From an optimization exercise on the open Yosys and OpenROAD flow, aimed at small area; shortcuts taken in it are not production practice. At most, simulation tests tie the RTL to the original design; equivalence was not proved. The series may have gaps, and a smaller design here may also do less where the tests do not look. For runs 3 to 5 and 13, only the layout was checked, not whether the RTL still works. No activity file was given, so power comes from the tool's default toggle rates.

### Final layout, run 1

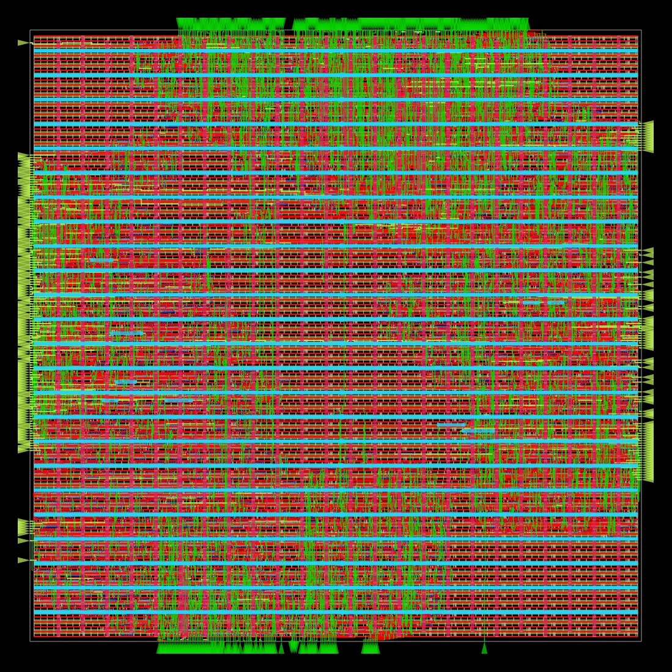
### M2 wires, run 1

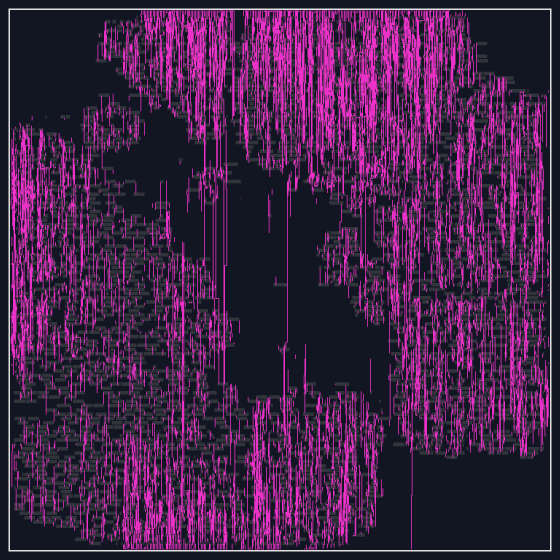
### Wires at chosen ports, followed through buffers, run 1

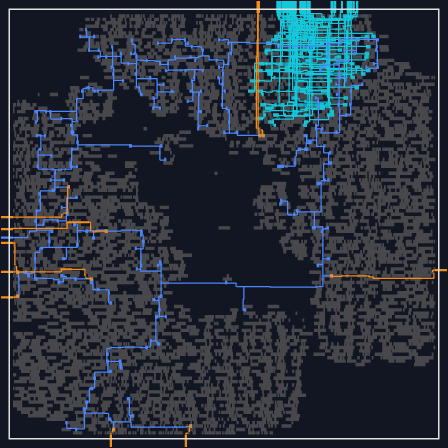
## flow/design.v

```verilog
module printer_core(
	input	wire			clk,
	input	wire			rst,
	input	wire	[9:0]	flags_out,
	input	wire	[9:0]	configuration_1,
	input	wire	[31:0]	stepper_1_speed,
	input	wire	[31:0]	stepper_2_speed,
	input	wire	[31:0]	stepper_3_speed,
	input	wire	[31:0]	stepper_4_speed,
	input	wire	[31:0]	stepper_1_steps_out,
	input	wire	[31:0]	stepper_2_steps_out,
	input	wire	[31:0]	stepper_3_steps_out,
	input	wire	[31:0]	stepper_4_steps_out,
	input	wire	[11:0]	temp_bed_bottom,
	input	wire	[11:0]	temp_bed_upper,
	input	wire	[11:0]	temp_e1_bottom,
	input	wire	[11:0]	temp_e1_upper,
	input	wire	[5:0]	endstop_raw,	 
	input	wire	[11:0]	temp_e1,
	input	wire	[11:0]	temp_bed,
	output	wire	[2:0]	flags_in,
	output	wire	[5:0]	end_stop,
	output	wire	[31:0]	stepper_1_steps_in,
	output	wire	[31:0]	stepper_2_steps_in,
	output	wire	[31:0]	stepper_3_steps_in,
	output	wire	[31:0]	stepper_4_steps_in,
	output	wire	[3:0]	step,
	output	wire	[3:0]	dir,
	output	wire	[3:0]	enable,
	output	wire			heater_bed,
	output	wire			heater_e1
);
	reg		[9:0]	flags_read;
	always @(posedge clk)
		if (rst)
			flags_read <= 10'd0;
		else
			flags_read <= flags_out;
	wire	[5:0]	es;
	endstop_filter ef1(.clk(clk), .rst(rst), .in(endstop_raw[0] ^ configuration_1[0]), .out(es[0]));
	endstop_filter ef2(.clk(clk), .rst(rst), .in(endstop_raw[1] ^ configuration_1[1]), .out(es[1]));
	endstop_filter ef3(.clk(clk), .rst(rst), .in(endstop_raw[2] ^ configuration_1[2]), .out(es[2]));
	endstop_filter ef4(.clk(clk), .rst(rst), .in(endstop_raw[3] ^ configuration_1[3]), .out(es[3]));
	endstop_filter ef5(.clk(clk), .rst(rst), .in(endstop_raw[4] ^ configuration_1[4]), .out(es[4]));
	endstop_filter ef6(.clk(clk), .rst(rst), .in(endstop_raw[5] ^ configuration_1[5]), .out(es[5]));
	assign end_stop = es;
	stepper_controller stepper_controller1(
		.clk(clk), .rst(rst),
		.stepper_step_in_1(stepper_1_steps_out), .stepper_speed_1(stepper_1_speed),
		.stepper_step_in_2(stepper_2_steps_out), .stepper_speed_2(stepper_2_speed),
		.stepper_step_in_3(stepper_3_steps_out), .stepper_speed_3(stepper_3_speed),
		.stepper_step_in_4(stepper_4_steps_out), .stepper_speed_4(stepper_4_speed),
		.negate(configuration_1[9:6]),
		.stepper_enable(flags_read[0]),
		.xmin(es[0]), .xmax(es[1]), .ymin(es[2]), .ymax(es[3]), .zmin(es[4]), .zmax(es[5]),
		.homex(flags_read[2]), .homey(flags_read[3]), .homez(flags_read[4]),
		.start_driving(flags_read[1]), .start_homing(flags_read[5]),
		.step(step), .dir(dir), .enable(enable),
		.steppers_driving(flags_in[0]),
		.stepper_step_out_1(stepper_1_steps_in),
		.stepper_step_out_2(stepper_2_steps_in),
		.stepper_step_out_3(stepper_3_steps_in),
		.stepper_step_out_4(stepper_4_steps_in));
	reg		[4:0]	samples;
	wire	[4:0]	samples_inc;
	ripple_inc #(5) samples_cnt(.a(samples), .en(!samples[4]), .y(samples_inc));
	always @(posedge clk)
		if (rst)
			samples <= 5'd0;
		else
			samples <= samples_inc;
	heater_control heater_bed_control(
		.clk(clk), .rst(rst), .full(samples[4]),
		.temp(temp_bed), .temp_bottom(temp_bed_bottom), .temp_upper(temp_bed_upper),
		.control(flags_read[7:6]), .enable_heater(heater_bed));
	heater_control heater_e1_control(
		.clk(clk), .rst(rst), .full(samples[4]),
		.temp(temp_e1), .temp_bottom(temp_e1_bottom), .temp_upper(temp_e1_upper),
		.control(flags_read[9:8]), .enable_heater(heater_e1));
	assign flags_in[1] = heater_bed;
	assign flags_in[2] = heater_e1;
endmodule
module ripple_inc #(parameter W = 32) (
	input	wire	[W-1:0]	a,
	input	wire			en,
	output	wire	[W-1:0]	y);
	wire	[W:0]	c;
	assign c[0] = en;
	genvar i;
	generate for (i = 0; i < W; i = i + 1) begin : g
		assign y[i] = a[i] ^ c[i];
		assign c[i+1] = c[i] & a[i];
	end endgenerate
endmodule
module ripple_dec #(parameter W = 32) (
	input	wire	[W-1:0]	a,
	input	wire			en,
	output	wire	[W-1:0]	y);
	wire	[W:0]	c;
	assign c[0] = en;
	genvar i;
	generate for (i = 0; i < W; i = i + 1) begin : g
		assign y[i] = a[i] ^ c[i];
		assign c[i+1] = c[i] & !a[i];
	end endgenerate
endmodule
module ripple_updn #(parameter W = 32) (
	input	wire	[W-1:0]	a,
	input	wire			en,
	input	wire			down,
	output	wire	[W-1:0]	y);
	wire	[W:0]	c;
	assign c[0] = en;
	genvar i;
	generate for (i = 0; i < W; i = i + 1) begin : g
		assign y[i] = a[i] ^ c[i];
		assign c[i+1] = c[i] & (a[i] ^ down);
	end endgenerate
endmodule
module step_count(
	input	wire	[31:0]	q,
	input	wire	[31:0]	x,
	input	wire			load,
	input	wire			neg,
	input	wire			done,
	output	wire	[31:0]	q_next,
	output	wire			dir_next);
	wire	[31:0]	a = load ? x : q;
	wire	[32:0]	b;
	wire	[31:0]	t;
	assign b[0] = load ? neg : done;
	genvar i;
	generate for (i = 0; i < 32; i = i + 1) begin : g
		assign t[i] = a[i] ^ b[i];
		assign b[i+1] = b[i] & !a[i];
	end endgenerate
	assign q_next = t ^ {32{load & t[31]}};
	assign dir_next = t[31] ^ neg;
endmodule
module ripple_cneg #(parameter W = 32) (
	input	wire	[W-1:0]	a,
	input	wire			neg,
	output	wire	[W-1:0]	y);
	wire	[W:0]	o;
	assign o[0] = 1'b0;
	genvar i;
	generate for (i = 0; i < W; i = i + 1) begin : g
		assign y[i] = a[i] ^ (neg & o[i]);
		assign o[i+1] = o[i] | a[i];
	end endgenerate
endmodule
module ripple_gt #(parameter W = 32) (
	input	wire	[W-1:0]	a,
	input	wire	[W-1:0]	b,
	output	wire			gt);
	wire	[W:0]	g;
	assign g[0] = 1'b0;
	genvar i;
	generate for (i = 0; i < W; i = i + 1) begin : g_
		assign g[i+1] = (a[i] & !b[i]) | (!(a[i] ^ b[i]) & g[i]);
	end endgenerate
	assign gt = g[W];
endmodule
module stepper_controller(
	input	wire			clk,
	input	wire			rst,
	input	wire	[31:0]	stepper_step_in_1,
	input	wire	[31:0]	stepper_speed_1,
	input	wire	[31:0]	stepper_step_in_2,
	input	wire	[31:0]	stepper_speed_2,
	input	wire	[31:0]	stepper_step_in_3,
	input	wire	[31:0]	stepper_speed_3,
	input	wire	[31:0]	stepper_step_in_4,
	input	wire	[31:0]	stepper_speed_4,
	input	wire	[3:0]	negate,
	input	wire			stepper_enable,
	input	wire			xmin,
	input	wire			xmax,
	input	wire			ymin,
	input	wire			ymax,
	input	wire			zmin,
	input	wire			zmax,
	input	wire			homex,
	input	wire			homey,
	input	wire			homez,
	input	wire			start_driving,
	input	wire			start_homing,
	output	wire	[3:0]	step,
	output	wire	[3:0]	dir,
	output	wire	[3:0]	enable,
	output	wire			steppers_driving,
	output	wire	[31:0]	stepper_step_out_1,
	output	wire	[31:0]	stepper_step_out_2,
	output	wire	[31:0]	stepper_step_out_3,
	output	wire	[31:0]	stepper_step_out_4);
	wire	[2:0]	step_h, dir_h;
	wire	[3:0]	step_d, dir_d;
	wire			driv_h, driv_xy, driv_z, driv_e;
	wire	drive = start_driving & !start_homing;
	wire	home  = start_homing & !start_driving;
	assign step = drive ? step_d : (home ? {1'b0, step_h} : 4'd0);
	assign dir  = drive ? dir_d  : (home ? {1'b0, dir_h}  : 4'd0);
	assign enable = {4{!stepper_enable}};
	assign steppers_driving = drive ? (driv_xy | driv_z | driv_e) : (home & driv_h);
	home_g28 home_blk(.clk(clk), .rst(rst),
		.stepper_speed_1(stepper_speed_1), .stepper_speed_2(stepper_speed_2), .stepper_speed_3(stepper_speed_3),
		.xmin(xmin), .ymin(ymin), .zmin(zmin),
		.homex(homex), .homey(homey), .homez(homez),
		.start_driving(start_homing),
		.step_signal(step_h), .dir(dir_h), .steppers_driving(driv_h));
	stepper_corexy_new corexy(.clk(clk), .rst(rst),
		.stepper_step_in_1(stepper_step_in_1), .negate_1(negate[0]), .stepper_speed_1(stepper_speed_1),
		.stepper_step_in_2(stepper_step_in_2), .negate_2(negate[1]), .stepper_speed_2(stepper_speed_2),
		.xmin(xmin), .xmax(xmax), .ymin(ymin), .ymax(ymax),
		.start_driving(start_driving),
		.step_signal_1(step_d[0]), .dir_1(dir_d[0]),
		.step_signal_2(step_d[1]), .dir_2(dir_d[1]),
		.steppers_driving(driv_xy),
		.stepper_step_out_1(stepper_step_out_1),
		.stepper_step_out_2(stepper_step_out_2));
	stepper_z z(.clk(clk), .rst(rst),
		.stepper_step_in(stepper_step_in_3), .negate(negate[2]), .stepper_speed(stepper_speed_3),
		.zmin(zmin), .zmax(zmax),
		.start_driving(start_driving),
		.step_signal(step_d[2]), .direction(dir_d[2]),
		.stepper_driving(driv_z), .stepper_step_out(stepper_step_out_3));
	stepper_extruder e1(.clk(clk), .rst(rst),
		.stepper_step_in(stepper_step_in_4), .negate(negate[3]), .stepper_speed(stepper_speed_4),
		.start_driving(start_driving),
		.step_signal(step_d[3]), .dir(dir_d[3]),
		.stepper_driving(driv_e), .stepper_step_out(stepper_step_out_4));
endmodule
module stepper_corexy_new(
	input	wire			clk,
	input	wire			rst,
	input	wire	[31:0]	stepper_step_in_1,
	input	wire			negate_1,
	input	wire	[31:0]	stepper_speed_1,
	input	wire	[31:0]	stepper_step_in_2,
	input	wire			negate_2,
	input	wire	[31:0]	stepper_speed_2,
	input	wire			xmin,
	input	wire			xmax,
	input	wire			ymin,
	input	wire			ymax,
	input	wire			start_driving,
	output	wire			step_signal_1,
	output	wire			dir_1,
	output	wire			step_signal_2,
	output	wire			dir_2,
	output	wire			steppers_driving,
	output	wire	[31:0]	stepper_step_out_1,
	output	wire	[31:0]	stepper_step_out_2);
	reg		[31:0]	q_1, q_2;		 
	reg		[31:0]	c_1, c_2;
	reg		[31:0]	speed_1, speed_2;
	reg				signal_1, signal_2;
	reg				driving_1, driving_2;
	reg				direction_1, direction_2;
	wire	[31:0]	r_1 = q_1 ^ {32{direction_1}};
	wire	[31:0]	r_2 = q_2 ^ {32{direction_2}};
	reg				f;
	reg				x_minus, x_plus, y_minus, y_plus;	 
	assign steppers_driving = driving_1 | driving_2;
	assign step_signal_1 = signal_1;
	assign step_signal_2 = signal_2;
	assign dir_1 = direction_1;
	assign dir_2 = direction_2;
	assign stepper_step_out_1 = r_1;
	assign stepper_step_out_2 = r_2;
	wire	nz_in_1 = |stepper_step_in_1[30:0];
	wire	nz_in_2 = |stepper_step_in_2[30:0];
	wire	load = !driving_1 & !driving_2 & !f & start_driving & (nz_in_1 | nz_in_2);
	wire	[30:0]	a_1 = stepper_step_in_1[30:0];
	wire	[30:0]	a_2 = stepper_step_in_2[30:0];
	wire	b_1 = stepper_step_in_1[31] & nz_in_1;
	wire	b_2 = stepper_step_in_2[31] & nz_in_2;
	wire	d_1 = stepper_step_in_1[31] ^ (negate_1 & nz_in_1);
	wire	d_2 = stepper_step_in_2[31] ^ (negate_2 & nz_in_2);
	wire	same = (b_1 == b_2);
	wire	[30:0]	p = a_2 ^ {31{same}};
	wire	[30:0]	h = a_1 ^ p;
	wire	[31:0]	g;
	assign g[0] = same;
	genvar i;
	generate for (i = 0; i < 31; i = i + 1) begin : cmp
		assign g[i+1] = (a_1[i] & p[i]) | (h[i] & g[i]);
	end endgenerate
	wire	[30:0]	k = {a_1[29:0] | p[29:0], same};
	wire	eq = &(h ~^ k);
	wire	[31:0]	carry = g;
	wire	gt = b_1 ? !carry[31] : (carry[31] & !eq);
	wire	s_plus  = d_1 ? (!gt & !eq) : gt;
	wire	s_minus = d_1 ? gt : (!gt & !eq);
	wire	s_on_y = (d_1 == d_2);
	wire	ok = ((xmin & !x_minus) | (xmax & !x_plus) | (!xmin & !xmax)) &
				 ((ymin & !y_minus) | (ymax & !y_plus) | (!ymin & !ymax));
	wire	[31:0]	c_1_inc, c_2_inc;
	ripple_inc #(32) c_1_cnt(.a(c_1), .en(1'b1), .y(c_1_inc));
	ripple_inc #(32) c_2_cnt(.a(c_2), .en(1'b1), .y(c_2_inc));
	wire	due_1 = (c_1 == speed_1);
	wire	due_2 = (c_2 == speed_2);
	wire	run_1 = ok & (|r_1[30:0]);
	wire	run_2 = ok & (|r_2[30:0]);
	wire	done_1 = driving_1 & signal_1 & (!run_1 | due_1) | !ok & signal_1;
	wire	done_2 = driving_2 & signal_2 & (!run_2 | due_2) | !ok & signal_2;
	wire	[31:0]	q_1_next, q_2_next;
	wire			dir_1_next, dir_2_next;
	step_count r_1_cnt(.q(q_1), .x(stepper_step_in_1), .load(load), .neg(negate_1),
		.done(done_1), .q_next(q_1_next), .dir_next(dir_1_next));
	step_count r_2_cnt(.q(q_2), .x(stepper_step_in_2), .load(load), .neg(negate_2),
		.done(done_2), .q_next(q_2_next), .dir_next(dir_2_next));
	wire	active = driving_1 | driving_2;
	wire	clear_1 = active & !ok & !(|r_1[30:0]);
	wire	clear_2 = active & !ok & !(|r_2[30:0]);
	always @(posedge clk)
	begin
		c_1 <= (load | due_1) ? 32'd1 : c_1_inc;
		c_2 <= (load | due_2) ? 32'd1 : c_2_inc;
		if (load)
		begin
			speed_1 <= stepper_speed_1;
			speed_2 <= stepper_speed_2;
		end
		if (rst)
		begin
			q_1 <= 32'd0; q_2 <= 32'd0;
			signal_1 <= 1'b0; signal_2 <= 1'b0;
			driving_1 <= 1'b0; driving_2 <= 1'b0;
			direction_1 <= 1'b0; direction_2 <= 1'b0;
			f <= 1'b0;
			x_minus <= 1'b0; x_plus <= 1'b0; y_minus <= 1'b0; y_plus <= 1'b0;
		end
		else
		begin
			q_1 <= {clear_1 ? direction_1 : q_1_next[31], q_1_next[30:0]};
			q_2 <= {clear_2 ? direction_2 : q_2_next[31], q_2_next[30:0]};
			if (load)
			begin
				driving_1 <= nz_in_1;
				driving_2 <= nz_in_2;
				signal_1 <= nz_in_1;
				signal_2 <= nz_in_2;
				direction_1 <= dir_1_next;
				direction_2 <= dir_2_next;
				f <= 1'b1;
				x_plus  <= s_on_y ? !d_1 : s_plus;
				x_minus <= s_on_y ?  d_1 : s_minus;
				y_plus  <= s_on_y ? s_plus  : !d_1;
				y_minus <= s_on_y ? s_minus : d_1;
			end
			else if (active)
			begin
				if (driving_1)
				begin
					if (!run_1)
					begin
						signal_1 <= 1'b0;
						driving_1 <= 1'b0;
					end
					else if (due_1)
						signal_1 <= !signal_1;
				end
				if (driving_2)
				begin
					if (!run_2)
					begin
						signal_2 <= 1'b0;
						driving_2 <= 1'b0;
					end
					else if (due_2)
						signal_2 <= !signal_2;
				end
				if (!ok)
				begin
					signal_1 <= 1'b0; driving_1 <= 1'b0;
					signal_2 <= 1'b0; driving_2 <= 1'b0;
				end
			end
			if (!start_driving)
			begin
				f <= 1'b0;
				driving_1 <= 1'b0; driving_2 <= 1'b0;
				signal_1 <= 1'b0; signal_2 <= 1'b0;
			end
		end
	end
endmodule
module stepper_z(
	input	wire			clk,
	input	wire			rst,
	input	wire	[31:0]	stepper_step_in,
	input	wire			negate,
	input	wire	[31:0]	stepper_speed,
	input	wire			zmin,
	input	wire			zmax,
	input	wire			start_driving,
	output	wire			step_signal,
	output	wire			direction,
	output	wire			stepper_driving,
	output	wire	[31:0]	stepper_step_out);
	reg		[31:0]	q;
	reg				q_dir;
	wire	[31:0]	r = q ^ {32{q_dir}};
	reg		[31:0]	m;
	reg				signal;
	reg				driving;
	reg				f;
	assign stepper_driving = driving;
	assign step_signal = signal;
	assign direction = r[31];
	assign stepper_step_out = r;
	wire	es_ok = (!zmin & !zmax) | (zmin & !r[31]) | (zmax & r[31]);
	wire	load = !driving & !f & start_driving & (|stepper_step_in[30:0]) & es_ok;
	wire	run = (|r[30:0]) & es_ok;	 
	wire	due = (m == 32'd1);
	wire	done = driving & signal & (!run | due);
	wire	[31:0]	m_dec, q_next;
	wire			dir_next;
	ripple_dec #(32) m_cnt(.a(m), .en(1'b1), .y(m_dec));
	step_count r_cnt(.q(q), .x(stepper_step_in), .load(load), .neg(negate),
		.done(done), .q_next(q_next), .dir_next(dir_next));
	always @(posedge clk)
	begin
		m <= (load | due) ? stepper_speed : m_dec;
		if (rst)
		begin
			q <= 32'd0; q_dir <= 1'b0; signal <= 1'b0; driving <= 1'b0; f <= 1'b0;
		end
		else
		begin
			q <= q_next;
			if (load)
				q_dir <= dir_next;
			if (load)
			begin
				driving <= 1'b1;
				signal <= 1'b1;
				f <= 1'b1;
			end
			else if (driving)
			begin
				if (run)
				begin
					if (due)
						signal <= !signal;
				end
				else
				begin
					signal <= 1'b0;
					driving <= 1'b0;
				end
			end
			if (!start_driving)
			begin
				f <= 1'b0;
				driving <= 1'b0;
				signal <= 1'b0;
			end
		end
	end
endmodule
module stepper_extruder(
	input	wire			clk,
	input	wire			rst,
	input	wire	[31:0]	stepper_step_in,
	input	wire			negate,
	input	wire	[31:0]	stepper_speed,
	input	wire			start_driving,
	output	wire			step_signal,
	output	wire			dir,
	output	wire			stepper_driving,
	output	wire	[31:0]	stepper_step_out);
	reg		[31:0]	q;
	reg				q_dir;
	wire	[31:0]	r = q ^ {32{q_dir}};
	reg		[31:0]	m;
	reg				signal;
	reg				driving;
	reg				f;
	assign stepper_driving = driving;
	assign step_signal = signal;
	assign dir = r[31];
	assign stepper_step_out = r;
	wire	es_ok = 1'b1;
	wire	load = !driving & !f & start_driving & (|stepper_step_in[30:0]) & es_ok;
	wire	run = (|r[30:0]) & es_ok;	 
	wire	due = (m == 32'd1);
	wire	done = driving & signal & (!run | due);
	wire	[31:0]	m_dec, q_next;
	wire			dir_next;
	ripple_dec #(32) m_cnt(.a(m), .en(1'b1), .y(m_dec));
	step_count r_cnt(.q(q), .x(stepper_step_in), .load(load), .neg(negate),
		.done(done), .q_next(q_next), .dir_next(dir_next));
	always @(posedge clk)
	begin
		m <= (load | due) ? stepper_speed : m_dec;
		if (rst)
		begin
			q <= 32'd0; q_dir <= 1'b0; signal <= 1'b0; driving <= 1'b0; f <= 1'b0;
		end
		else
		begin
			q <= q_next;
			if (load)
				q_dir <= dir_next;
			if (load)
			begin
				driving <= 1'b1;
				signal <= 1'b1;
				f <= 1'b1;
			end
			else if (driving)
			begin
				if (run)
				begin
					if (due)
						signal <= !signal;
				end
				else
				begin
					signal <= 1'b0;
					driving <= 1'b0;
				end
			end
			if (!start_driving)
			begin
				f <= 1'b0;
				driving <= 1'b0;
				signal <= 1'b0;
			end
		end
	end
endmodule
module home_g28(
	input	wire			clk,
	input	wire			rst,
	input	wire	[31:0]	stepper_speed_1,
	input	wire	[31:0]	stepper_speed_2,
	input	wire	[31:0]	stepper_speed_3,
	input	wire			xmin,
	input	wire			ymin,
	input	wire			zmin,
	input	wire			homex,
	input	wire			homey,
	input	wire			homez,
	input	wire			start_driving,
	output	wire	[2:0]	step_signal,
	output	wire	[2:0]	dir,
	output	wire			steppers_driving);
	reg		[1:0]	f;
	reg				dir1, dir3;
	assign dir = {dir3, (f == 2'd1), dir1};
	assign steppers_driving = start_driving & (homex & !xmin | homey & !ymin | homez & !zmin);
	wire	both  = !xmin & !ymin & homex & homey;
	wire	xonly = !both & !xmin & homex;
	wire	yonly = !both & !xonly & !ymin & homey;
	wire	[1:0]	mode = xonly ? 2'd1 : (yonly ? 2'd2 : 2'd0);
	wire	active = both | xonly | yonly;
	wire	change = active & (f != mode);	 
	always @(posedge clk)
		if (rst)
		begin
			f <= 2'd0; dir1 <= 1'b0; dir3 <= 1'b0;
		end
		else if (start_driving)
		begin
			dir3 <= 1'b1;
			if (change)
			begin
				f <= mode;
				dir1 <= 1'b1;
			end
		end
	home_axis axis1(.clk(clk), .rst(rst), .speed(stepper_speed_1),
		.run(start_driving & active), .restart(change),
		.clear(start_driving & !active), .mute(1'b0), .signal(step_signal[0]));
	home_axis axis2(.clk(clk), .rst(rst), .speed(stepper_speed_2),
		.run(start_driving & (xonly | yonly)), .restart(change),
		.clear(start_driving & (!active | (both & change))),
		.mute(start_driving & both), .signal(step_signal[1]));
	home_axis axis3(.clk(clk), .rst(rst), .speed(stepper_speed_3),
		.run(start_driving & !zmin & homez), .restart(1'b0),
		.clear(start_driving & !(!zmin & homez)), .mute(1'b0), .signal(step_signal[2]));
endmodule
module home_axis(
	input	wire			clk,
	input	wire			rst,
	input	wire	[31:0]	speed,
	input	wire			run,
	input	wire			restart,
	input	wire			clear,
	input	wire			mute,
	output	reg				signal);
	reg		[31:0]	m;
	reg		[30:0]	n;
	reg				z;
	wire	reload = run & (restart | z | (m == 32'd0));
	wire	count = run & !reload;
	wire	n_zero = (n == 31'd0);
	wire	[31:0]	m_dec;
	wire	[30:0]	n_dec;
	ripple_dec #(32) m_cnt(.a(m), .en(count), .y(m_dec));
	ripple_dec #(31) n_cnt(.a(n), .en(count & !n_zero), .y(n_dec));
	always @(posedge clk)
	begin
		m <= reload ? speed : m_dec;
		n <= reload ? speed[31:1] : n_dec;
		if (rst)
		begin
			z <= 1'b1; signal <= 1'b0;
		end
		else if (reload)
		begin
			z <= 1'b0; signal <= 1'b1;
		end
		else if (count)
		begin
			if (n_zero)
				signal <= 1'b0;
		end
		else if (clear)
		begin
			z <= 1'b1; signal <= 1'b0;
		end
		else if (mute)
			signal <= 1'b0;
	end
endmodule
module heater_control(
	input	wire			clk,
	input	wire			rst,
	input	wire			full,
	input	wire	[11:0]	temp,
	input	wire	[11:0]	temp_bottom,
	input	wire	[11:0]	temp_upper,
	input	wire	[1:0]	control,
	output	wire			enable_heater);
	reg en;
	reg f;
	wire [11:0] temp_filter;
	assign enable_heater = en;
	analog_filter filter_1(.clk(clk), .rst(rst), .full(full),
		.signal_in(temp), .signal_out(temp_filter));
	wire above, below;
	ripple_gt #(12) cmp_upper(.a(temp_filter), .b(temp_upper), .gt(above));
	ripple_gt #(12) cmp_bottom(.a(temp_bottom), .b(temp_filter), .gt(below));
	wire reached = !above;		 
	always @(posedge clk)
		if (rst)
		begin
			en <= 1'b0; f <= 1'b1;
		end
		else if (control[0])		 
		begin
			if (f)
			begin
				en <= !reached;
				f <= !reached;
			end
		end
		else
		begin
			f <= 1'b1;
			if (control[1])			 
			begin
				if (reached)
					en <= 1'b0;
				else if (!below)		 
					en <= 1'b1;
			end
			else
				en <= 1'b0;
		end
endmodule
module analog_filter(
	input	wire			clk,
	input	wire			rst,
	input	wire			full,
	input	wire	[11:0]	signal_in,
	output	wire	[11:0]	signal_out);
	reg		[191:0]	history;
	reg		[15:0]	sum;
	wire	[15:0]	x = sum;
	wire	[15:0]	y = {4'd0, signal_in};
	wire	[15:0]	z = {4'hf, ~(history[191:180] & {12{full}})};
	wire	[15:0]	s = x ^ y ^ z;
	wire	[16:0]	k = {(x & y) | (z & (x ^ y)), 1'b1};
	wire	[16:0]	c;
	wire	[15:0]	next;
	assign c[0] = 1'b0;
	genvar i;
	generate for (i = 0; i < 16; i = i + 1) begin : g
		assign next[i] = s[i] ^ k[i] ^ c[i];
		assign c[i+1] = (s[i] & k[i]) | (c[i] & (s[i] ^ k[i]));
	end endgenerate
	always @(posedge clk)
	begin
		history <= {history[179:0], signal_in};
		if (rst)
			sum <= 16'd0;
		else
			sum <= next;
	end
	assign signal_out = sum[15:4];
endmodule
module endstop_filter(
	input	wire	clk,
	input	wire	rst,
	input	wire	in,
	output	reg		out);
	reg		[13:0]	k;
	reg				prev;
	wire	full = (k == 14'd10000);
	wire	[13:0]	k_inc;
	ripple_inc #(14) k_cnt(.a(k), .en(!full & (in == prev)), .y(k_inc));
	always @(posedge clk)
		if (rst)
		begin
			out <= 1'b0; k <= 14'd0; prev <= 1'b0;
		end
		else
		begin
			prev <= in;
			k <= (in == out) ? 14'd0 : k_inc;
			if ((in != out) & full)
				out <= prev;
		end
endmodule
```

## flow/config.mk

```make
export PLATFORM = sky130hd
export DESIGN_NAME = printer_core
export DESIGN_NICKNAME = printer_core
export VERILOG_FILES = /design/flow/design.v
export SDC_FILE = /design/flow/constraint.sdc
export NUM_CORES = 4
export LEC_CHECK = 0
export CAP_MARGIN = 20
export CORE_MARGIN = 2
export CORE_UTILIZATION = 40
export CTS_CLUSTER_DIAMETER = 100
export CTS_CLUSTER_SIZE = 30
export SLEW_MARGIN = 20
```

## flow/flow/run.sh

```bash
#!/bin/bash
# The standard layout (standard.sh: ORFS synthesis to final), except that the
# input and output ports get the smallest buffer, sky130_fd_sc_hd__buf_1,
# instead of the one buffer_ports picks by default. ORFS writes each step's
# log under orfs/logs; make's own output goes to standard.log.
set -euo pipefail
export BUFFER_PORTS_ARGS="-buffer_cell sky130_fd_sc_hd__buf_1"
bash standard.sh > standard.log 2>&1
```

## flow/standard.sh

```bash
#!/bin/bash
# synth_recipe.tcl (not shown) runs the flow's synth.tcl, then flattens the netlist and writes it again
# the make line also repeats each setting of config.mk as NAME=value (left out here)
make -C /OpenROAD-flow-scripts/flow DESIGN_CONFIG=/design/flow/config.mk WORK_HOME=/design/flow/orfs CLKGATE_MAP_FILE= SYNTH_SCRIPT=/design/flow/synth_recipe.tcl "${@:-finish}"
```

## flow/constraint.sdc

```tcl
create_clock -name core_clock -period 10.0 [get_ports {clk}]
set_input_delay 2.0000 -clock core_clock [delete_from_list [all_inputs] [get_ports {clk}]]
set_output_delay 2.0000 -clock core_clock [all_outputs]
set_load 0.01 [all_outputs]
```

==> reports/metrics.cfg, run 1 <==
[global_route]
grt_pass1_vias = 30300
grt_use_met2_pct = 29.8
grt_antenna_before_repair = 15
use_met3_pct = 2.97
grtUsageMet1_pct = 22.9
busiest_layer = met2
gr-usage-all-layers_pct = 17.7
grt_overflow = 0
grt_pass1_wl_um = 164000
grt_max_degree = 104

[layout]
ff_latch_area_sq_mm = 0.0220
fin_cells = 6341
syn2layout_area_growth_pct = 14.9
layout_common_cells = dfxtp_1, ha_1, buf_1, inv_1, nor2_1
nNonClkBuffers = 698
largest_cell_class = registers
inverters = 446
fillers = 10600
finalNetCount = 5835
seq_share_pct = 42.3
multi_input_area_sq_mm = 0.0214
multi_input_area_share_pct = 41.1
drive_above_1_share_pct = 7.26
nFlopsAndLatches = 1069
clkbuf_count = 54
reg_top3 = heater_bed_control.filter_1.history x192, heater_e1_control.filter_1.history x192
antennaDiodeCount = 4
bufAreaShareNonClock_pct = 6.82
clk_share_pct = 2.95
num-multi-input-gates = 2551
final_common_cell = dfxtp_1

[route]
routedLengthMet1_um = 48000
wl_met3_um = 4300
drt_iter0_drc = 1213
maxUsedRoutingLayer = met5
drt_first_pass_iters = 5
routed_wl_um = 105000
drtAntennaViolNets = 0
drc_errors = 0
wire_per_inst_um = 16.6
routed-via-count = 29800
wl_met2_um = 49500
vias_per_cell = 4.70

[synth]
synth_compound_area_share_pct = 5.61
ys_ff_latch = 1069
synth.distinct_cells = 74
synth_edf_count = 64
syn_nets = 5240
async_flop_share_pct = 0
synth_ff_type = dfxtp_1
synth_top_family_by_area = adder cells
synth_top_cell_by_area = dfxtp_1
yosys_warnings = 9
synthCells = 4218
synthMuxAreaShare_pct = 2.76
syn_area_per_cell_sq_um = 10.7
synthTopCellsByArea = dfxtp_1, ha_1, xor2_1
synth.cell_area_sq_mm = 0.0453
yosysMostFrequentCell = dfxtp_1
synth_xor_area_share_pct = 8.50
yosys.area_share.simple_pct = 10.1
yosysSeqAreaShare_pct = 48.6
yosys.area_share.adder_pct = 19.2
synth_top_area_share_pct = 44.4
synthTopCellsByCount = dfxtp_1, ha_1, inv_1

[run_status]
status = complete, no violations

[clock_network]
postCtsResizedCells = 0
clk_path_buf_depth = 3
h-tree-depth = 2
cts_tree = built
numCtsBuffers = 47
postCtsSetupBuffers = 0
clk_latency_ns = 0.69
cts_sinks = 1069
clkTransAtPathRegs_ns = 0.11
holdBufCountCts = 0
root_buffer = clkbuf_16

[die]
nWellTaps = 1500
start_util_pct = 40.3
die_area_sq_mm = 0.116
io_pins = 507
rows = 123
fp.dieH_um = 341
coreArea_sq_mm = 0.112
die_x_um = 341

[placement]
dp_slack_ns = -0.538
place.gp.congestion = 0.960
port_buffers = 506
dp_hpwl_um = 82800
dpl_cell_area_sq_mm = 0.0500
place_inst = 6252

[timing]
tightest_slew_ns = 1.02
hold_viol_final = 0
finalCritPeriodShare_pct = 97.0
slew_headroom_pct = 31.7
finalWorstSetupSlack_ns = 0.297
setup_violations = 0
clock.fmax_mhz = 103
fin_setup_tns_ns = 0
maxSlewViolCount = 0
final.setup_skew_ns = 0.0525
fin_crit_ns = 9.70
whs_ns = 0.323

[worst_setup_path]
reg2reg_depth = 44
rr_endpoint = stepper_controller1.z.q[28]
crit_buf_inv = 4
end_kind = flip-flop
cp.depth = 46
required_ns = 10.51
max_stage_delay_ns = 0.34
cp_top_family = adder cells
r2r_slack_ns = 0.72
reg2reg_from = stepper_controller1.z.q_dir
cp_slowest_cell = nor4_2
cp.arrival_ns = 10.21
worstSetupStartpoint = stepper_1_steps_out[6]
cp_common_cell = ha_1
crit_type = input pin to flip-flop
crit_path_end = stepper_controller1.corexy.q_2[3]
worst-path-max-fanout = 8
cp-start-kind = input pin

[pwr]
powerSeq_mw = 5.03
power_switching_mw = 2.74
finalPower_mw = 9.31
p_leak_nw = 25.1
sw_frac_of_total_pct = 29.4
powerDensity_mw_per_mm2 = 179
power.group.top = sequential cells
comb_cell_power_mw = 1.89
clkPwrFrac_pct = 25.7
pwr-share-seq_pct = 54.0
internal_power_mw = 6.57
ir_drop_mv = 0.218
pg_clk_mw = 2.39
combPwrFrac_pct = 20.3

[worst_hold_path]
worstHoldStart = heater_bed_control.filter_1.history[156]
hold_end = heater_bed_control.filter_1.history[168]
whs_path_depth = 0
hold_path_class = flip-flop to flip-flop

[flow_run]
cap_violations = 0

## Picture notes: 'Final layout'
design area: 0.0521 sq mm
fin util: 46.3%

## Picture notes: 'M2 wires'
The layer carries 49.5 mm of wire. The layer holds 47% of the routed length. 4878 nets have wire on it. The longest straight run is 168 um. The wires run mostly vertical.

## Picture notes: 'Wires at chosen ports, followed through buffers'
Cyan marks stepper_1_steps_out, bits 32, direction input, end cells 105, buffers 63, wire 4110 um. Orange marks flags_out, bits 10, direction input, end cells 10, buffers 10, wire 566 um. Blue marks rst, bits 1, direction input, end cells 225, buffers 3, wire 2770 um.

## Run 2: what changed since run 1
--- a/flow/config.mk
+++ b/flow/config.mk
@@ -8,6 +8,4 @@
 export CAP_MARGIN = 20
 export CORE_MARGIN = 2
 export CORE_UTILIZATION = 40
-export CTS_CLUSTER_DIAMETER = 100
-export CTS_CLUSTER_SIZE = 30
 export SLEW_MARGIN = 20
==> run 2 against run 1 <==
Against the previous run:
- synthesized cell count stayed put
- die area is the same
- sequential cell count stayed put
- critical endpoint is now stepper_controller1.z.q[10]
==> reports/metrics.cfg, run 2 <==
[worst_setup_path]
cp.depth = 44
end_kind = flip-flop
reg2reg_depth = 44
cp_top_family = adder cells
r2r_slack_ns = 0.65
cp-start-kind = input pin
worstSetupStartpoint = stepper_3_steps_out[29]
reg2reg_from = stepper_controller1.z.q_dir
crit_type = input pin to flip-flop
crit_buf_inv = 4
worst-path-max-fanout = 7
cp_slowest_cell = nor4_2

[clock_network]
h-tree-depth = 3
clkTransAtPathRegs_ns = 0.06
postCtsResizedCells = 0

[route]
drt_iter0_drc = 1136
drtAntennaViolNets = 0
routedLengthMet1_um = 48200
routed_wl_um = 108000
drc_errors = 0
wire_per_inst_um = 16.6
maxUsedRoutingLayer = met5

[synth]
synthTopCellsByCount = dfxtp_1, ha_1, inv_1
synth.cell_area_sq_mm = 0.0453
yosysSeqAreaShare_pct = 48.6
yosysMostFrequentCell = dfxtp_1
async_flop_share_pct = 0
yosys.area_share.adder_pct = 19.2
synth_top_area_share_pct = 44.4
synthTopCellsByArea = dfxtp_1, ha_1, xor2_1
synth_edf_count = 64
syn_nets = 5240

[worst_hold_path]
whs_path_depth = 0
hold_path_class = flip-flop to flip-flop

[timing]
maxSlewViolCount = 0
finalCritPeriodShare_pct = 96.8
fin_crit_ns = 9.68
slew_headroom_pct = 31.0
finalWorstSetupSlack_ns = 0.324
tightest_slew_ns = 1.03

[pwr]
comb_cell_power_mw = 1.89
power.group.top = sequential cells
powerSeq_mw = 5.04
pg_clk_mw = 4.47
sw_frac_of_total_pct = 27.1
combPwrFrac_pct = 16.6

[global_route]
grt_overflow = 0
grt_pass1_wl_um = 167000
use_met3_pct = 3.68
grt_use_met2_pct = 30.4
grt_max_degree = 104

[layout]
final_common_cell = dfxtp_1
finalInstanceArea_sq_mm = 0.0546
fin_cells = 6474
reg_top3 = heater_bed_control.filter_1.history x192, heater_e1_control.filter_1.history x192
antennaDiodeCount = 3
largest_cell_class = registers
clkbuf_count = 152
finalNetCount = 5897

[placement]
port_buffers = 506
dp_slack_ns = -0.538

[run_status]
status = complete, no violations

[flow_run]
cap_violations = 0

[die]
io_pins = 507
die_area_sq_mm = 0.116
coreArea_sq_mm = 0.112
fp.dieH_um = 341

### Wires at chosen ports, followed through buffers, run 2

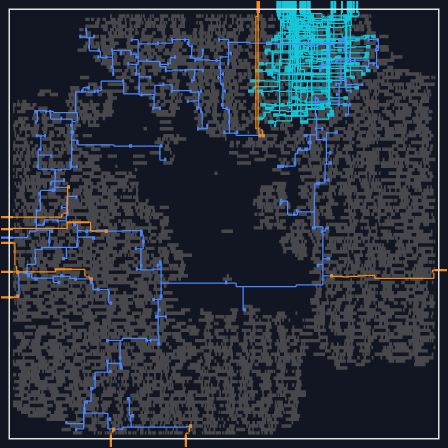
Cyan marks stepper_1_steps_out, bits 32, direction input, end cells 105, buffers 63, wire 4120 um. Blue marks rst, bits 1, direction input, end cells 225, buffers 3, wire 2810 um. Orange marks flags_out, bits 10, direction input, end cells 10, buffers 10, wire 569 um.

### Local utilization, run 2

34 x 34 tiles, from dark purple (low) to yellow (high), 0 to 100% covered.
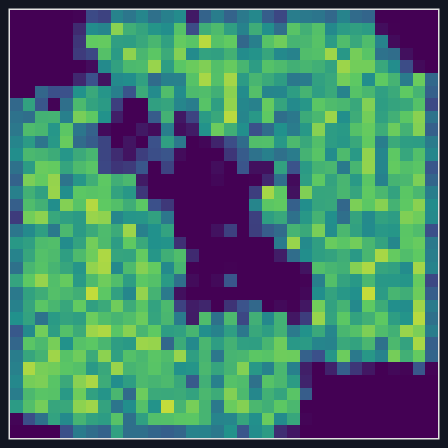
12% of the tiles are over 75% full. The emptiest ninth of the die: centre. The mean over all tiles is 45%. The fullest tile reaches 91%.

### Close-up of the layout, run 2

Scale bar: 10 um. Region (241, 70) to (271, 100) um. Cells in grey, sequential cells in the stronger grey; small squares are vias.
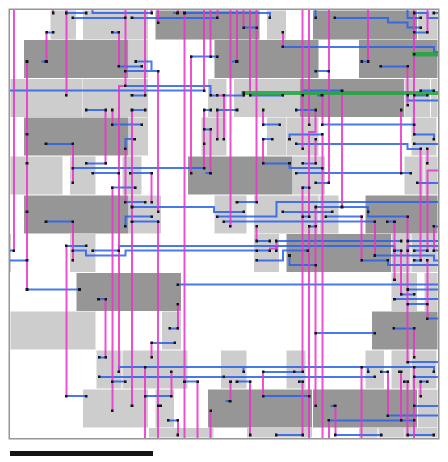
Green marks met3. Magenta marks met2. Blue marks met1.
Netlist names of flops here include stepper_controller1.home_blk.axis1.m (10), stepper_controller1.home_blk.axis1.n (5). Sequential cells in the window: 15. 53 logic cells have their middle in the window. Most frequent: dfxtp_1 (15), a21oi_1 (12), inv_1 (10).

### Final layout, run 2

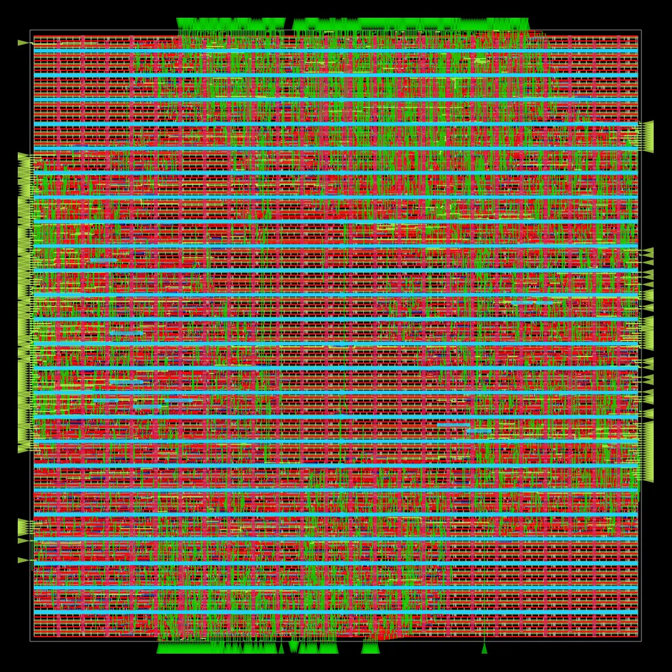

## Run 3: what changed since run 2
--- a/flow/design.v
+++ b/flow/design.v
@@ -402,7 +402,7 @@
 	reg		[31:0]	q;
 	reg				q_dir;
 	wire	[31:0]	r = q ^ {32{q_dir}};
-	reg		[31:0]	m;
+	reg		[31:0]	mi;		 
 	reg				signal;
 	reg				driving;
 	reg				f;
@@ -413,16 +413,16 @@
 	wire	es_ok = (!zmin & !zmax) | (zmin & !r[31]) | (zmax & r[31]);
 	wire	load = !driving & !f & start_driving & (|stepper_step_in[30:0]) & es_ok;
 	wire	run = (|r[30:0]) & es_ok;	 
-	wire	due = (m == 32'd1);
+	wire	due = (mi == 32'hfffffffe);	 
 	wire	done = driving & signal & (!run | due);
-	wire	[31:0]	m_dec, q_next;
+	wire	[31:0]	mi_inc, q_next;
 	wire			dir_next;
-	ripple_dec #(32) m_cnt(.a(m), .en(1'b1), .y(m_dec));
+	ripple_inc #(32) m_cnt(.a(mi), .en(1'b1), .y(mi_inc));
 	step_count r_cnt(.q(q), .x(stepper_step_in), .load(load), .neg(negate),
 		.done(done), .q_next(q_next), .dir_next(dir_next));
 	always @(posedge clk)
 	begin
-		m <= (load | due) ? stepper_speed : m_dec;
+		mi <= (load | due) ? ~stepper_speed : mi_inc;
 		if (rst)
 		begin
 			q <= 32'd0; q_dir <= 1'b0; signal <= 1'b0; driving <= 1'b0; f <= 1'b0;
@@ -474,7 +474,7 @@
 	reg		[31:0]	q;
 	reg				q_dir;
 	wire	[31:0]	r = q ^ {32{q_dir}};
-	reg		[31:0]	m;
+	reg		[31:0]	mi;		 
 	reg				signal;
 	reg				driving;
 	reg				f;
@@ -485,16 +485,16 @@
 	wire	es_ok = 1'b1;
 	wire	load = !driving & !f & start_driving & (|stepper_step_in[30:0]) & es_ok;
 	wire	run = (|r[30:0]) & es_ok;	 
-	wire	due = (m == 32'd1);
+	wire	due = (mi == 32'hfffffffe);	 
 	wire	done = driving & signal & (!run | due);
-	wire	[31:0]	m_dec, q_next;
+	wire	[31:0]	mi_inc, q_next;
 	wire			dir_next;
-	ripple_dec #(32) m_cnt(.a(m), .en(1'b1), .y(m_dec));
+	ripple_inc #(32) m_cnt(.a(mi), .en(1'b1), .y(mi_inc));
 	step_count r_cnt(.q(q), .x(stepper_step_in), .load(load), .neg(negate),
 		.done(done), .q_next(q_next), .dir_next(dir_next));
 	always @(posedge clk)
 	begin
-		m <= (load | due) ? stepper_speed : m_dec;
+		mi <= (load | due) ? ~stepper_speed : mi_inc;
 		if (rst)
 		begin
 			q <= 32'd0; q_dir <= 1'b0; signal <= 1'b0; driving <= 1'b0; f <= 1'b0;
@@ -592,20 +592,20 @@
 	input	wire			clear,
 	input	wire			mute,
 	output	reg				signal);
-	reg		[31:0]	m;
-	reg		[30:0]	n;
+	reg		[31:0]	mi;
+	reg		[30:0]	ni;
 	reg				z;
-	wire	reload = run & (restart | z | (m == 32'd0));
+	wire	reload = run & (restart | z | (&mi));
 	wire	count = run & !reload;
-	wire	n_zero = (n == 31'd0);
-	wire	[31:0]	m_dec;
-	wire	[30:0]	n_dec;
-	ripple_dec #(32) m_cnt(.a(m), .en(count), .y(m_dec));
-	ripple_dec #(31) n_cnt(.a(n), .en(count & !n_zero), .y(n_dec));
+	wire	n_zero = &ni;
+	wire	[31:0]	mi_inc;
+	wire	[30:0]	ni_inc;
+	ripple_inc #(32) m_cnt(.a(mi), .en(count), .y(mi_inc));
+	ripple_inc #(31) n_cnt(.a(ni), .en(count & !n_zero), .y(ni_inc));
 	always @(posedge clk)
 	begin
-		m <= reload ? speed : m_dec;
-		n <= reload ? speed[31:1] : n_dec;
+		mi <= reload ? ~speed : mi_inc;
+		ni <= reload ? ~speed[31:1] : ni_inc;
 		if (rst)
 		begin
 			z <= 1'b1; signal <= 1'b0;
--- a/flow/config.mk
+++ b/flow/config.mk
@@ -7,5 +7,7 @@
 export LEC_CHECK = 0
 export CAP_MARGIN = 20
 export CORE_MARGIN = 2
-export CORE_UTILIZATION = 40
+export CORE_UTILIZATION = 65
+export CTS_CLUSTER_DIAMETER = 100
+export CTS_CLUSTER_SIZE = 30
 export SLEW_MARGIN = 20
### Final layout, run 3

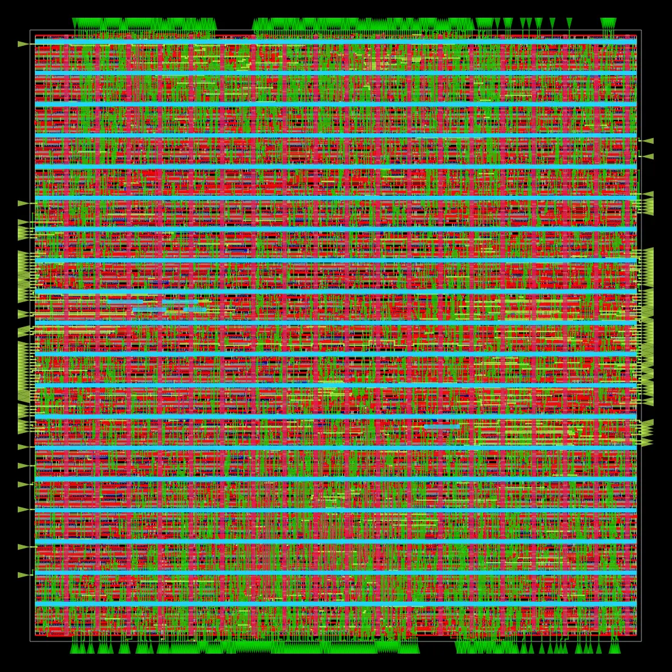
DIE AREA: 0.0709 sq mm
Post-Layout Cell Count: 5556
die height: 266 um
fin util: 73.7%

### M2 wires, run 3

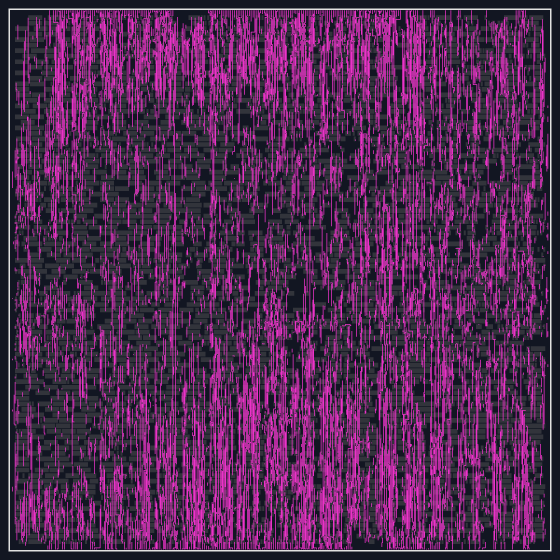
4708 nets have wire on it. The wires run mostly vertical. The layer carries 47.3 mm of wire.

### Wires at chosen ports, followed through buffers, run 3

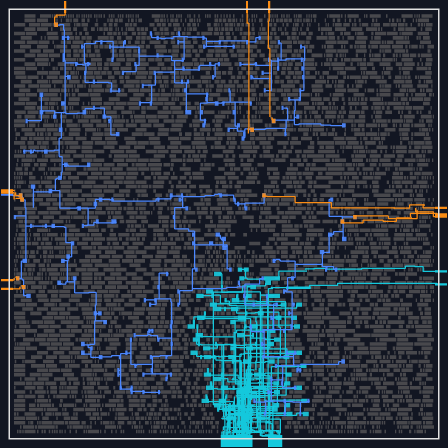
Cyan marks stepper_1_steps_out, bits 32, direction input, end cells 104, buffers 63, wire 3750 um. Orange marks flags_out, bits 10, direction input, end cells 10, buffers 10, wire 448 um. Blue marks rst, bits 1, direction input, end cells 223, buffers 2, wire 2510 um.

==> run 3 against run 2 <==
Against the previous run:
- sequential cell count stayed put
- synthesized area down 1.4%
- setup slack worse by 0.041 ns
- still clean on timing, DRC and antenna
- register-to-register slack lost 0.06 ns
- cell area decreased by 7.7%
- routed wire length down 9.8%
- sequential power barely moved
- sequential share of layout area is 3.4 points higher
- first-iteration DRC count up 54%
- largest power group unchanged
- cell count is 14% lower
- critical path depth grew 2
==> reports/metrics.cfg, run 3 <==
[run_status]
status = complete, no violations

[pwr]
clkPwrFrac_pct = 23.0
sw_frac_of_total_pct = 28.7
pg_clk_mw = 2.08
power.group.top = sequential cells
powerDensity_mw_per_mm2 = 180
power_switching_mw = 2.60
pwr-share-seq_pct = 56.0
powerSeq_mw = 5.07
p_leak_nw = 23.9
comb_cell_power_mw = 1.90
finalPower_mw = 9.05
combPwrFrac_pct = 21.0
ir_drop_mv = 0.193
internal_power_mw = 6.46

[global_route]
grt_antenna_before_repair = 11
use_met3_pct = 3.00
grt_pass1_vias = 28900
grt_use_met2_pct = 45.9
grtUsageMet1_pct = 35.0
busiest_layer = met2
grt_pass1_wl_um = 151000
grt_overflow = 0
gr-usage-all-layers_pct = 26.9
grt_max_degree = 173

[placement]
dp_slack_ns = -0.495
dpl_cell_area_sq_mm = 0.0487
place.gp.congestion = 0.934
dp_hpwl_um = 74400
port_buffers = 506
place_inst = 5479

[synth]
synth.cell_area_sq_mm = 0.0447
async_flop_share_pct = 0
synthTopCellsByArea = dfxtp_1, ha_1, xor2_1
synth_xor_area_share_pct = 8.60
yosysSeqAreaShare_pct = 49.3
yosys.area_share.adder_pct = 19.5
synth_compound_area_share_pct = 5.27
synth_top_cell_by_area = dfxtp_1
synth_top_area_share_pct = 45.0
syn_area_per_cell_sq_um = 11.0
synthCells = 4068
yosys_warnings = 9
synthMuxAreaShare_pct = 2.96
synth_ff_type = dfxtp_1
yosys.area_share.simple_pct = 11.1
syn_nets = 5090
synth_top_family_by_area = adder cells
synthTopCellsByCount = dfxtp_1, ha_1, nor2_1
synth.distinct_cells = 65
yosysMostFrequentCell = dfxtp_1
synth_edf_count = 64
ys_ff_latch = 1069

[layout]
nNonClkBuffers = 705
reg_top3 = heater_bed_control.filter_1.history x192, heater_e1_control.filter_1.history x192
inverters = 205
finalNetCount = 5679
drive_above_1_share_pct = 6.79
bufAreaShareNonClock_pct = 7.34
nFlopsAndLatches = 1069
layout_common_cells = dfxtp_1, ha_1, buf_1, nor2_1, xor2_1
final_common_cell = dfxtp_1
syn2layout_area_growth_pct = 12.7
clk_share_pct = 2.36
fillers = 5087
multi_input_area_sq_mm = 0.0216
largest_cell_class = registers
ff_latch_area_sq_mm = 0.0220
clkbuf_count = 51
finalInstanceArea_sq_mm = 0.0504
num-multi-input-gates = 2634
multi_input_area_share_pct = 42.8
seq_share_pct = 43.8
antennaDiodeCount = 6

[worst_setup_path]
r2r_slack_ns = 0.59
crit_type = input pin to flip-flop
required_ns = 10.48
max_stage_delay_ns = 0.30
cp.arrival_ns = 10.20
reg2reg_from = stepper_controller1.corexy.direction_2
worstSetupStartpoint = stepper_2_steps_out[14]
cp-start-kind = input pin
end_kind = flip-flop
crit_path_end = stepper_controller1.corexy.q_2[15]
crit_buf_inv = 5
cp_top_family = adder cells
worst-path-max-fanout = 6
cp_slowest_cell = nor4_2
cp_common_cell = ha_1
reg2reg_depth = 45
cp.depth = 46
rr_endpoint = stepper_controller1.corexy.q_2[15]

[timing]
finalCritPeriodShare_pct = 97.2
clock.fmax_mhz = 103
fin_crit_ns = 9.72
whs_ns = 0.324
fin_setup_tns_ns = 0
hold_viol_final = 0
final.setup_skew_ns = 0.0284
finalWorstSetupSlack_ns = 0.283
tightest_slew_ns = 0.869
setup_violations = 0
slew_headroom_pct = 42.0
maxSlewViolCount = 0

[route]
maxUsedRoutingLayer = met5
drc_errors = 0
drt_first_pass_iters = 5
routedLengthMet1_um = 42600
vias_per_cell = 5.34
routed_wl_um = 97300
wl_met3_um = 3740
wl_met2_um = 47300
drtAntennaViolNets = 0
wire_per_inst_um = 17.5
routed-via-count = 29600
drt_iter0_drc = 1754

[worst_hold_path]
hold_end = heater_bed_control.filter_1.history[183]
worstHoldStart = heater_bed_control.filter_1.history[171]
whs_path_depth = 0
hold_path_class = flip-flop to flip-flop

[clock_network]
postCtsSetupBuffers = 0
holdBufCountCts = 0
clkTransAtPathRegs_ns = 0.12
h-tree-depth = 2
clk_path_buf_depth = 3
cts_tree = built
cts_sinks = 1069
root_buffer = clkbuf_16
postCtsResizedCells = 0
numCtsBuffers = 42
clk_latency_ns = 0.62

[flow_run]
cap_violations = 0

[die]
nWellTaps = 882
rows = 96
coreArea_sq_mm = 0.0683
die_x_um = 266
io_pins = 507
start_util_pct = 65.4

## Run 4: what changed since run 3
--- a/flow/config.mk
+++ b/flow/config.mk
@@ -9,5 +9,5 @@
 export CORE_MARGIN = 2
 export CORE_UTILIZATION = 65
 export CTS_CLUSTER_DIAMETER = 100
-export CTS_CLUSTER_SIZE = 30
+export CTS_CLUSTER_SIZE = 25
 export SLEW_MARGIN = 20
### Close-up of the layout, run 4

Scale bar: 10 um. Region (185, 52) to (215, 82) um. Cells in grey, sequential cells in the stronger grey; small squares are vias.
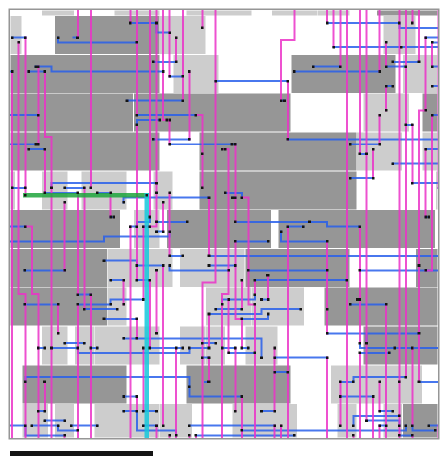
Magenta marks met2. Cyan marks met4. Blue marks met1. Green marks met3.
Most frequent: edfxtp_1 (9), dfxtp_1 (8), nand2_1 (7). Netlist names of flops here include stepper_controller1.corexy.speed_1 (9), stepper_controller1.home_blk.axis1.mi (6), stepper_controller1.corexy.c_1 (2). Sequential cells in the window: 17. 46 logic cells have their middle in the window.

### Final layout, run 4

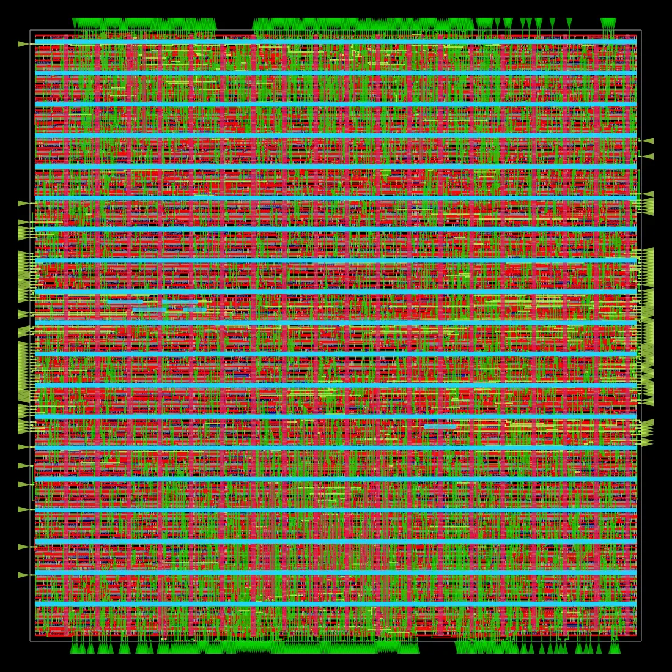
fin util: 73.8%
I/O pins: 507
design area: 0.0504 sq mm
Post-Layout Cell Count: 5563

==> run 4 against run 3 <==
Against the previous run:
- still clean
- die area unchanged
- first-iteration DRC count decreased by 3.2%
- core utilization increased by 0.095 points
- largest power group unchanged
==> reports/metrics.cfg, run 4 <==
[pwr]
comb_cell_power_mw = 1.89
powerDensity_mw_per_mm2 = 181
power_switching_mw = 2.61
clkPwrFrac_pct = 23.9
power.group.top = sequential cells

[clock_network]
numCtsBuffers = 48
cts_tree = built
holdBufCountCts = 0
clk_path_buf_depth = 3
clk_latency_ns = 0.64
h-tree-depth = 2

[worst_setup_path]
worst-path-max-fanout = 6
crit_type = input pin to flip-flop
crit_path_end = stepper_controller1.corexy.q_2[5]
required_ns = 10.48
cp_slowest_cell = nor4_2

[synth]
synthTopCellsByArea = dfxtp_1, ha_1, xor2_1
synth_edf_count = 64
yosys_warnings = 9
synth_top_cell_by_area = dfxtp_1
syn_area_per_cell_sq_um = 11.0
synth_ff_type = dfxtp_1
yosys.area_share.simple_pct = 11.1
synthMuxAreaShare_pct = 2.96
synth_compound_area_share_pct = 5.27
synth.distinct_cells = 65
synthCells = 4068
synth.cell_area_sq_mm = 0.0447
async_flop_share_pct = 0

[timing]
hold_viol_final = 0
finalCritPeriodShare_pct = 97.1
whs_ns = 0.325
fin_setup_tns_ns = 0
setup_violations = 0
slew_headroom_pct = 40.3
fin_crit_ns = 9.71

[layout]
multi_input_area_share_pct = 42.7
antennaDiodeCount = 7
clk_share_pct = 2.58
clkbuf_count = 59
ff_latch_area_sq_mm = 0.0220
syn2layout_area_growth_pct = 12.9
seq_share_pct = 43.7
layout_common_cells = dfxtp_1, ha_1, buf_1, nor2_1, xor2_1
bufAreaShareNonClock_pct = 7.27
nNonClkBuffers = 703
drive_above_1_share_pct = 6.76
multi_input_area_sq_mm = 0.0215
fillers = 5081

[die]
start_util_pct = 65.4
die_area_sq_mm = 0.0709
die_x_um = 266
fp.dieH_um = 266

[global_route]
grt_use_met2_pct = 46.3
gr-usage-all-layers_pct = 27.1
grt_pass1_vias = 29000
busiest_layer = met2
grt_max_degree = 173

[placement]
place_inst = 5479

[worst_hold_path]
hold_path_class = flip-flop to flip-flop
whs_path_depth = 0
hold_end = heater_bed_control.filter_1.history[34]

[run_status]
status = complete, no violations

[route]
wl_met2_um = 47300
wl_met3_um = 3660
routed_wl_um = 97300
vias_per_cell = 5.32
routedLengthMet1_um = 42500
drc_errors = 0
drtAntennaViolNets = 0

### M2 wires, run 4

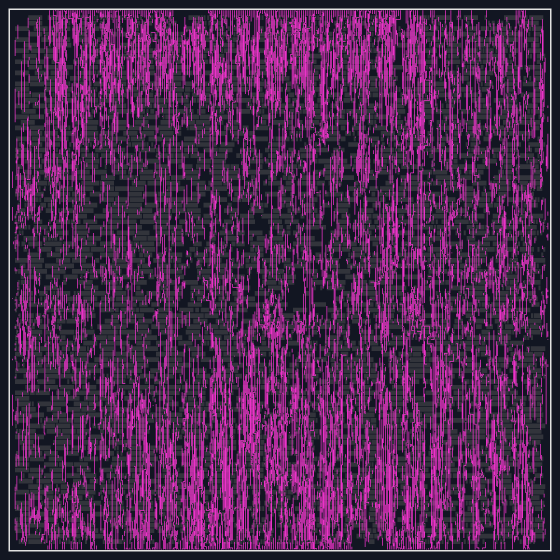
The layer carries 47.3 mm of wire. The wires run mostly vertical.

## Run 5: what changed since run 4
--- a/flow/design.v
+++ b/flow/design.v
@@ -134,8 +134,9 @@
 		assign t[i] = a[i] ^ b[i];
 		assign b[i+1] = b[i] & !a[i];
 	end endgenerate
-	assign q_next = t ^ {32{load & t[31]}};
-	assign dir_next = t[31] ^ neg;
+	wire	t31 = x[31] ^ (neg & !(|x[30:0]));
+	assign q_next = t ^ {32{load & t31}};
+	assign dir_next = t31 ^ neg;
 endmodule
 module ripple_cneg #(parameter W = 32) (
 	input	wire	[W-1:0]	a,
==> run 5 against run 4 <==
Against the previous run:
- global-route usage is 0.26 points higher
- synthesized cell count is 1.0% higher
- cell count hardly changed
- count of clock-buffer cells in the layout is 3 higher
- critical endpoint is now stepper_controller1.corexy.q_1[31]
- core utilization is 1.5 points lower
- sequential cell count stayed put
- still clean
- cell area is 1.6% lower
- first-iteration DRC count is 6.5% lower
==> reports/metrics.cfg, run 5 <==
[pwr]
comb_cell_power_mw = 1.79
power.group.top = sequential cells
p_leak_nw = 23.3
pwr-share-seq_pct = 55.7
internal_power_mw = 6.48
sw_frac_of_total_pct = 28.6
finalPower_mw = 9.09
power_switching_mw = 2.60
ir_drop_mv = 0.183
powerSeq_mw = 5.06
powerDensity_mw_per_mm2 = 183
clkPwrFrac_pct = 24.6
pg_clk_mw = 2.24

[route]
wl_met2_um = 47000
drt_first_pass_iters = 5
drc_errors = 0
wire_per_inst_um = 17.8
vias_per_cell = 5.30
wl_met3_um = 4570
routed-via-count = 29500
maxUsedRoutingLayer = met5
routedLengthMet1_um = 43900

[placement]
dp_slack_ns = -0.400
port_buffers = 506
dp_hpwl_um = 76600

[layout]
finalNetCount = 5629
nNonClkBuffers = 604
ff_latch_area_sq_mm = 0.0220
multi_input_area_sq_mm = 0.0216
fillers = 5192
syn2layout_area_growth_pct = 10.4
drive_above_1_share_pct = 4.00
layout_common_cells = dfxtp_1, ha_1, buf_1, nor2_1, xor2_1
antennaDiodeCount = 7
nFlopsAndLatches = 1069
num-multi-input-gates = 2678
clk_share_pct = 2.78
clkbuf_count = 62
bufAreaShareNonClock_pct = 5.39
final_common_cell = dfxtp_1
multi_input_area_share_pct = 43.5

[worst_setup_path]
crit_buf_inv = 5
worstSetupStartpoint = stepper_2_steps_out[2]
max_stage_delay_ns = 0.30
worst-path-max-fanout = 7
reg2reg_depth = 41
r2r_slack_ns = 0.99
cp_common_cell = ha_1
cp_slowest_cell = nor4_1
cp-start-kind = input pin

[timing]
clock.fmax_mhz = 104
setup_violations = 0
tightest_slew_ns = 1.03
maxSlewViolCount = 0
finalCritPeriodShare_pct = 95.8
finalWorstSetupSlack_ns = 0.421

[synth]
yosysSeqAreaShare_pct = 49.0
synth_top_cell_by_area = dfxtp_1
synthTopCellsByCount = dfxtp_1, ha_1, nor2_1
async_flop_share_pct = 0
yosys_warnings = 9
syn_area_per_cell_sq_um = 10.9
synth_edf_count = 64
synthTopCellsByArea = dfxtp_1, ha_1, xor2_1
syn_nets = 5131
synth.distinct_cells = 64
synth_xor_area_share_pct = 8.51
synth.cell_area_sq_mm = 0.0450
yosys.area_share.adder_pct = 19.4
synthMuxAreaShare_pct = 3.18
synth_compound_area_share_pct = 5.23

[global_route]
gr-usage-all-layers_pct = 27.3
grt_max_degree = 168
grtUsageMet1_pct = 35.6
grt_antenna_before_repair = 9
grt_pass1_vias = 28700
use_met3_pct = 3.66
grt_pass1_wl_um = 152000
grt_use_met2_pct = 46.4
grt_overflow = 0

[clock_network]
cts_sinks = 1069
clk_path_buf_depth = 3
root_buffer = clkbuf_16
numCtsBuffers = 49
holdBufCountCts = 0
clkTransAtPathRegs_ns = 0.09

[run_status]
status = complete, no violations

[flow_run]
cap_violations = 0

[worst_hold_path]
worstHoldStart = heater_bed_control.filter_1.history[158]
whs_path_depth = 0
hold_path_class = flip-flop to flip-flop

[die]
io_pins = 507
nWellTaps = 931
start_util_pct = 65.6
coreArea_sq_mm = 0.0686
rows = 96

### Local utilization, run 5

27 x 27 tiles, from dark purple (low) to yellow (high), 0 to 100% covered.
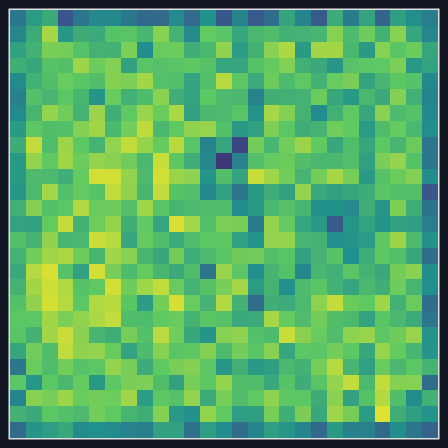
34% of the tiles are over 75% full. The mean over all tiles is 68%. The fullest tile reaches 95%.

### Final layout, run 5

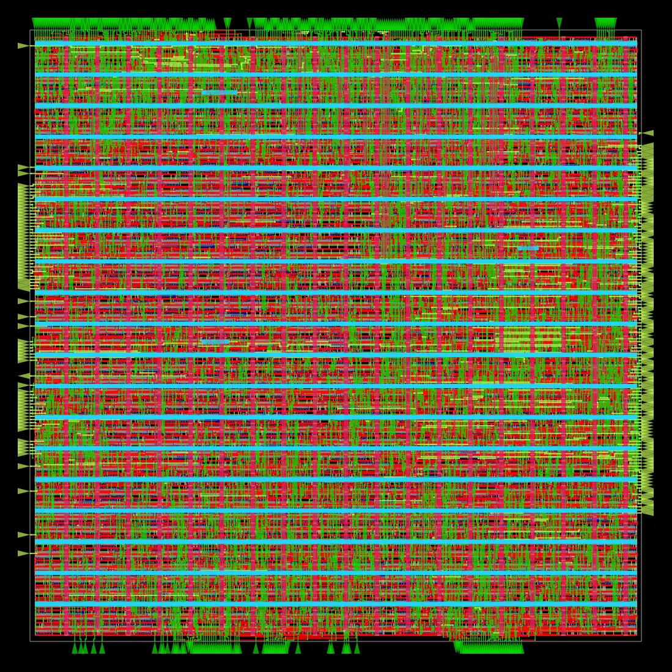
DIE AREA: 0.0713 sq mm
design area: 0.0496 sq mm
chip width: 267 um
Post-Layout Cell Count: 5562

### Wires at chosen ports, followed through buffers, run 5

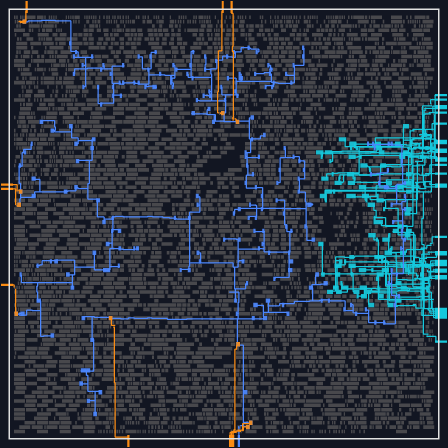
Cyan marks stepper_1_steps_out, bits 32, direction input, end cells 105, buffers 63, wire 3000 um. Orange marks flags_out, bits 10, direction input, end cells 10, buffers 10, wire 375 um. Blue marks rst, bits 1, direction input, end cells 223, buffers 2, wire 2460 um.

## Run 6: what changed since run 5
--- a/flow/design.v
+++ b/flow/design.v
@@ -89,7 +89,10 @@
 	genvar i;
 	generate for (i = 0; i < W; i = i + 1) begin : g
 		assign y[i] = a[i] ^ c[i];
-		assign c[i+1] = c[i] & a[i];
+		if (W > 20 && i == W / 2 - 1)
+			assign c[i+1] = c[0] & (&a[i:0]);
+		else
+			assign c[i+1] = c[i] & a[i];
 	end endgenerate
 endmodule
 module ripple_dec #(parameter W = 32) (
@@ -132,7 +135,10 @@
 	genvar i;
 	generate for (i = 0; i < 32; i = i + 1) begin : g
 		assign t[i] = a[i] ^ b[i];
-		assign b[i+1] = b[i] & !a[i];
+		if (i == 15)
+			assign b[16] = b[0] & !(|a[15:0]);
+		else
+			assign b[i+1] = b[i] & !a[i];
 	end endgenerate
 	wire	t31 = x[31] ^ (neg & !(|x[30:0]));
 	assign q_next = t ^ {32{load & t31}};
==> run 6 against run 5 <==
Against the previous run:
- combinational power about the same
- die area increased by 0.84%
- via count increased by 0.71%
- clock power about the same
- count of clock-buffer cells in the layout decreased by 2
- clock skew decreased by 0.0039 ns
- critical endpoint is now heater_bed_control.filter_1.sum[15]
==> reports/metrics.cfg, run 6 <==
[run_status]
status = complete, no violations

[global_route]
grt_max_degree = 170
grt_antenna_before_repair = 20
grt_pass1_vias = 28800
grt_use_met2_pct = 47.3

[layout]
final_util_pct = 71.8
bufAreaShareNonClock_pct = 4.32
layout_common_cells = dfxtp_1, ha_1, buf_1, xor2_1, nor2_1
multi_input_area_sq_mm = 0.0218
finalInstanceArea_sq_mm = 0.0494
ff_latch_area_sq_mm = 0.0220
nFlopsAndLatches = 1069
nNonClkBuffers = 527
largest_cell_class = registers
finalNetCount = 5600
clkbuf_count = 60
fillers = 5363
antennaDiodeCount = 12

[timing]
setup_violations = 0
final.setup_skew_ns = 0.0182
maxSlewViolCount = 0
tightest_slew_ns = 1.06
finalCritPeriodShare_pct = 78.5
whs_ns = 0.319
fin_crit_ns = 7.85

[worst_hold_path]
worstHoldStart = heater_e1_control.filter_1.history[15]
hold_end = heater_e1_control.filter_1.history[27]
hold_path_class = flip-flop to flip-flop

[pwr]
comb_cell_power_mw = 1.76
p_leak_nw = 23.1
clkPwrFrac_pct = 24.7
powerDensity_mw_per_mm2 = 184
sw_frac_of_total_pct = 28.4
ir_drop_mv = 0.195
power.group.top = sequential cells

[worst_setup_path]
rr_endpoint = heater_bed_control.filter_1.sum[15]
end_kind = flip-flop
max_stage_delay_ns = 0.54
cp_common_cell = fa_1
cp-start-kind = input pin
cp_slowest_cell = fa_1
worstSetupStartpoint = temp_bed[1]
cp.depth = 22

[placement]
dp_hpwl_um = 76100
dpl_cell_area_sq_mm = 0.0479
port_buffers = 506
place.gp.congestion = 0.921

[synth]
synth_compound_area_share_pct = 5.32
synth_ff_type = dfxtp_1
synth_top_area_share_pct = 44.4
yosysMostFrequentCell = dfxtp_1
synthCells = 4176
yosys.area_share.adder_pct = 18.9
synthTopCellsByArea = dfxtp_1, ha_1, xor2_1

[clock_network]
numCtsBuffers = 49
h-tree-depth = 2
clkTransAtPathRegs_ns = 0.09
clk_path_buf_depth = 3

[die]
nWellTaps = 931
die_area_sq_mm = 0.0719
start_util_pct = 65.9
coreArea_sq_mm = 0.0688
io_pins = 507

[route]
wl_met2_um = 48100
wl_met3_um = 5110
drt_first_pass_iters = 5
vias_per_cell = 5.35

### M2 wires, run 6

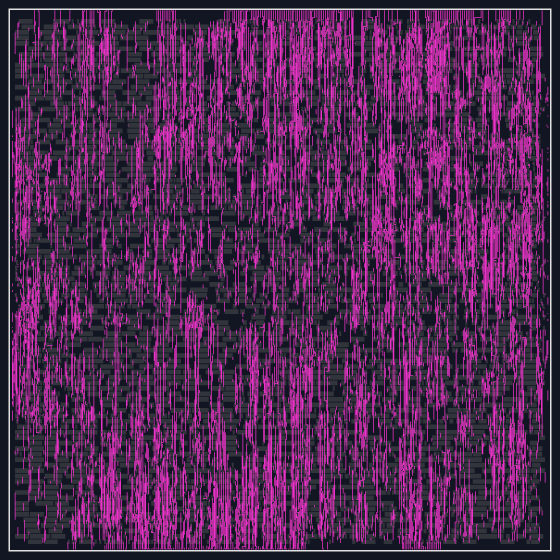
The layer carries 48.1 mm of wire. The wires run mostly vertical. The longest straight run is 84.3 um.

### Final layout, run 6

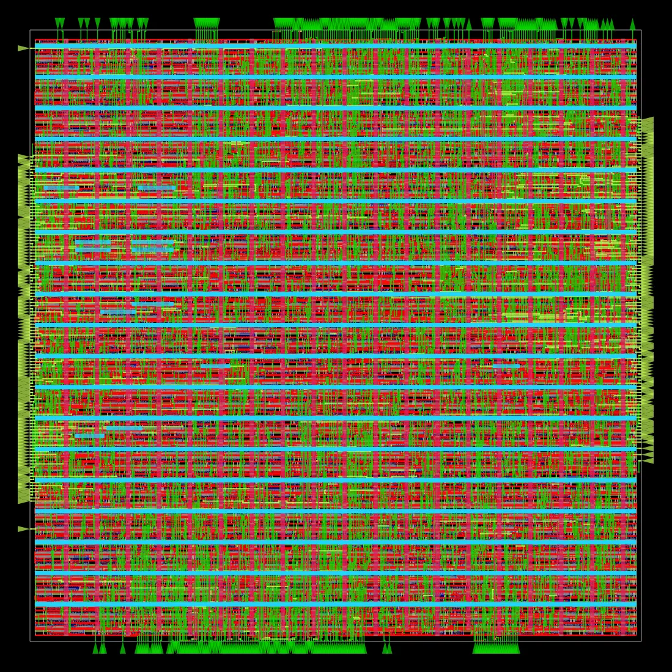
Std-Cell Rows: 96
Post-Layout Cell Count: 5550

### Close-up of the layout, run 6

Scale bar: 10 um. Region (186, 52) to (216, 82) um. Cells in grey, sequential cells in the stronger grey; small squares are vias.
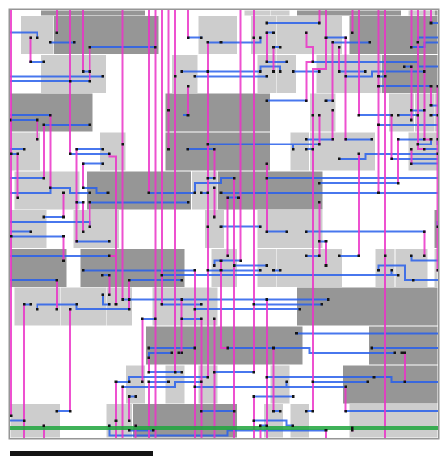
Magenta marks met2. Blue marks met1. Green marks met3.
55 logic cells have their middle in the window. Most frequent: dfxtp_1 (11), ha_1 (10), nand2_1 (8). Sequential cells in the window: 14. Netlist names of flops here include stepper_controller1.corexy.c_1 (5), stepper_controller1.home_blk.axis2.ni (5), stepper_controller1.corexy.speed_2 (3).

## Run 7: what changed since run 6
==> flow/flow/run.sh (replaced) <==
#!/bin/bash
# The standard layout (standard.sh: ORFS synthesis to final) with two changes
# to how it is made:
#  - synthesis maps the logic with an area-oriented ABC script
#    (flow/abc_area.script, used through ABC_AREA=1 in config.mk) in place of
#    ORFS's; only the combinational mapping changes, so the registers, their
#    names and cell types are those of the standard synthesis;
#  - the input and output ports get the smallest buffer,
#    sky130_fd_sc_hd__buf_1, instead of the one buffer_ports picks.
# ORFS writes each step's log under orfs/logs; make's own output goes to
# standard.log.
set -euo pipefail
rm -rf scripts_area
cp -r "$FLOW_HOME/scripts" scripts_area
cp flow/abc_area.script scripts_area/abc_area.script
export BUFFER_PORTS_ARGS="-buffer_cell sky130_fd_sc_hd__buf_1"
bash standard.sh SCRIPTS_DIR="$PWD/scripts_area" finish > standard.log 2>&1
==> flow/flow/abc_area.script (new file) <==
strash
&get -n
&fraig -x
&put
scorr
dc2
strash
dch -f
amap -m -F 2 -A 8
--- a/flow/config.mk
+++ b/flow/config.mk
@@ -5,6 +5,7 @@
 export SDC_FILE = /design/flow/constraint.sdc
 export NUM_CORES = 4
 export LEC_CHECK = 0
+export ABC_AREA = 1
 export CAP_MARGIN = 20
 export CORE_MARGIN = 2
 export CORE_UTILIZATION = 65
### Final layout, run 7

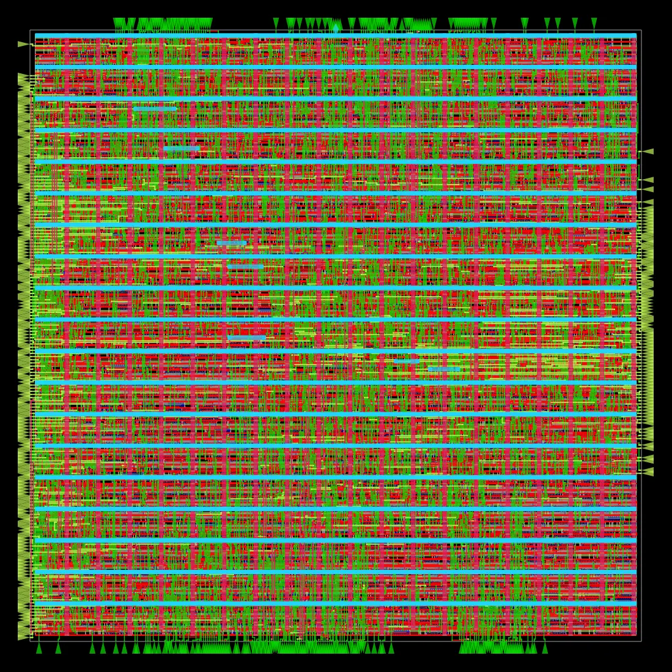
design area: 0.0485 sq mm
die height: 263 um
Post-Layout Cell Count: 5792

### Local utilization, run 7

26 x 26 tiles, from dark purple (low) to yellow (high), 0 to 100% covered.
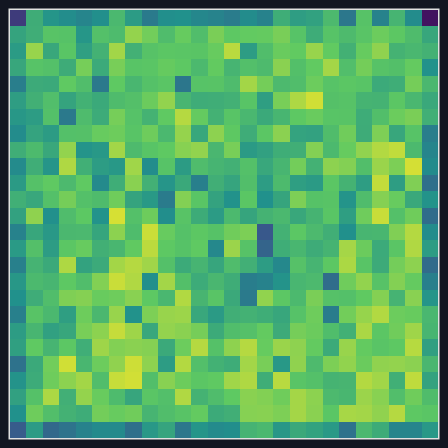
The fullest tile reaches 94%. 33% of the tiles are over 75% full. The mean over all tiles is 68%.

### M2 wires, run 7

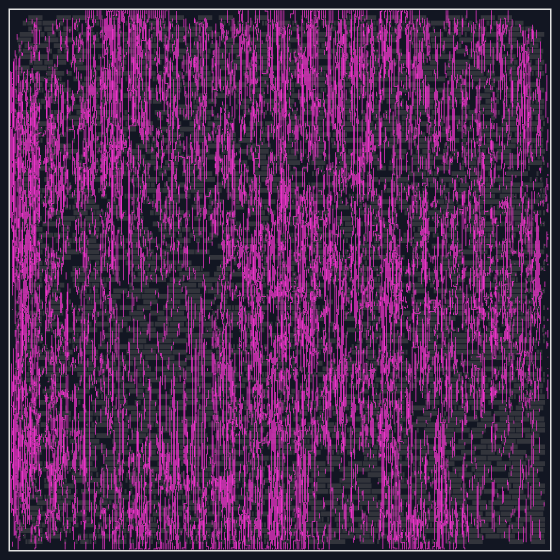
The layer holds 47% of the routed length. 4744 nets have wire on it. The wires run mostly vertical. The longest straight run is 103 um. The layer carries 50.5 mm of wire.

==> run 7 against run 6 <==
Against the previous run:
- total power decreased by 0.98%
- largest power group unchanged
- combinational power fell by 2%
- critical path type unchanged
- clock power is essentially flat
- routed wire length up 8.4%
- critical path depth up 53
- synthesized area fell by 3.5%
- cell count rose by 4.4%
- critical endpoint is now stepper_controller1.corexy.y_minus
- non-clock buffer count up 31
- fmax decreased by 14%
==> reports/metrics.cfg, run 7 <==
[run_status]
status = complete, no violations

[timing]
finalWorstSetupSlack_ns = 0.878
whs_ns = 0.321
hold_viol_final = 0
tightest_slew_ns = 1.10
final.setup_skew_ns = 0.0319
slew_headroom_pct = 26.4
fin_setup_tns_ns = 0
clock.fmax_mhz = 110
setup_violations = 0
rsz0062_at_grt = yes
maxSlewViolCount = 0
finalCritPeriodShare_pct = 91.2
fin_crit_ns = 9.12

[layout]
inverters = 320
finalNetCount = 5905
antennaDiodeCount = 7
multi_input_area_share_pct = 42.3
layout_common_cells = dfxtp_1, ha_1, buf_1, o21ai_0, nand2_1
drive_above_1_share_pct = 2.57
final_common_cell = dfxtp_1
clk_share_pct = 2.74
seq_share_pct = 45.4
final_util_pct = 72.5
multi_input_area_sq_mm = 0.0205
nFlopsAndLatches = 1069
ff_latch_area_sq_mm = 0.0220
fillers = 5117
num-multi-input-gates = 2900
syn2layout_area_growth_pct = 10.9
bufAreaShareNonClock_pct = 4.73
clkbuf_count = 62
reg_top3 = heater_bed_control.filter_1.history x192, heater_e1_control.filter_1.history x192
largest_cell_class = registers
nNonClkBuffers = 558

[synth]
yosys.area_share.adder_pct = 19.5
async_flop_share_pct = 0
syn_area_per_cell_sq_um = 10.2
ys_ff_latch = 1069
synth_compound_area_share_pct = 12.6
synthCells = 4303
synth_xor_area_share_pct = 0.240
syn_nets = 5311
synthTopCellsByCount = dfxtp_1, ha_1, o21ai_0
synth.distinct_cells = 50
synth_top_cell_by_area = dfxtp_1
yosysMostFrequentCell = dfxtp_1
synthTopCellsByArea = dfxtp_1, ha_1, o21ai_0
synth_edf_count = 64
yosys_warnings = 9
synth.cell_area_sq_mm = 0.0438
synth_top_family_by_area = adder cells
synthMuxAreaShare_pct = 0
yosys.area_share.simple_pct = 14.3
synth_top_area_share_pct = 46.0
yosysSeqAreaShare_pct = 50.4
synth_ff_type = dfxtp_1

[worst_setup_path]
max_stage_delay_ns = 0.47
cp_slowest_cell = nor4_2
cp.arrival_ns = 9.61
cp-start-kind = input pin
cp.depth = 75
rr_endpoint = stepper_controller1.corexy.q_2[31]
reg2reg_from = stepper_controller1.corexy.direction_2
required_ns = 10.49
crit_path_end = stepper_controller1.corexy.y_minus
worst-path-max-fanout = 10
worstSetupStartpoint = stepper_2_steps_out[28]
crit_buf_inv = 6
r2r_slack_ns = 2.85
reg2reg_depth = 33
cp_common_cell = nor2_1
end_kind = flip-flop
cp_top_family = simple AND/OR/NAND/NOR gates
crit_type = input pin to flip-flop

[pwr]
powerDensity_mw_per_mm2 = 185
combPwrFrac_pct = 19.2
comb_cell_power_mw = 1.72
p_leak_nw = 20.8
ir_drop_mv = 0.162
sw_frac_of_total_pct = 28.9
clkPwrFrac_pct = 24.8
power.group.top = sequential cells
pg_clk_mw = 2.22
pwr-share-seq_pct = 56.1
internal_power_mw = 6.39
powerSeq_mw = 5.03
power_switching_mw = 2.59
finalPower_mw = 8.98

[global_route]
grt_overflow = 0
grt_max_degree = 93
grt_use_met2_pct = 52.0
use_met3_pct = 6.35
grt_pass1_wl_um = 167000
grt_antenna_before_repair = 16
busiest_layer = met2
grtUsageMet1_pct = 39.2
gr-usage-all-layers_pct = 30.7
grt_pass1_vias = 30900

[placement]
place.gp.congestion = 0.945
place_inst = 5720
dp_hpwl_um = 82800
port_buffers = 506
dpl_cell_area_sq_mm = 0.0471
dp_slack_ns = -0.147

[clock_network]
cts_tree = built
clk_latency_ns = 0.65
postCtsSetupBuffers = 0
cts_sinks = 1069
holdBufCountCts = 0
postCtsResizedCells = 0
h-tree-depth = 2
clkTransAtPathRegs_ns = 0.10
root_buffer = clkbuf_16
clk_path_buf_depth = 3
numCtsBuffers = 48

[route]
wl_met3_um = 7320
routed_wl_um = 108000
vias_per_cell = 5.58
wire_per_inst_um = 18.6
wl_met2_um = 50500
routedLengthMet1_um = 46200
drtAntennaViolNets = 0
drt_iter0_drc = 2104
routed-via-count = 32300
drt_first_pass_iters = 6
drc_errors = 0
maxUsedRoutingLayer = met5

[die]
start_util_pct = 65.4
die_area_sq_mm = 0.0694
rows = 95
coreArea_sq_mm = 0.0669
nWellTaps = 873
io_pins = 507
die_x_um = 263

[worst_hold_path]
worstHoldStart = heater_e1_control.filter_1.history[121]
hold_path_class = flip-flop to flip-flop
whs_path_depth = 0
hold_end = heater_e1_control.filter_1.history[133]

[flow_run]
cap_violations = 0

## Run 8: what changed since run 7
==> flow/flow/run.sh (replaced) <==
#!/bin/bash
# The standard layout (standard.sh: ORFS synthesis to final) with changes to
# how it is made:
#  - synthesis maps the logic with an area-oriented ABC script
#    (flow/abc_area.script, used through ABC_AREA=1 in config.mk) in place of
#    ORFS's, and leaves adders to ABC instead of extracting full and half
#    adder cells first (ADDER_MAP_FILE empty); only the combinational
#    mapping changes, so the registers, their names and cell types are those
#    of the standard synthesis;
#  - the input and output ports get the smallest buffer,
#    sky130_fd_sc_hd__buf_1, instead of the one buffer_ports picks.
# ORFS writes each step's log under orfs/logs; make's own output goes to
# standard.log.
set -euo pipefail
rm -rf scripts_area
cp -r "$FLOW_HOME/scripts" scripts_area
cp flow/abc_area.script scripts_area/abc_area.script
export BUFFER_PORTS_ARGS="-buffer_cell sky130_fd_sc_hd__buf_1"
bash standard.sh SCRIPTS_DIR="$PWD/scripts_area" ADDER_MAP_FILE= finish > standard.log 2>&1
### Wires at chosen ports, followed through buffers, run 8

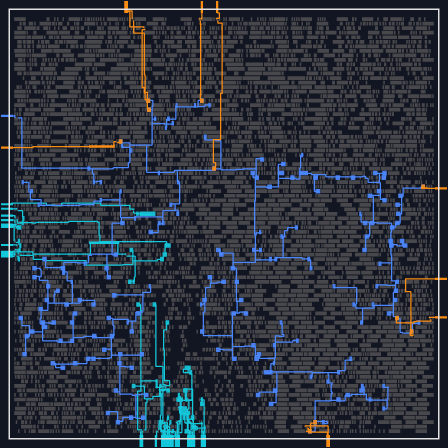
Cyan marks stepper_1_steps_out, bits 32, direction input, end cells 56, buffers 36, wire 1180 um. Blue marks rst, bits 1, direction input, end cells 181, buffers 2, wire 2270 um. Orange marks flags_out, bits 10, direction input, end cells 10, buffers 10, wire 522 um.

### Final layout, run 8

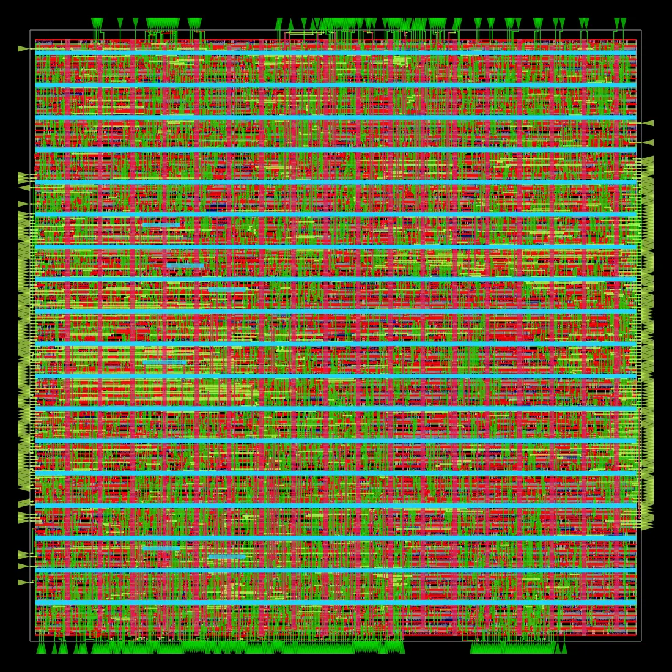
Post-Layout Cell Count: 6408
Std-Cell Rows: 92

### Local utilization, run 8

26 x 26 tiles, from dark purple (low) to yellow (high), 0 to 100% covered.
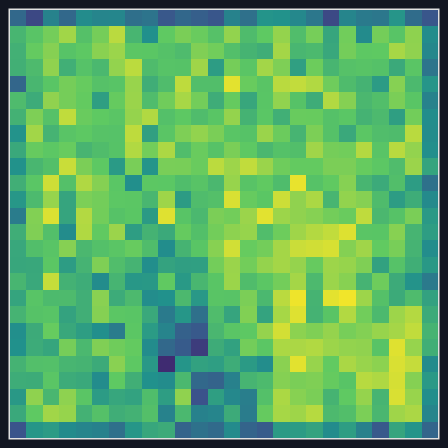
The mean over all tiles is 69%. The fullest tile reaches 98%. 39% of the tiles are over 75% full.

==> run 8 against run 7 <==
Against the previous run:
- routed wire length grew 8.2%
- worst hold slack improved by 0.0028 ns
- count of clock-buffer cells in the layout is the same
- register-to-register slack got worse by 1.6 ns
- core utilization increased by 1.4 points
- critical path depth is 24 lower
- cell area fell by 3.8%
- non-clock buffer count increased by 35
- critical endpoint unchanged
- largest cell class unchanged
==> reports/metrics.cfg, run 8 <==
[worst_setup_path]
max_stage_delay_ns = 0.67
reg2reg_from = stepper_controller1.corexy.direction_1
cp.depth = 51
worst-path-max-fanout = 8
crit_buf_inv = 6
cp_slowest_cell = or4_4
crit_path_end = stepper_controller1.corexy.y_minus
cp.arrival_ns = 9.78
end_kind = flip-flop
reg2reg_depth = 56
crit_type = input pin to flip-flop
cp-start-kind = input pin
r2r_slack_ns = 1.26
required_ns = 10.56

[global_route]
grt_overflow = 0
grt_antenna_before_repair = 19
grtUsageMet1_pct = 43.8
use_met3_pct = 5.75
grt_pass1_vias = 34500
grt_pass1_wl_um = 179000
grt_max_degree = 168

[die]
io_pins = 507
die_x_um = 257
nWellTaps = 846
coreArea_sq_mm = 0.0632
fp.dieH_um = 257

[layout]
layout_common_cells = dfxtp_1, nor2_1, clkinv_1, buf_1, o22ai_1
finalNetCount = 5887
multi_input_area_share_pct = 37.1
num-multi-input-gates = 3205
reg_top3 = heater_bed_control.filter_1.history x192, heater_e1_control.filter_1.history x192
multi_input_area_sq_mm = 0.0173
largest_cell_class = registers
nNonClkBuffers = 593
ff_latch_area_sq_mm = 0.0220
seq_share_pct = 47.2
nFlopsAndLatches = 1069
clkbuf_count = 62
syn2layout_area_growth_pct = 12.1
final_util_pct = 73.9
final_common_cell = dfxtp_1
fillers = 4914
bufAreaShareNonClock_pct = 5.50

[placement]
place.gp.congestion = 0.984
dp_slack_ns = -0.0834
dp_hpwl_um = 86400
port_buffers = 506
place_inst = 6325

[clock_network]
cts_sinks = 1069
clk_latency_ns = 0.64
clk_path_buf_depth = 3
numCtsBuffers = 48
cts_tree = built
h-tree-depth = 2
holdBufCountCts = 0
postCtsSetupBuffers = 0
postCtsResizedCells = 0

[synth]
syn_nets = 5258
synth_ff_type = dfxtp_1
synth_top_area_share_pct = 48.3
synth.cell_area_sq_mm = 0.0416
async_flop_share_pct = 0
synthTopCellsByCount = dfxtp_1, nor2_1, clkinv_1
synth_top_cell_by_area = dfxtp_1
synth_top_family_by_area = compound AO/OA/AOI/OAI gates
ys_ff_latch = 1069
yosysSeqAreaShare_pct = 52.9
synthCells = 4902
synth_edf_count = 64
yosys.area_share.adder_pct = 0
synth.distinct_cells = 55
yosys.area_share.simple_pct = 18.2
synthTopCellsByArea = dfxtp_1, nor2_1, o22ai_1
yosys_warnings = 9

[timing]
clock.fmax_mhz = 108
hold_viol_final = 0
tightest_slew_ns = 1.02
maxSlewViolCount = 0
fin_crit_ns = 9.22
whs_ns = 0.324
finalCritPeriodShare_pct = 92.2
setup_violations = 0
finalWorstSetupSlack_ns = 0.781

[route]
wl_met3_um = 8780
routed-via-count = 38200
routed_wl_um = 116000
wl_met2_um = 52800
drt_iter0_drc = 3323
maxUsedRoutingLayer = met5
drc_errors = 0
routedLengthMet1_um = 48700
wire_per_inst_um = 18.2
drtAntennaViolNets = 0
drt_first_pass_iters = 5

[pwr]
pg_clk_mw = 2.23
powerSeq_mw = 5.07
sw_frac_of_total_pct = 30.5
p_leak_nw = 16.2
power.group.top = sequential cells
pwr-share-seq_pct = 55.5
clkPwrFrac_pct = 24.4
power_switching_mw = 2.78
ir_drop_mv = 0.169
comb_cell_power_mw = 1.83
powerDensity_mw_per_mm2 = 196

[worst_hold_path]
hold_end = heater_e1_control.filter_1.history[188]
worstHoldStart = heater_e1_control.filter_1.history[176]
whs_path_depth = 0

[flow_run]
cap_violations = 0

[run_status]
status = complete, no violations

## Run 9: what changed since run 8
--- a/flow/design.v
+++ b/flow/design.v
@@ -718,9 +718,8 @@
 	output	reg		out);
 	reg		[13:0]	k;
 	reg				prev;
-	wire	full = (k == 14'd10000);
-	wire	[13:0]	k_inc;
-	ripple_inc #(14) k_cnt(.a(k), .en(!full & (in == prev)), .y(k_inc));
+	wire	full = (k == 14'h036a);
+	wire	[13:0]	k_step = {k[12:0], !(k[13] ^ k[12] ^ k[11] ^ k[1])};
 	always @(posedge clk)
 		if (rst)
 		begin
@@ -729,7 +728,10 @@
 		else
 		begin
 			prev <= in;
-			k <= (in == out) ? 14'd0 : k_inc;
+			if (in == out)
+				k <= 14'd0;
+			else if (!full & (in == prev))
+				k <= k_step;
 			if ((in != out) & full)
 				out <= prev;
 		end
--- a/flow/config.mk
+++ b/flow/config.mk
@@ -8,7 +8,8 @@
 export ABC_AREA = 1
 export CAP_MARGIN = 20
 export CORE_MARGIN = 2
-export CORE_UTILIZATION = 65
-export CTS_CLUSTER_DIAMETER = 100
-export CTS_CLUSTER_SIZE = 25
+export CORE_UTILIZATION = 75
+export CTS_BUF_LIST = sky130_fd_sc_hd__clkbuf_8
+export CTS_CLUSTER_DIAMETER = 80
+export CTS_CLUSTER_SIZE = 16
 export SLEW_MARGIN = 20
### Final layout, run 9

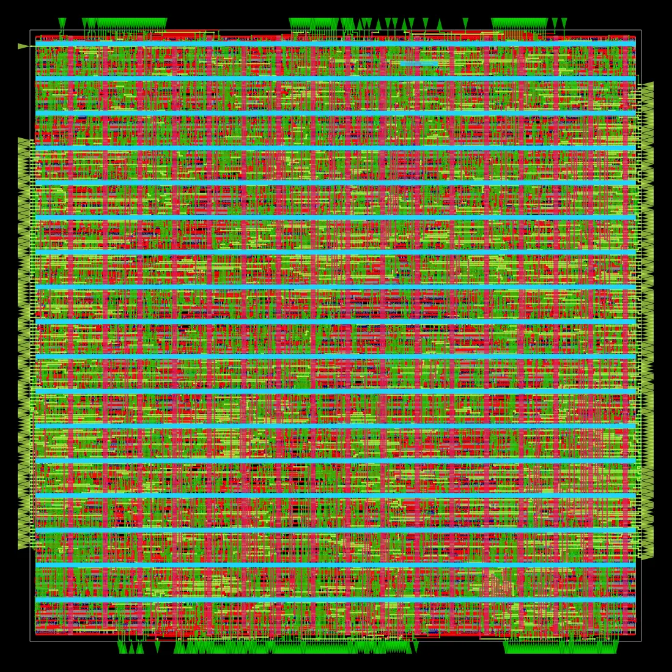
fin util: 83.6%
Std-Cell Rows: 86

### M2 wires, run 9

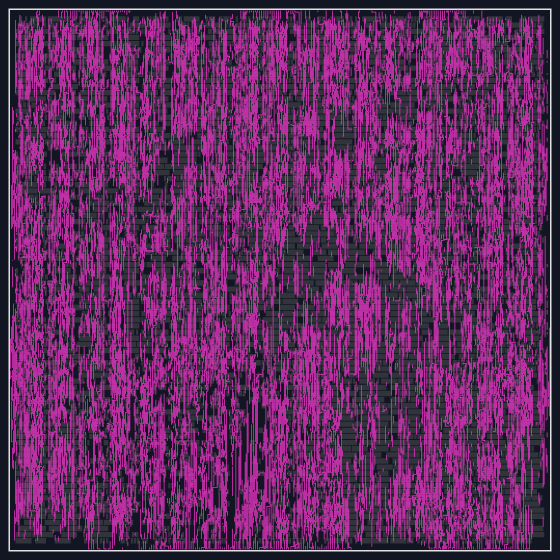
The layer holds 46% of the routed length. The layer carries 56.9 mm of wire. The wires run mostly vertical. 5186 nets have wire on it.

### Wires at chosen ports, followed through buffers, run 9

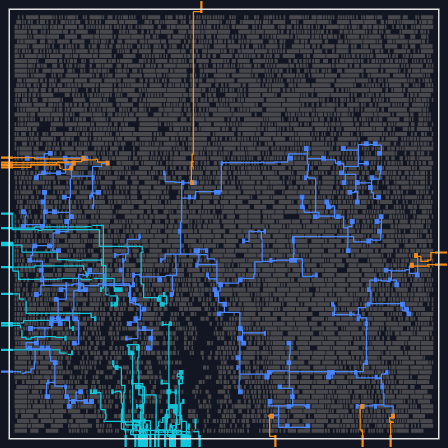
Orange marks flags_out, bits 10, direction input, end cells 10, buffers 10, wire 367 um. Cyan marks stepper_1_steps_out, bits 32, direction input, end cells 52, buffers 32, wire 1450 um. Blue marks rst, bits 1, direction input, end cells 188, buffers 3, wire 2090 um.

==> run 9 against run 8 <==
Against the previous run:
- still clean on timing, DRC and antenna
- critical path depth is 5 higher
- highest routed layer unchanged
- clock power is 7% lower
- total power is 0.21% higher
- setup slack better by 0.016 ns
- core utilization is 9.7 points higher
- via count is 3.7% higher
- synthesized area is 0.29% lower
==> reports/metrics.cfg, run 9 <==
[run_status]
status = complete, no violations

[synth]
synth_top_family_by_area = compound AO/OA/AOI/OAI gates
yosys.area_share.simple_pct = 17.8
yosysMostFrequentCell = dfxtp_1
synth.cell_area_sq_mm = 0.0415
async_flop_share_pct = 0
yosysSeqAreaShare_pct = 53.1
synth_edf_count = 64
yosys_warnings = 9
synthTopCellsByCount = dfxtp_1, nor2_1, clkinv_1
synth_top_cell_by_area = dfxtp_1
synth_ff_type = dfxtp_1
ys_ff_latch = 1069
yosys.area_share.adder_pct = 0

[placement]
dpl_cell_area_sq_mm = 0.0446
port_buffers = 506
place.gp.congestion = 1.03

[worst_setup_path]
cp-start-kind = input pin
reg2reg_depth = 54
cp_top_family = simple AND/OR/NAND/NOR gates
crit_path_end = stepper_controller1.corexy.q_1[31]
worst-path-max-fanout = 15
max_stage_delay_ns = 0.36
crit_type = input pin to flip-flop
rr_endpoint = stepper_controller1.corexy.q_2[31]
cp_slowest_cell = a2111oi_1
required_ns = 10.62

[route]
wl_met3_um = 12700
drt_first_pass_iters = 9
wire_per_inst_um = 20.2
routed_wl_um = 125000
drc_errors = 0
vias_per_cell = 6.39
maxUsedRoutingLayer = met5

[pwr]
p_leak_nw = 16.1
powerDensity_mw_per_mm2 = 199
comb_cell_power_mw = 1.96
powerSeq_mw = 5.11
power.group.top = sequential cells
finalPower_mw = 9.15
ir_drop_mv = 0.179
pwr-share-seq_pct = 55.9

[flow_run]
cap_violations = 0

[layout]
bufAreaShareNonClock_pct = 4.81
multi_input_area_sq_mm = 0.0173
multi_input_area_share_pct = 37.6
finalNetCount = 5806
nFlopsAndLatches = 1069
num-multi-input-gates = 3166
antennaDiodeCount = 19
layout_common_cells = dfxtp_1, nor2_1, clkinv_1, buf_1, o22ai_1
nNonClkBuffers = 545
finalInstanceArea_sq_mm = 0.0459
fillers = 3322
ff_latch_area_sq_mm = 0.0220
clk_share_pct = 2.65

[clock_network]
clk_path_buf_depth = 3
cts_sinks = 1069
numCtsBuffers = 76
holdBufCountCts = 0
root_buffer = clkbuf_8
postCtsSetupBuffers = 0
postCtsResizedCells = 0
cts_tree = built
clkTransAtPathRegs_ns = 0.10
clk_latency_ns = 0.74

[timing]
tightest_slew_ns = 0.979
final.setup_skew_ns = 0.0615
finalCritPeriodShare_pct = 92.0
maxSlewViolCount = 0
clock.fmax_mhz = 109
slew_headroom_pct = 34.4
fin_setup_tns_ns = 0

[die]
die_area_sq_mm = 0.0573
die_x_um = 239
fp.dieH_um = 239
start_util_pct = 75.7

[global_route]
grtUsageMet1_pct = 51.4
gr-usage-all-layers_pct = 42.2
grt_pass1_wl_um = 192000

[worst_hold_path]
hold_path_class = flip-flop to flip-flop
worstHoldStart = heater_e1_control.filter_1.history[62]
hold_end = heater_e1_control.filter_1.history[74]

## Run 10: what changed since run 9
--- a/flow/flow/run.sh
+++ b/flow/flow/run.sh
@@ -8,7 +8,9 @@
 #    mapping changes, so the registers, their names and cell types are those
 #    of the standard synthesis;
 #  - the input and output ports get the smallest buffer,
-#    sky130_fd_sc_hd__buf_1, instead of the one buffer_ports picks.
+#    sky130_fd_sc_hd__buf_1, instead of the one buffer_ports picks;
+#  - clock tree synthesis (CTS_ARGS, the settings of config.mk written out)
+#    inserts no dummy loads.
 # ORFS writes each step's log under orfs/logs; make's own output goes to
 # standard.log.
 set -euo pipefail
@@ -16,4 +18,5 @@
 cp -r "$FLOW_HOME/scripts" scripts_area
 cp flow/abc_area.script scripts_area/abc_area.script
 export BUFFER_PORTS_ARGS="-buffer_cell sky130_fd_sc_hd__buf_1"
+export CTS_ARGS="-sink_clustering_enable -repair_clock_nets -sink_clustering_size 16 -sink_clustering_max_diameter 80 -buf_list sky130_fd_sc_hd__clkbuf_8 -dont_use_dummy_load"
 bash standard.sh SCRIPTS_DIR="$PWD/scripts_area" ADDER_MAP_FILE= finish > standard.log 2>&1
### Local utilization, run 10

24 x 24 tiles, from dark purple (low) to yellow (high), 0 to 100% covered.
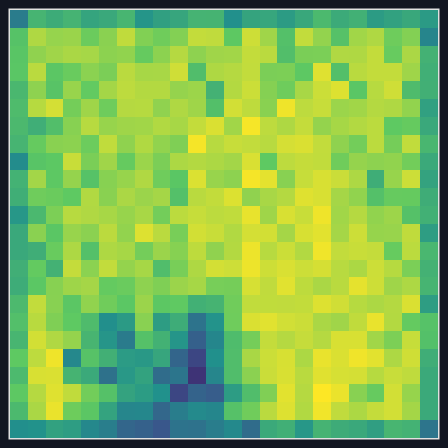
68% of the tiles are over 75% full. The fullest tile reaches 100%. The mean over all tiles is 78%.

### Wires at chosen ports, followed through buffers, run 10

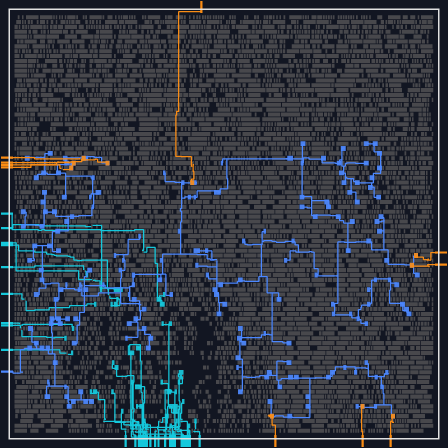
Blue marks rst, bits 1, direction input, end cells 188, buffers 3, wire 2110 um. Cyan marks stepper_1_steps_out, bits 32, direction input, end cells 52, buffers 32, wire 1440 um. Orange marks flags_out, bits 10, direction input, end cells 10, buffers 10, wire 378 um.

==> run 10 against run 9 <==
Against the previous run:
- still clean on timing, DRC and antenna
- combinational power about the same
- sequential cell count is the same
- total power shrank 1.3%
- die area unchanged
- register-to-register slack is essentially flat
- synthesized cell count is the same
- critical endpoint unchanged
- largest cell class unchanged
- largest power group unchanged
==> reports/metrics.cfg, run 10 <==
[run_status]
status = complete, no violations

[pwr]
powerSeq_mw = 5.11
powerDensity_mw_per_mm2 = 198
sw_frac_of_total_pct = 31.7
internal_power_mw = 6.17
comb_cell_power_mw = 1.95
clkPwrFrac_pct = 21.8
pg_clk_mw = 1.97
combPwrFrac_pct = 21.6

[route]
routed-via-count = 39500
routedLengthMet1_um = 46900
vias_per_cell = 6.41
drt_first_pass_iters = 8
wl_met2_um = 56300
drtAntennaViolNets = 0

[timing]
hold_viol_final = 0
finalCritPeriodShare_pct = 91.8
fin_setup_tns_ns = 0
tightest_slew_ns = 1.01
clock.fmax_mhz = 109
whs_ns = 0.242
final.setup_skew_ns = 0.105
fin_crit_ns = 9.18

[synth]
synth.cell_area_sq_mm = 0.0415
yosys_warnings = 9
yosysSeqAreaShare_pct = 53.1
yosys.area_share.adder_pct = 0
syn_area_per_cell_sq_um = 8.58
synthTopCellsByArea = dfxtp_1, nor2_1, o22ai_1
syn_nets = 5197
synth_compound_area_share_pct = 23.5
synth_ff_type = dfxtp_1
synthMuxAreaShare_pct = 0
async_flop_share_pct = 0
synth_top_area_share_pct = 48.5

[global_route]
grt_overflow = 0
grt_antenna_before_repair = 17
grt_pass1_wl_um = 190000
grt_pass1_vias = 36400

[layout]
layout_common_cells = dfxtp_1, nor2_1, clkinv_1, buf_1, o22ai_1
multi_input_area_share_pct = 37.8
bufAreaShareNonClock_pct = 4.83
nFlopsAndLatches = 1069
reg_top3 = heater_bed_control.filter_1.history x192, heater_e1_control.filter_1.history x192
final_util_pct = 83.3
drive_above_1_share_pct = 2.62
num-multi-input-gates = 3166
final_common_cell = dfxtp_1
syn2layout_area_growth_pct = 10.1
fillers = 3378
nNonClkBuffers = 545
ff_latch_area_sq_mm = 0.0220

[worst_setup_path]
worstSetupStartpoint = stepper_1_steps_out[5]
max_stage_delay_ns = 0.36
worst-path-max-fanout = 15
cp_top_family = simple AND/OR/NAND/NOR gates
required_ns = 10.57
crit_buf_inv = 23
reg2reg_from = stepper_controller1.corexy.direction_2
end_kind = flip-flop

[clock_network]
cts_tree = built
h-tree-depth = 3
clkTransAtPathRegs_ns = 0.10
root_buffer = clkbuf_8
clk_path_buf_depth = 3
numCtsBuffers = 76
holdBufCountCts = 0
postCtsSetupBuffers = 0

[flow_run]
cap_violations = 0

[die]
die_x_um = 239
nWellTaps = 704
start_util_pct = 75.7

[placement]
dp_slack_ns = 0.144
port_buffers = 506
dp_hpwl_um = 90700
dpl_cell_area_sq_mm = 0.0446

### Final layout, run 10

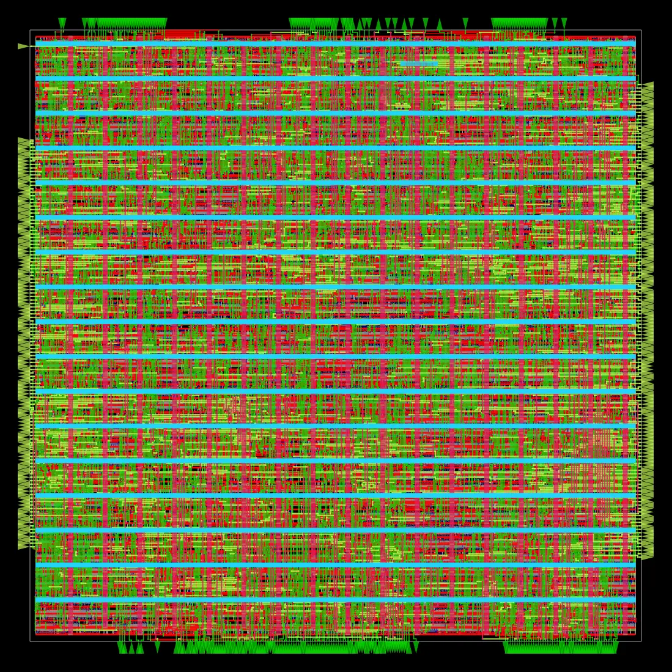
Post-Layout Cell Count: 6170
design area: 0.0457 sq mm

## Run 11: what changed since run 10
--- a/flow/design.v
+++ b/flow/design.v
@@ -258,8 +258,12 @@
 	output	wire			steppers_driving,
 	output	wire	[31:0]	stepper_step_out_1,
 	output	wire	[31:0]	stepper_step_out_2);
-	reg		[31:0]	q_1, q_2;		 
-	reg		[31:0]	c_1, c_2;
+	reg		[31:0]	qn_1, qn_2;		 
+	wire	[31:0]	q_1 = ~qn_1;
+	wire	[31:0]	q_2 = ~qn_2;
+	reg		[31:0]	cn_1, cn_2;		 
+	wire	[31:0]	c_1 = ~cn_1;
+	wire	[31:0]	c_2 = ~cn_2;
 	reg		[31:0]	speed_1, speed_2;
 	reg				signal_1, signal_2;
 	reg				driving_1, driving_2;
@@ -322,8 +326,8 @@
 	wire	clear_2 = active & !ok & !(|r_2[30:0]);
 	always @(posedge clk)
 	begin
-		c_1 <= (load | due_1) ? 32'd1 : c_1_inc;
-		c_2 <= (load | due_2) ? 32'd1 : c_2_inc;
+		cn_1 <= ~((load | due_1) ? 32'd1 : c_1_inc);
+		cn_2 <= ~((load | due_2) ? 32'd1 : c_2_inc);
 		if (load)
 		begin
 			speed_1 <= stepper_speed_1;
@@ -331,7 +335,7 @@
 		end
 		if (rst)
 		begin
-			q_1 <= 32'd0; q_2 <= 32'd0;
+			qn_1 <= 32'hffffffff; qn_2 <= 32'hffffffff;
 			signal_1 <= 1'b0; signal_2 <= 1'b0;
 			driving_1 <= 1'b0; driving_2 <= 1'b0;
 			direction_1 <= 1'b0; direction_2 <= 1'b0;
@@ -340,8 +344,8 @@
 		end
 		else
 		begin
-			q_1 <= {clear_1 ? direction_1 : q_1_next[31], q_1_next[30:0]};
-			q_2 <= {clear_2 ? direction_2 : q_2_next[31], q_2_next[30:0]};
+			qn_1 <= ~{clear_1 ? direction_1 : q_1_next[31], q_1_next[30:0]};
+			qn_2 <= ~{clear_2 ? direction_2 : q_2_next[31], q_2_next[30:0]};
 			if (load)
 			begin
 				driving_1 <= nz_in_1;
### Final layout, run 11

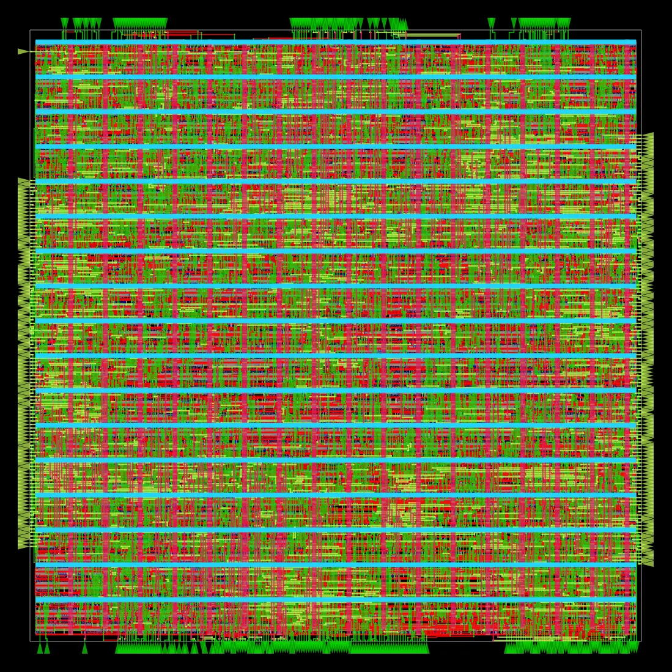
WL final: 125000 um
Post-Layout Cell Count: 6076
design area: 0.0455 sq mm
chip width: 239 um

### Wires at chosen ports, followed through buffers, run 11

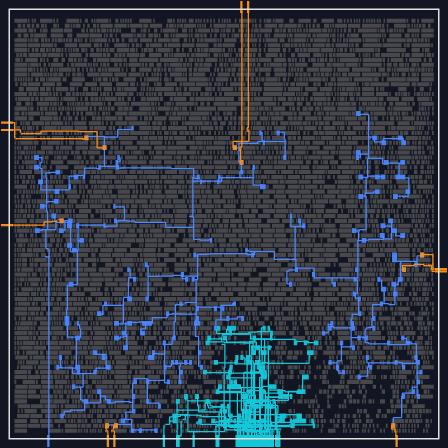
Orange marks flags_out, bits 10, direction input, end cells 10, buffers 10, wire 388 um. Blue marks rst, bits 1, direction input, end cells 200, buffers 3, wire 2290 um. Cyan marks stepper_1_steps_out, bits 32, direction input, end cells 107, buffers 32, wire 2230 um.

==> run 11 against run 10 <==
Against the previous run:
- largest cell class unchanged
- still clean on timing, DRC and antenna
- cell count is 1.5% lower
- via count increased by 0.29%
- worst hold slack improved by 0.056 ns
- synthesized area shrank 0.59%
==> reports/metrics.cfg, run 11 <==
[worst_hold_path]
hold_end = heater_bed_control.filter_1.history[37]
worstHoldStart = heater_bed_control.filter_1.history[25]
hold_path_class = flip-flop to flip-flop
whs_path_depth = 0

[synth]
syn_nets = 5095
synth_top_area_share_pct = 48.7
synthTopCellsByCount = dfxtp_1, nor2_1, clkinv_1
yosys.area_share.adder_pct = 0
synthMuxAreaShare_pct = 0
yosys_warnings = 9
yosysMostFrequentCell = dfxtp_1
synth_ff_type = dfxtp_1
synth_compound_area_share_pct = 24.1
synth_xor_area_share_pct = 0.191
synth_edf_count = 64
synth.cell_area_sq_mm = 0.0413
synth.distinct_cells = 53
async_flop_share_pct = 0
syn_area_per_cell_sq_um = 8.71
synthTopCellsByArea = dfxtp_1, nor2_1, o22ai_1
synthCells = 4739
ys_ff_latch = 1069
yosys.area_share.simple_pct = 17.1
synth_top_family_by_area = compound AO/OA/AOI/OAI gates
yosysSeqAreaShare_pct = 53.4
synth_top_cell_by_area = dfxtp_1

[route]
wire_per_inst_um = 20.5
wl_met3_um = 11900
routed-via-count = 39600
routedLengthMet1_um = 47200
drc_errors = 0
maxUsedRoutingLayer = met4
drt_iter0_drc = 4727
wl_met2_um = 57400
vias_per_cell = 6.53
drt_first_pass_iters = 8
drtAntennaViolNets = 0

[pwr]
powerSeq_mw = 5.13
p_leak_nw = 16.1
clkPwrFrac_pct = 22.1
finalPower_mw = 9.03
powerDensity_mw_per_mm2 = 199
pg_clk_mw = 1.99
sw_frac_of_total_pct = 31.5
combPwrFrac_pct = 21.1
pwr-share-seq_pct = 56.9
comb_cell_power_mw = 1.90
power.group.top = sequential cells
ir_drop_mv = 0.197
internal_power_mw = 6.18
power_switching_mw = 2.84

[worst_setup_path]
worstSetupStartpoint = stepper_2_steps_out[7]
reg2reg_from = stepper_controller1.corexy.direction_1
max_stage_delay_ns = 0.29
cp.depth = 75
worst-path-max-fanout = 13
crit_type = input pin to flip-flop
end_kind = flip-flop
cp_slowest_cell = a211oi_1
cp-start-kind = input pin
crit_buf_inv = 32
cp_top_family = simple AND/OR/NAND/NOR gates
rr_endpoint = stepper_controller1.corexy.qn_1[31]
r2r_slack_ns = 1.16
reg2reg_depth = 74
cp.arrival_ns = 9.55
required_ns = 10.54
crit_path_end = stepper_controller1.corexy.qn_1[31]

[global_route]
grt_pass1_wl_um = 189000
busiest_layer = met2
grt_overflow = 0
gr-usage-all-layers_pct = 41.6
use_met3_pct = 7.63
grtUsageMet1_pct = 52.2
grt_pass1_vias = 36500
grt_use_met2_pct = 67.9
grt_max_degree = 93
grt_antenna_before_repair = 24

[layout]
layout_common_cells = dfxtp_1, nor2_1, clkinv_1, buf_1, nand2_1
finalNetCount = 5708
clk_share_pct = 2.33
nNonClkBuffers = 548
final_common_cell = dfxtp_1
multi_input_area_sq_mm = 0.0171
reg_top3 = heater_bed_control.filter_1.history x192, heater_e1_control.filter_1.history x192
antennaDiodeCount = 30
final_util_pct = 84.0
multi_input_area_share_pct = 37.7
drive_above_1_share_pct = 2.45
bufAreaShareNonClock_pct = 4.88
largest_cell_class = registers
inverters = 546
syn2layout_area_growth_pct = 10.2
num-multi-input-gates = 3110
ff_latch_area_sq_mm = 0.0220
clkbuf_count = 77
fillers = 3177
seq_share_pct = 48.5
nFlopsAndLatches = 1069

[die]
io_pins = 507
coreArea_sq_mm = 0.0541
nWellTaps = 696
rows = 85
start_util_pct = 76.2
die_area_sq_mm = 0.0569

[timing]
final.setup_skew_ns = 0.0639
clock.fmax_mhz = 111
tightest_slew_ns = 1.09
finalCritPeriodShare_pct = 90.1
finalWorstSetupSlack_ns = 0.991
setup_violations = 0
maxSlewViolCount = 0
fin_setup_tns_ns = 0
whs_ns = 0.298
hold_viol_final = 0
rsz0062_at_grt = no
fin_crit_ns = 9.01
slew_headroom_pct = 27.1

[clock_network]
clkTransAtPathRegs_ns = 0.10
h-tree-depth = 3
cts_tree = built
root_buffer = clkbuf_8
numCtsBuffers = 77
postCtsResizedCells = 0
clk_latency_ns = 0.71
postCtsSetupBuffers = 0
holdBufCountCts = 0
cts_sinks = 1069
clk_path_buf_depth = 3

[placement]
place_inst = 5969
dpl_cell_area_sq_mm = 0.0443
place.gp.congestion = 1.03
port_buffers = 506
dp_slack_ns = 0.516
dp_hpwl_um = 88800

[flow_run]
cap_violations = 0

[run_status]
status = complete, no violations

### Local utilization, run 11

24 x 24 tiles, from dark purple (low) to yellow (high), 0 to 100% covered.
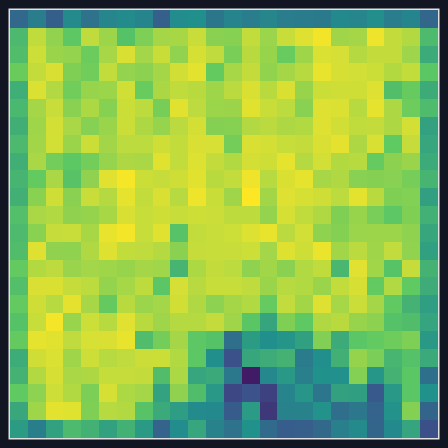
71% of the tiles are over 75% full. The mean over all tiles is 78%. The fullest tile reaches 100%.

## Run 12: what changed since run 11
--- a/flow/design.v
+++ b/flow/design.v
@@ -691,7 +691,8 @@
 	input	wire	[11:0]	signal_in,
 	output	wire	[11:0]	signal_out);
 	reg		[191:0]	history;
-	reg		[15:0]	sum;
+	reg		[15:0]	sum_n;		 
+	wire	[15:0]	sum = ~sum_n;
 	wire	[15:0]	x = sum;
 	wire	[15:0]	y = {4'd0, signal_in};
 	wire	[15:0]	z = {4'hf, ~(history[191:180] & {12{full}})};
@@ -709,9 +710,9 @@
 	begin
 		history <= {history[179:0], signal_in};
 		if (rst)
-			sum <= 16'd0;
+			sum_n <= 16'hffff;
 		else
-			sum <= next;
+			sum_n <= ~next;
 	end
 	assign signal_out = sum[15:4];
 endmodule
### M2 wires, run 12

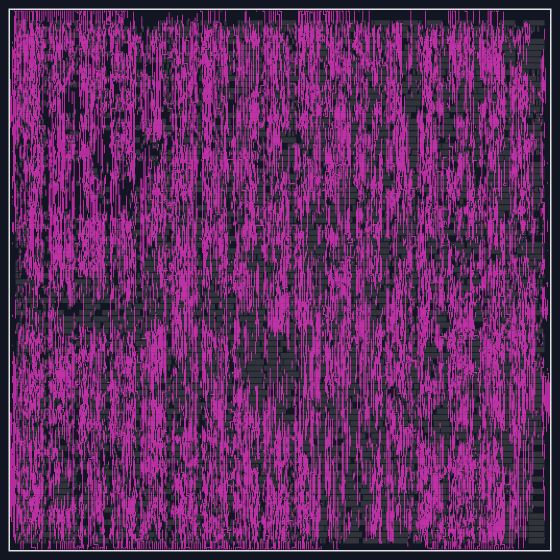
The layer carries 56.1 mm of wire. 5158 nets have wire on it.

### Close-up of the layout, run 12

Scale bar: 10 um. Region (164, 45) to (194, 75) um. Cells in grey, sequential cells in the stronger grey; small squares are vias.
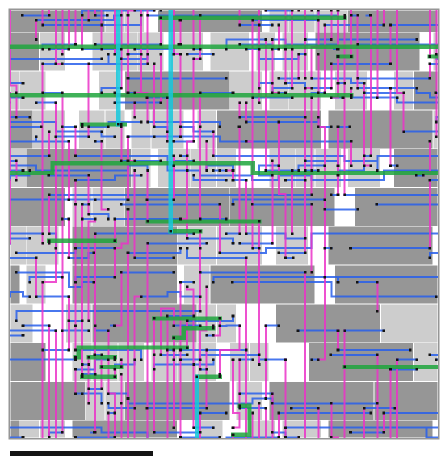
Blue marks met1. Magenta marks met2. Cyan marks met4. Green marks met3.
Most frequent: dfxtp_1 (24), o22ai_1 (10), a21oi_1 (9). Sequential cells in the window: 24. Netlist names of flops here include heater_bed_control.filter_1.history (15), stepper_controller1.home_blk.axis3.ni (5), stepper_controller1.home_blk.axis3.mi (3). 83 logic cells have their middle in the window.

==> run 12 against run 11 <==
Against the previous run:
- still clean on timing, DRC and antenna
- global-route usage shrank 0.46 points
- die area shrank 0.29%
- sequential share of layout area grew 0.17 points
- first-iteration DRC count shrank 7.0%
- non-clock buffer count shrank 3
- highest routed layer is now met5
==> reports/metrics.cfg, run 12 <==
[worst_setup_path]
reg2reg_from = stepper_controller1.z.q_dir
crit_type = input pin to flip-flop
cp_slowest_cell = or4_1
max_stage_delay_ns = 0.54
crit_path_end = stepper_controller1.corexy.qn_2[30]
end_kind = flip-flop
cp.arrival_ns = 9.48
crit_buf_inv = 31
cp_top_family = simple AND/OR/NAND/NOR gates
cp-start-kind = input pin
cp.depth = 73
rr_endpoint = stepper_controller1.z.q[31]

[global_route]
gr-usage-all-layers_pct = 41.2
grt_pass1_wl_um = 187000
busiest_layer = met2
grt_pass1_vias = 36900
grt_antenna_before_repair = 19

[clock_network]
cts_sinks = 1069
h-tree-depth = 3
clk_latency_ns = 0.72
holdBufCountCts = 0
cts_tree = built
postCtsSetupBuffers = 0
postCtsResizedCells = 0
root_buffer = clkbuf_8
numCtsBuffers = 76

[route]
wire_per_inst_um = 19.8
routed_wl_um = 121000
drtAntennaViolNets = 0
wl_met2_um = 56100
drt_iter0_drc = 4396
drt_first_pass_iters = 9

[synth]
syn_area_per_cell_sq_um = 8.61
syn_nets = 5138
synth_edf_count = 64
synth_top_cell_by_area = dfxtp_1
synth.distinct_cells = 56
yosys_warnings = 9
yosysMostFrequentCell = dfxtp_1
synthCells = 4782
synthMuxAreaShare_pct = 0
yosys.area_share.adder_pct = 0
synth_compound_area_share_pct = 24.8
yosys.area_share.simple_pct = 16.0
synth.cell_area_sq_mm = 0.0412
ys_ff_latch = 1069
yosysSeqAreaShare_pct = 53.6
async_flop_share_pct = 0

[pwr]
pg_clk_mw = 1.97
comb_cell_power_mw = 1.81
p_leak_nw = 16.1
combPwrFrac_pct = 20.3
powerDensity_mw_per_mm2 = 197
clkPwrFrac_pct = 22.0
pwr-share-seq_pct = 57.7
power_switching_mw = 2.81
finalPower_mw = 8.94

[placement]
place_inst = 6007
port_buffers = 506

[worst_hold_path]
hold_path_class = flip-flop to flip-flop
whs_path_depth = 0
worstHoldStart = heater_e1_control.filter_1.history[165]

[die]
start_util_pct = 76.2
die_area_sq_mm = 0.0568
nWellTaps = 696
fp.dieH_um = 238
rows = 85

[timing]
clock.fmax_mhz = 112
fin_crit_ns = 8.95
setup_violations = 0
finalCritPeriodShare_pct = 89.5
maxSlewViolCount = 0
final.setup_skew_ns = 0.0804

[layout]
antennaDiodeCount = 14
ff_latch_area_sq_mm = 0.0220
fin_cells = 6100
drive_above_1_share_pct = 2.37
final_common_cell = dfxtp_1
largest_cell_class = registers
layout_common_cells = dfxtp_1, nor2_1, clkinv_1, buf_1, nand2_1
inverters = 586
syn2layout_area_growth_pct = 10.1
nNonClkBuffers = 545

[run_status]
status = complete, no violations

### Local utilization, run 12

24 x 24 tiles, from dark purple (low) to yellow (high), 0 to 100% covered.
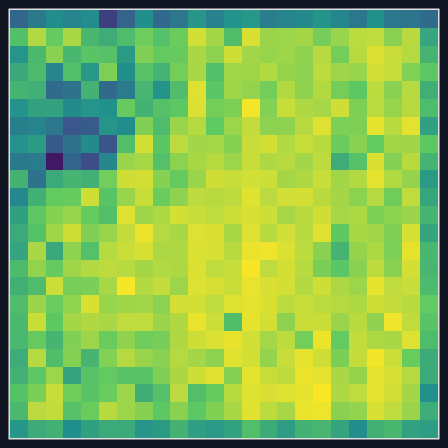
The fullest tile reaches 99%. 69% of the tiles are over 75% full. The mean over all tiles is 78%. The emptiest ninth of the die: upper left.

==> run 13: too many edits to list; what changed since run 12 <==
flow/design.v: 743 -> 719 lines; modules unchanged: 9
  ripple_inc: edited, 15 -> 12 lines
  step_count: edited, 24 -> 23 lines
  stepper_corexy_new: edited, 160 -> 153 lines
  stepper_z: edited, 74 -> 69 lines
  stepper_extruder: edited, 72 -> 67 lines
  analog_filter: edited, 32 -> 31 lines
  endstop_filter: edited, 25 -> 23 lines
==> module ripple_inc as of run 13 <==
module ripple_inc #(parameter W = 32) (
	input	wire	[W-1:0]	a,
	input	wire			en,
	output	wire	[W-1:0]	y);
	wire	[W:0]	c;
	assign c[0] = en;
	genvar i;
	generate for (i = 0; i < W; i = i + 1) begin : g
		assign y[i] = a[i] ^ c[i];
		assign c[i+1] = c[i] & a[i];
	end endgenerate
endmodule
==> module analog_filter as of run 13 <==
module analog_filter(
	input	wire			clk,
	input	wire			rst,
	input	wire			full,
	input	wire	[11:0]	signal_in,
	output	wire	[11:0]	signal_out);
	reg		[191:0]	history;
	reg		[15:0]	sum;
	wire	[15:0]	x = sum;
	wire	[15:0]	y = {4'd0, signal_in};
	wire	[15:0]	z = {4'hf, ~(history[191:180] & {12{full}})};
	wire	[15:0]	s = x ^ y ^ z;
	wire	[16:0]	k = {(x & y) | (z & (x ^ y)), 1'b1};
	wire	[16:0]	c;
	wire	[15:0]	next;
	assign c[0] = 1'b0;
	genvar i;
	generate for (i = 0; i < 16; i = i + 1) begin : g
		assign next[i] = s[i] ^ k[i] ^ c[i];
		assign c[i+1] = (s[i] & k[i]) | (c[i] & (s[i] ^ k[i]));
	end endgenerate
	always @(posedge clk)
	begin
		history <= {history[179:0], signal_in};
		if (rst)
			sum <= 16'd0;
		else
			sum <= next;
	end
	assign signal_out = sum[15:4];
endmodule
==> module stepper_extruder as of run 13 <==
module stepper_extruder(
	input	wire			clk,
	input	wire			rst,
	input	wire	[31:0]	stepper_step_in,
	input	wire			negate,
	input	wire	[31:0]	stepper_speed,
	input	wire			start_driving,
	output	wire			step_signal,
	output	wire			dir,
	output	wire			stepper_driving,
	output	wire	[31:0]	stepper_step_out);
	reg		[31:0]	r;
	reg		[31:0]	mi;		 
	reg				signal;
	reg				driving;
	reg				f;
	assign stepper_driving = driving;
	assign step_signal = signal;
	assign dir = r[31];
	assign stepper_step_out = r;
	wire	es_ok = 1'b1;
	wire	load = !driving & !f & start_driving & (|stepper_step_in[30:0]) & es_ok;
	wire	run = (|r[30:0]) & es_ok;
	wire	due = (mi == 32'hfffffffe);	 
	wire	done = driving & signal & (!run | due);
	wire	[31:0]	mi_inc, r_step;
	ripple_inc #(32) m_cnt(.a(mi), .en(1'b1), .y(mi_inc));
	step_count r_cnt(.r(r), .x(stepper_step_in), .load(load), .neg(negate),
		.done(done), .down(!r[31]), .y(r_step));
	always @(posedge clk)
	begin
		mi <= (load | due) ? ~stepper_speed : mi_inc;
		if (rst)
		begin
			r <= 32'd0; signal <= 1'b0; driving <= 1'b0; f <= 1'b0;
		end
		else
		begin
			r <= r_step;
			if (load)
			begin
				driving <= 1'b1;
				signal <= 1'b1;
				f <= 1'b1;
			end
			else if (driving)
			begin
				if (run)
				begin
					if (due)
						signal <= !signal;
				end
				else
				begin
					signal <= 1'b0;
					driving <= 1'b0;
				end
			end
			if (!start_driving)
			begin
				f <= 1'b0;
				driving <= 1'b0;
				signal <= 1'b0;
			end
		end
	end
endmodule
--- a/flow/flow/run.sh
+++ b/flow/flow/run.sh
@@ -9,7 +9,5 @@
 #    of the standard synthesis;
 #  - the input and output ports get the smallest buffer,
-#    sky130_fd_sc_hd__buf_1, instead of the one buffer_ports picks;
-#  - clock tree synthesis (CTS_ARGS, the settings of config.mk written out)
-#    inserts no dummy loads.
+#    sky130_fd_sc_hd__buf_1, instead of the one buffer_ports picks.
 # ORFS writes each step's log under orfs/logs; make's own output goes to
 # standard.log.
@@ -19,4 +17,3 @@
 cp flow/abc_area.script scripts_area/abc_area.script
 export BUFFER_PORTS_ARGS="-buffer_cell sky130_fd_sc_hd__buf_1"
-export CTS_ARGS="-sink_clustering_enable -repair_clock_nets -sink_clustering_size 16 -sink_clustering_max_diameter 80 -buf_list sky130_fd_sc_hd__clkbuf_8 -dont_use_dummy_load"
 bash standard.sh SCRIPTS_DIR="$PWD/scripts_area" ADDER_MAP_FILE= finish > standard.log 2>&1
--- a/flow/config.mk
+++ b/flow/config.mk
@@ -9,7 +9,6 @@
 export CAP_MARGIN = 20
 export CORE_MARGIN = 2
-export CORE_UTILIZATION = 75
-export CTS_BUF_LIST = sky130_fd_sc_hd__clkbuf_8
-export CTS_CLUSTER_DIAMETER = 80
-export CTS_CLUSTER_SIZE = 16
+export CORE_UTILIZATION = 65
+export CTS_CLUSTER_DIAMETER = 100
+export CTS_CLUSTER_SIZE = 25
 export SLEW_MARGIN = 20
### Final layout, run 13

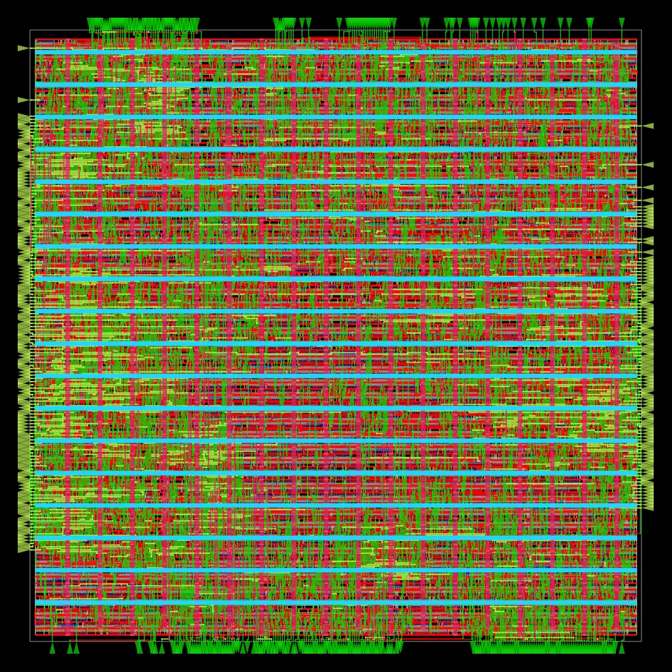
fin util: 74.1%
Post-Layout Cell Count: 6311
DIE AREA: 0.0660 sq mm
die height: 257 um
design area: 0.0468 sq mm

### M2 wires, run 13

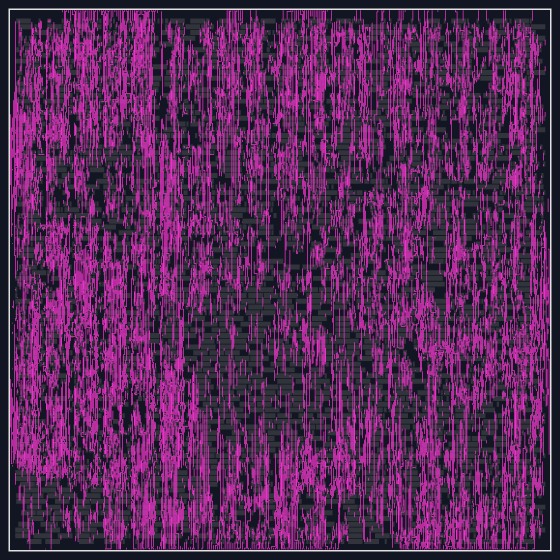
The wires run mostly vertical. The layer carries 52.4 mm of wire. The longest straight run is 94.9 um.

==> run 13 against run 12 <==
Against the previous run:
- the layout now fails its checks (setup timing)
- synthesized area increased by 1.0%
- global-route usage decreased by 8.2 points
- first-iteration DRC count decreased by 8.8%
- sequential share of layout area decreased by 1.7 points
- via count decreased by 3.1%
- setup slack got worse by 1.5 ns
- cell count increased by 3.5%
- non-clock buffer count increased by 51
- clock skew decreased by 0.060 ns
- worst hold slack improved by 0.020 ns
- register-to-register slack got worse by 1.1 ns
- sequential cell count decreased by 2
==> reports/metrics.cfg, run 13 <==
[run_status]
status = finished with violations
so_faults = setup timing

[worst_setup_path]
required_ns = 10.56
max_stage_delay_ns = 0.52
rr_endpoint = stepper_controller1.z.r[31]
cp-start-kind = input pin
r2r_slack_ns = 0.47

[clock_network]
cts_tree = built
postCtsSetupBuffers = 13
holdBufCountCts = 0

[route]
routed-via-count = 38200
wl_met2_um = 52400
drc_errors = 0
maxUsedRoutingLayer = met4

[pwr]
power_switching_mw = 2.68
power.group.top = sequential cells
pwr-share-seq_pct = 56.0
comb_cell_power_mw = 1.73
pg_clk_mw = 2.24

[global_route]
grt_pass1_vias = 33900
grtUsageMet1_pct = 45.0
grt_max_degree = 75
use_met3_pct = 5.15
busiest_layer = met2
grt_use_met2_pct = 54.3

[synth]
synth_ff_type = dfxtp_1
synth.cell_area_sq_mm = 0.0416
ys_ff_latch = 1067
syn_area_per_cell_sq_um = 8.64
synth_compound_area_share_pct = 22.7
async_flop_share_pct = 0
yosysMostFrequentCell = dfxtp_1
synth_top_area_share_pct = 48.3
synth.distinct_cells = 52
synth_top_family_by_area = compound AO/OA/AOI/OAI gates
synthMuxAreaShare_pct = 0

[timing]
maxSlewViolCount = 0
setup_violations = 3
fin_setup_tns_ns = -1.25
hold_viol_final = 0
finalWorstSetupSlack_ns = -0.432
clock.fmax_mhz = 95.9
fin_crit_ns = 10.43

[layout]
layout_common_cells = dfxtp_1, nor2_1, buf_1, clkinv_1, o22ai_1
inverters = 443
num-multi-input-gates = 3288
seq_share_pct = 47.0
fillers = 4929
finalNetCount = 5801
nFlopsAndLatches = 1067
antennaDiodeCount = 6
final_common_cell = dfxtp_1
largest_cell_class = registers

[worst_hold_path]
hold_end = heater_bed_control.filter_1.history[108]
worstHoldStart = heater_bed_control.filter_1.history[96]
whs_path_depth = 0

[placement]
place_inst = 6225

[die]
nWellTaps = 846
coreArea_sq_mm = 0.0632
rows = 92

### Close-up of the layout, run 13

Scale bar: 10 um. Region (178, 49) to (208, 79) um. Cells in grey, sequential cells in the stronger grey; small squares are vias.
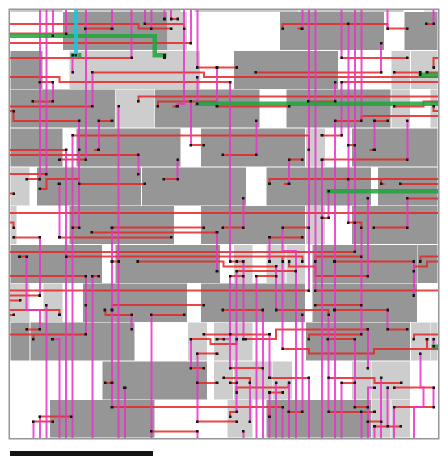
Magenta marks met2. Cyan marks met4. Green marks met3. Red marks met1.
Sequential cells in the window: 28. Netlist names of flops here include heater_e1_control.filter_1.history (26), heater_e1_control.filter_1.sum (2). 53 logic cells have their middle in the window. Most frequent: dfxtp_1 (28), buf_1 (6), clkinv_1 (5).

port drivers added, routing unchanged:
Ports are ideal in the flow. The routed layouts listed here were re-timed in OpenROAD. Step 1 (the two cells are an assumption about what drives the block):
set clk [get_ports {clk}]
set_driving_cell -lib_cell sky130_fd_sc_hd__clkbuf_16 $clk
set_driving_cell -lib_cell sky130_fd_sc_hd__buf_2 [delete_from_list [all_inputs] $clk]
Step 2 moves the port delays by t, midway between the first and last clock arrival at a register: inputs arrive t later, outputs are due t later. That takes back most of the time a late clock gives input paths. Three values: ideal ports, drivers, drivers and shift; two values: the first two.
run	shift t [ns]	setup WS [ns]	pins driven straight from the clock port
run 1	0.725	0.297 / 0.339 / -0.386	1
run 2	0.761	0.324 / 0.371 / -0.390	1
run 3	0.675	0.283 / 0.327 / -0.349	1
run 4	0.695	0.291 / 0.337 / -0.357	1
run 5	0.698	0.421 / 0.455 / -0.243	1
run 6	0.690	2.147 / 2.189 / 1.499	1
run 7	0.703	0.878 / 0.927 / 0.224	1
run 8	0.704	0.781 / 0.830 / 0.126	1
run 9	0.764	0.798 / 0.799 / 0.034	1
run 10	0.735	0.821 / 0.839 / 0.105	1
run 11	0.751	0.991 / 1.013 / 0.262	1
run 12	0.744	1.053 / 1.096 / 0.352	1
run 13	0.700	-0.432 / -0.415 / -1.115	1
With both steps, setup timing fails in 5 of these runs, where it was met with ideal ports. The setup slack of run 9, which loses most, moves by +0.001 ns with the drivers and by -0.764 ns with both steps.
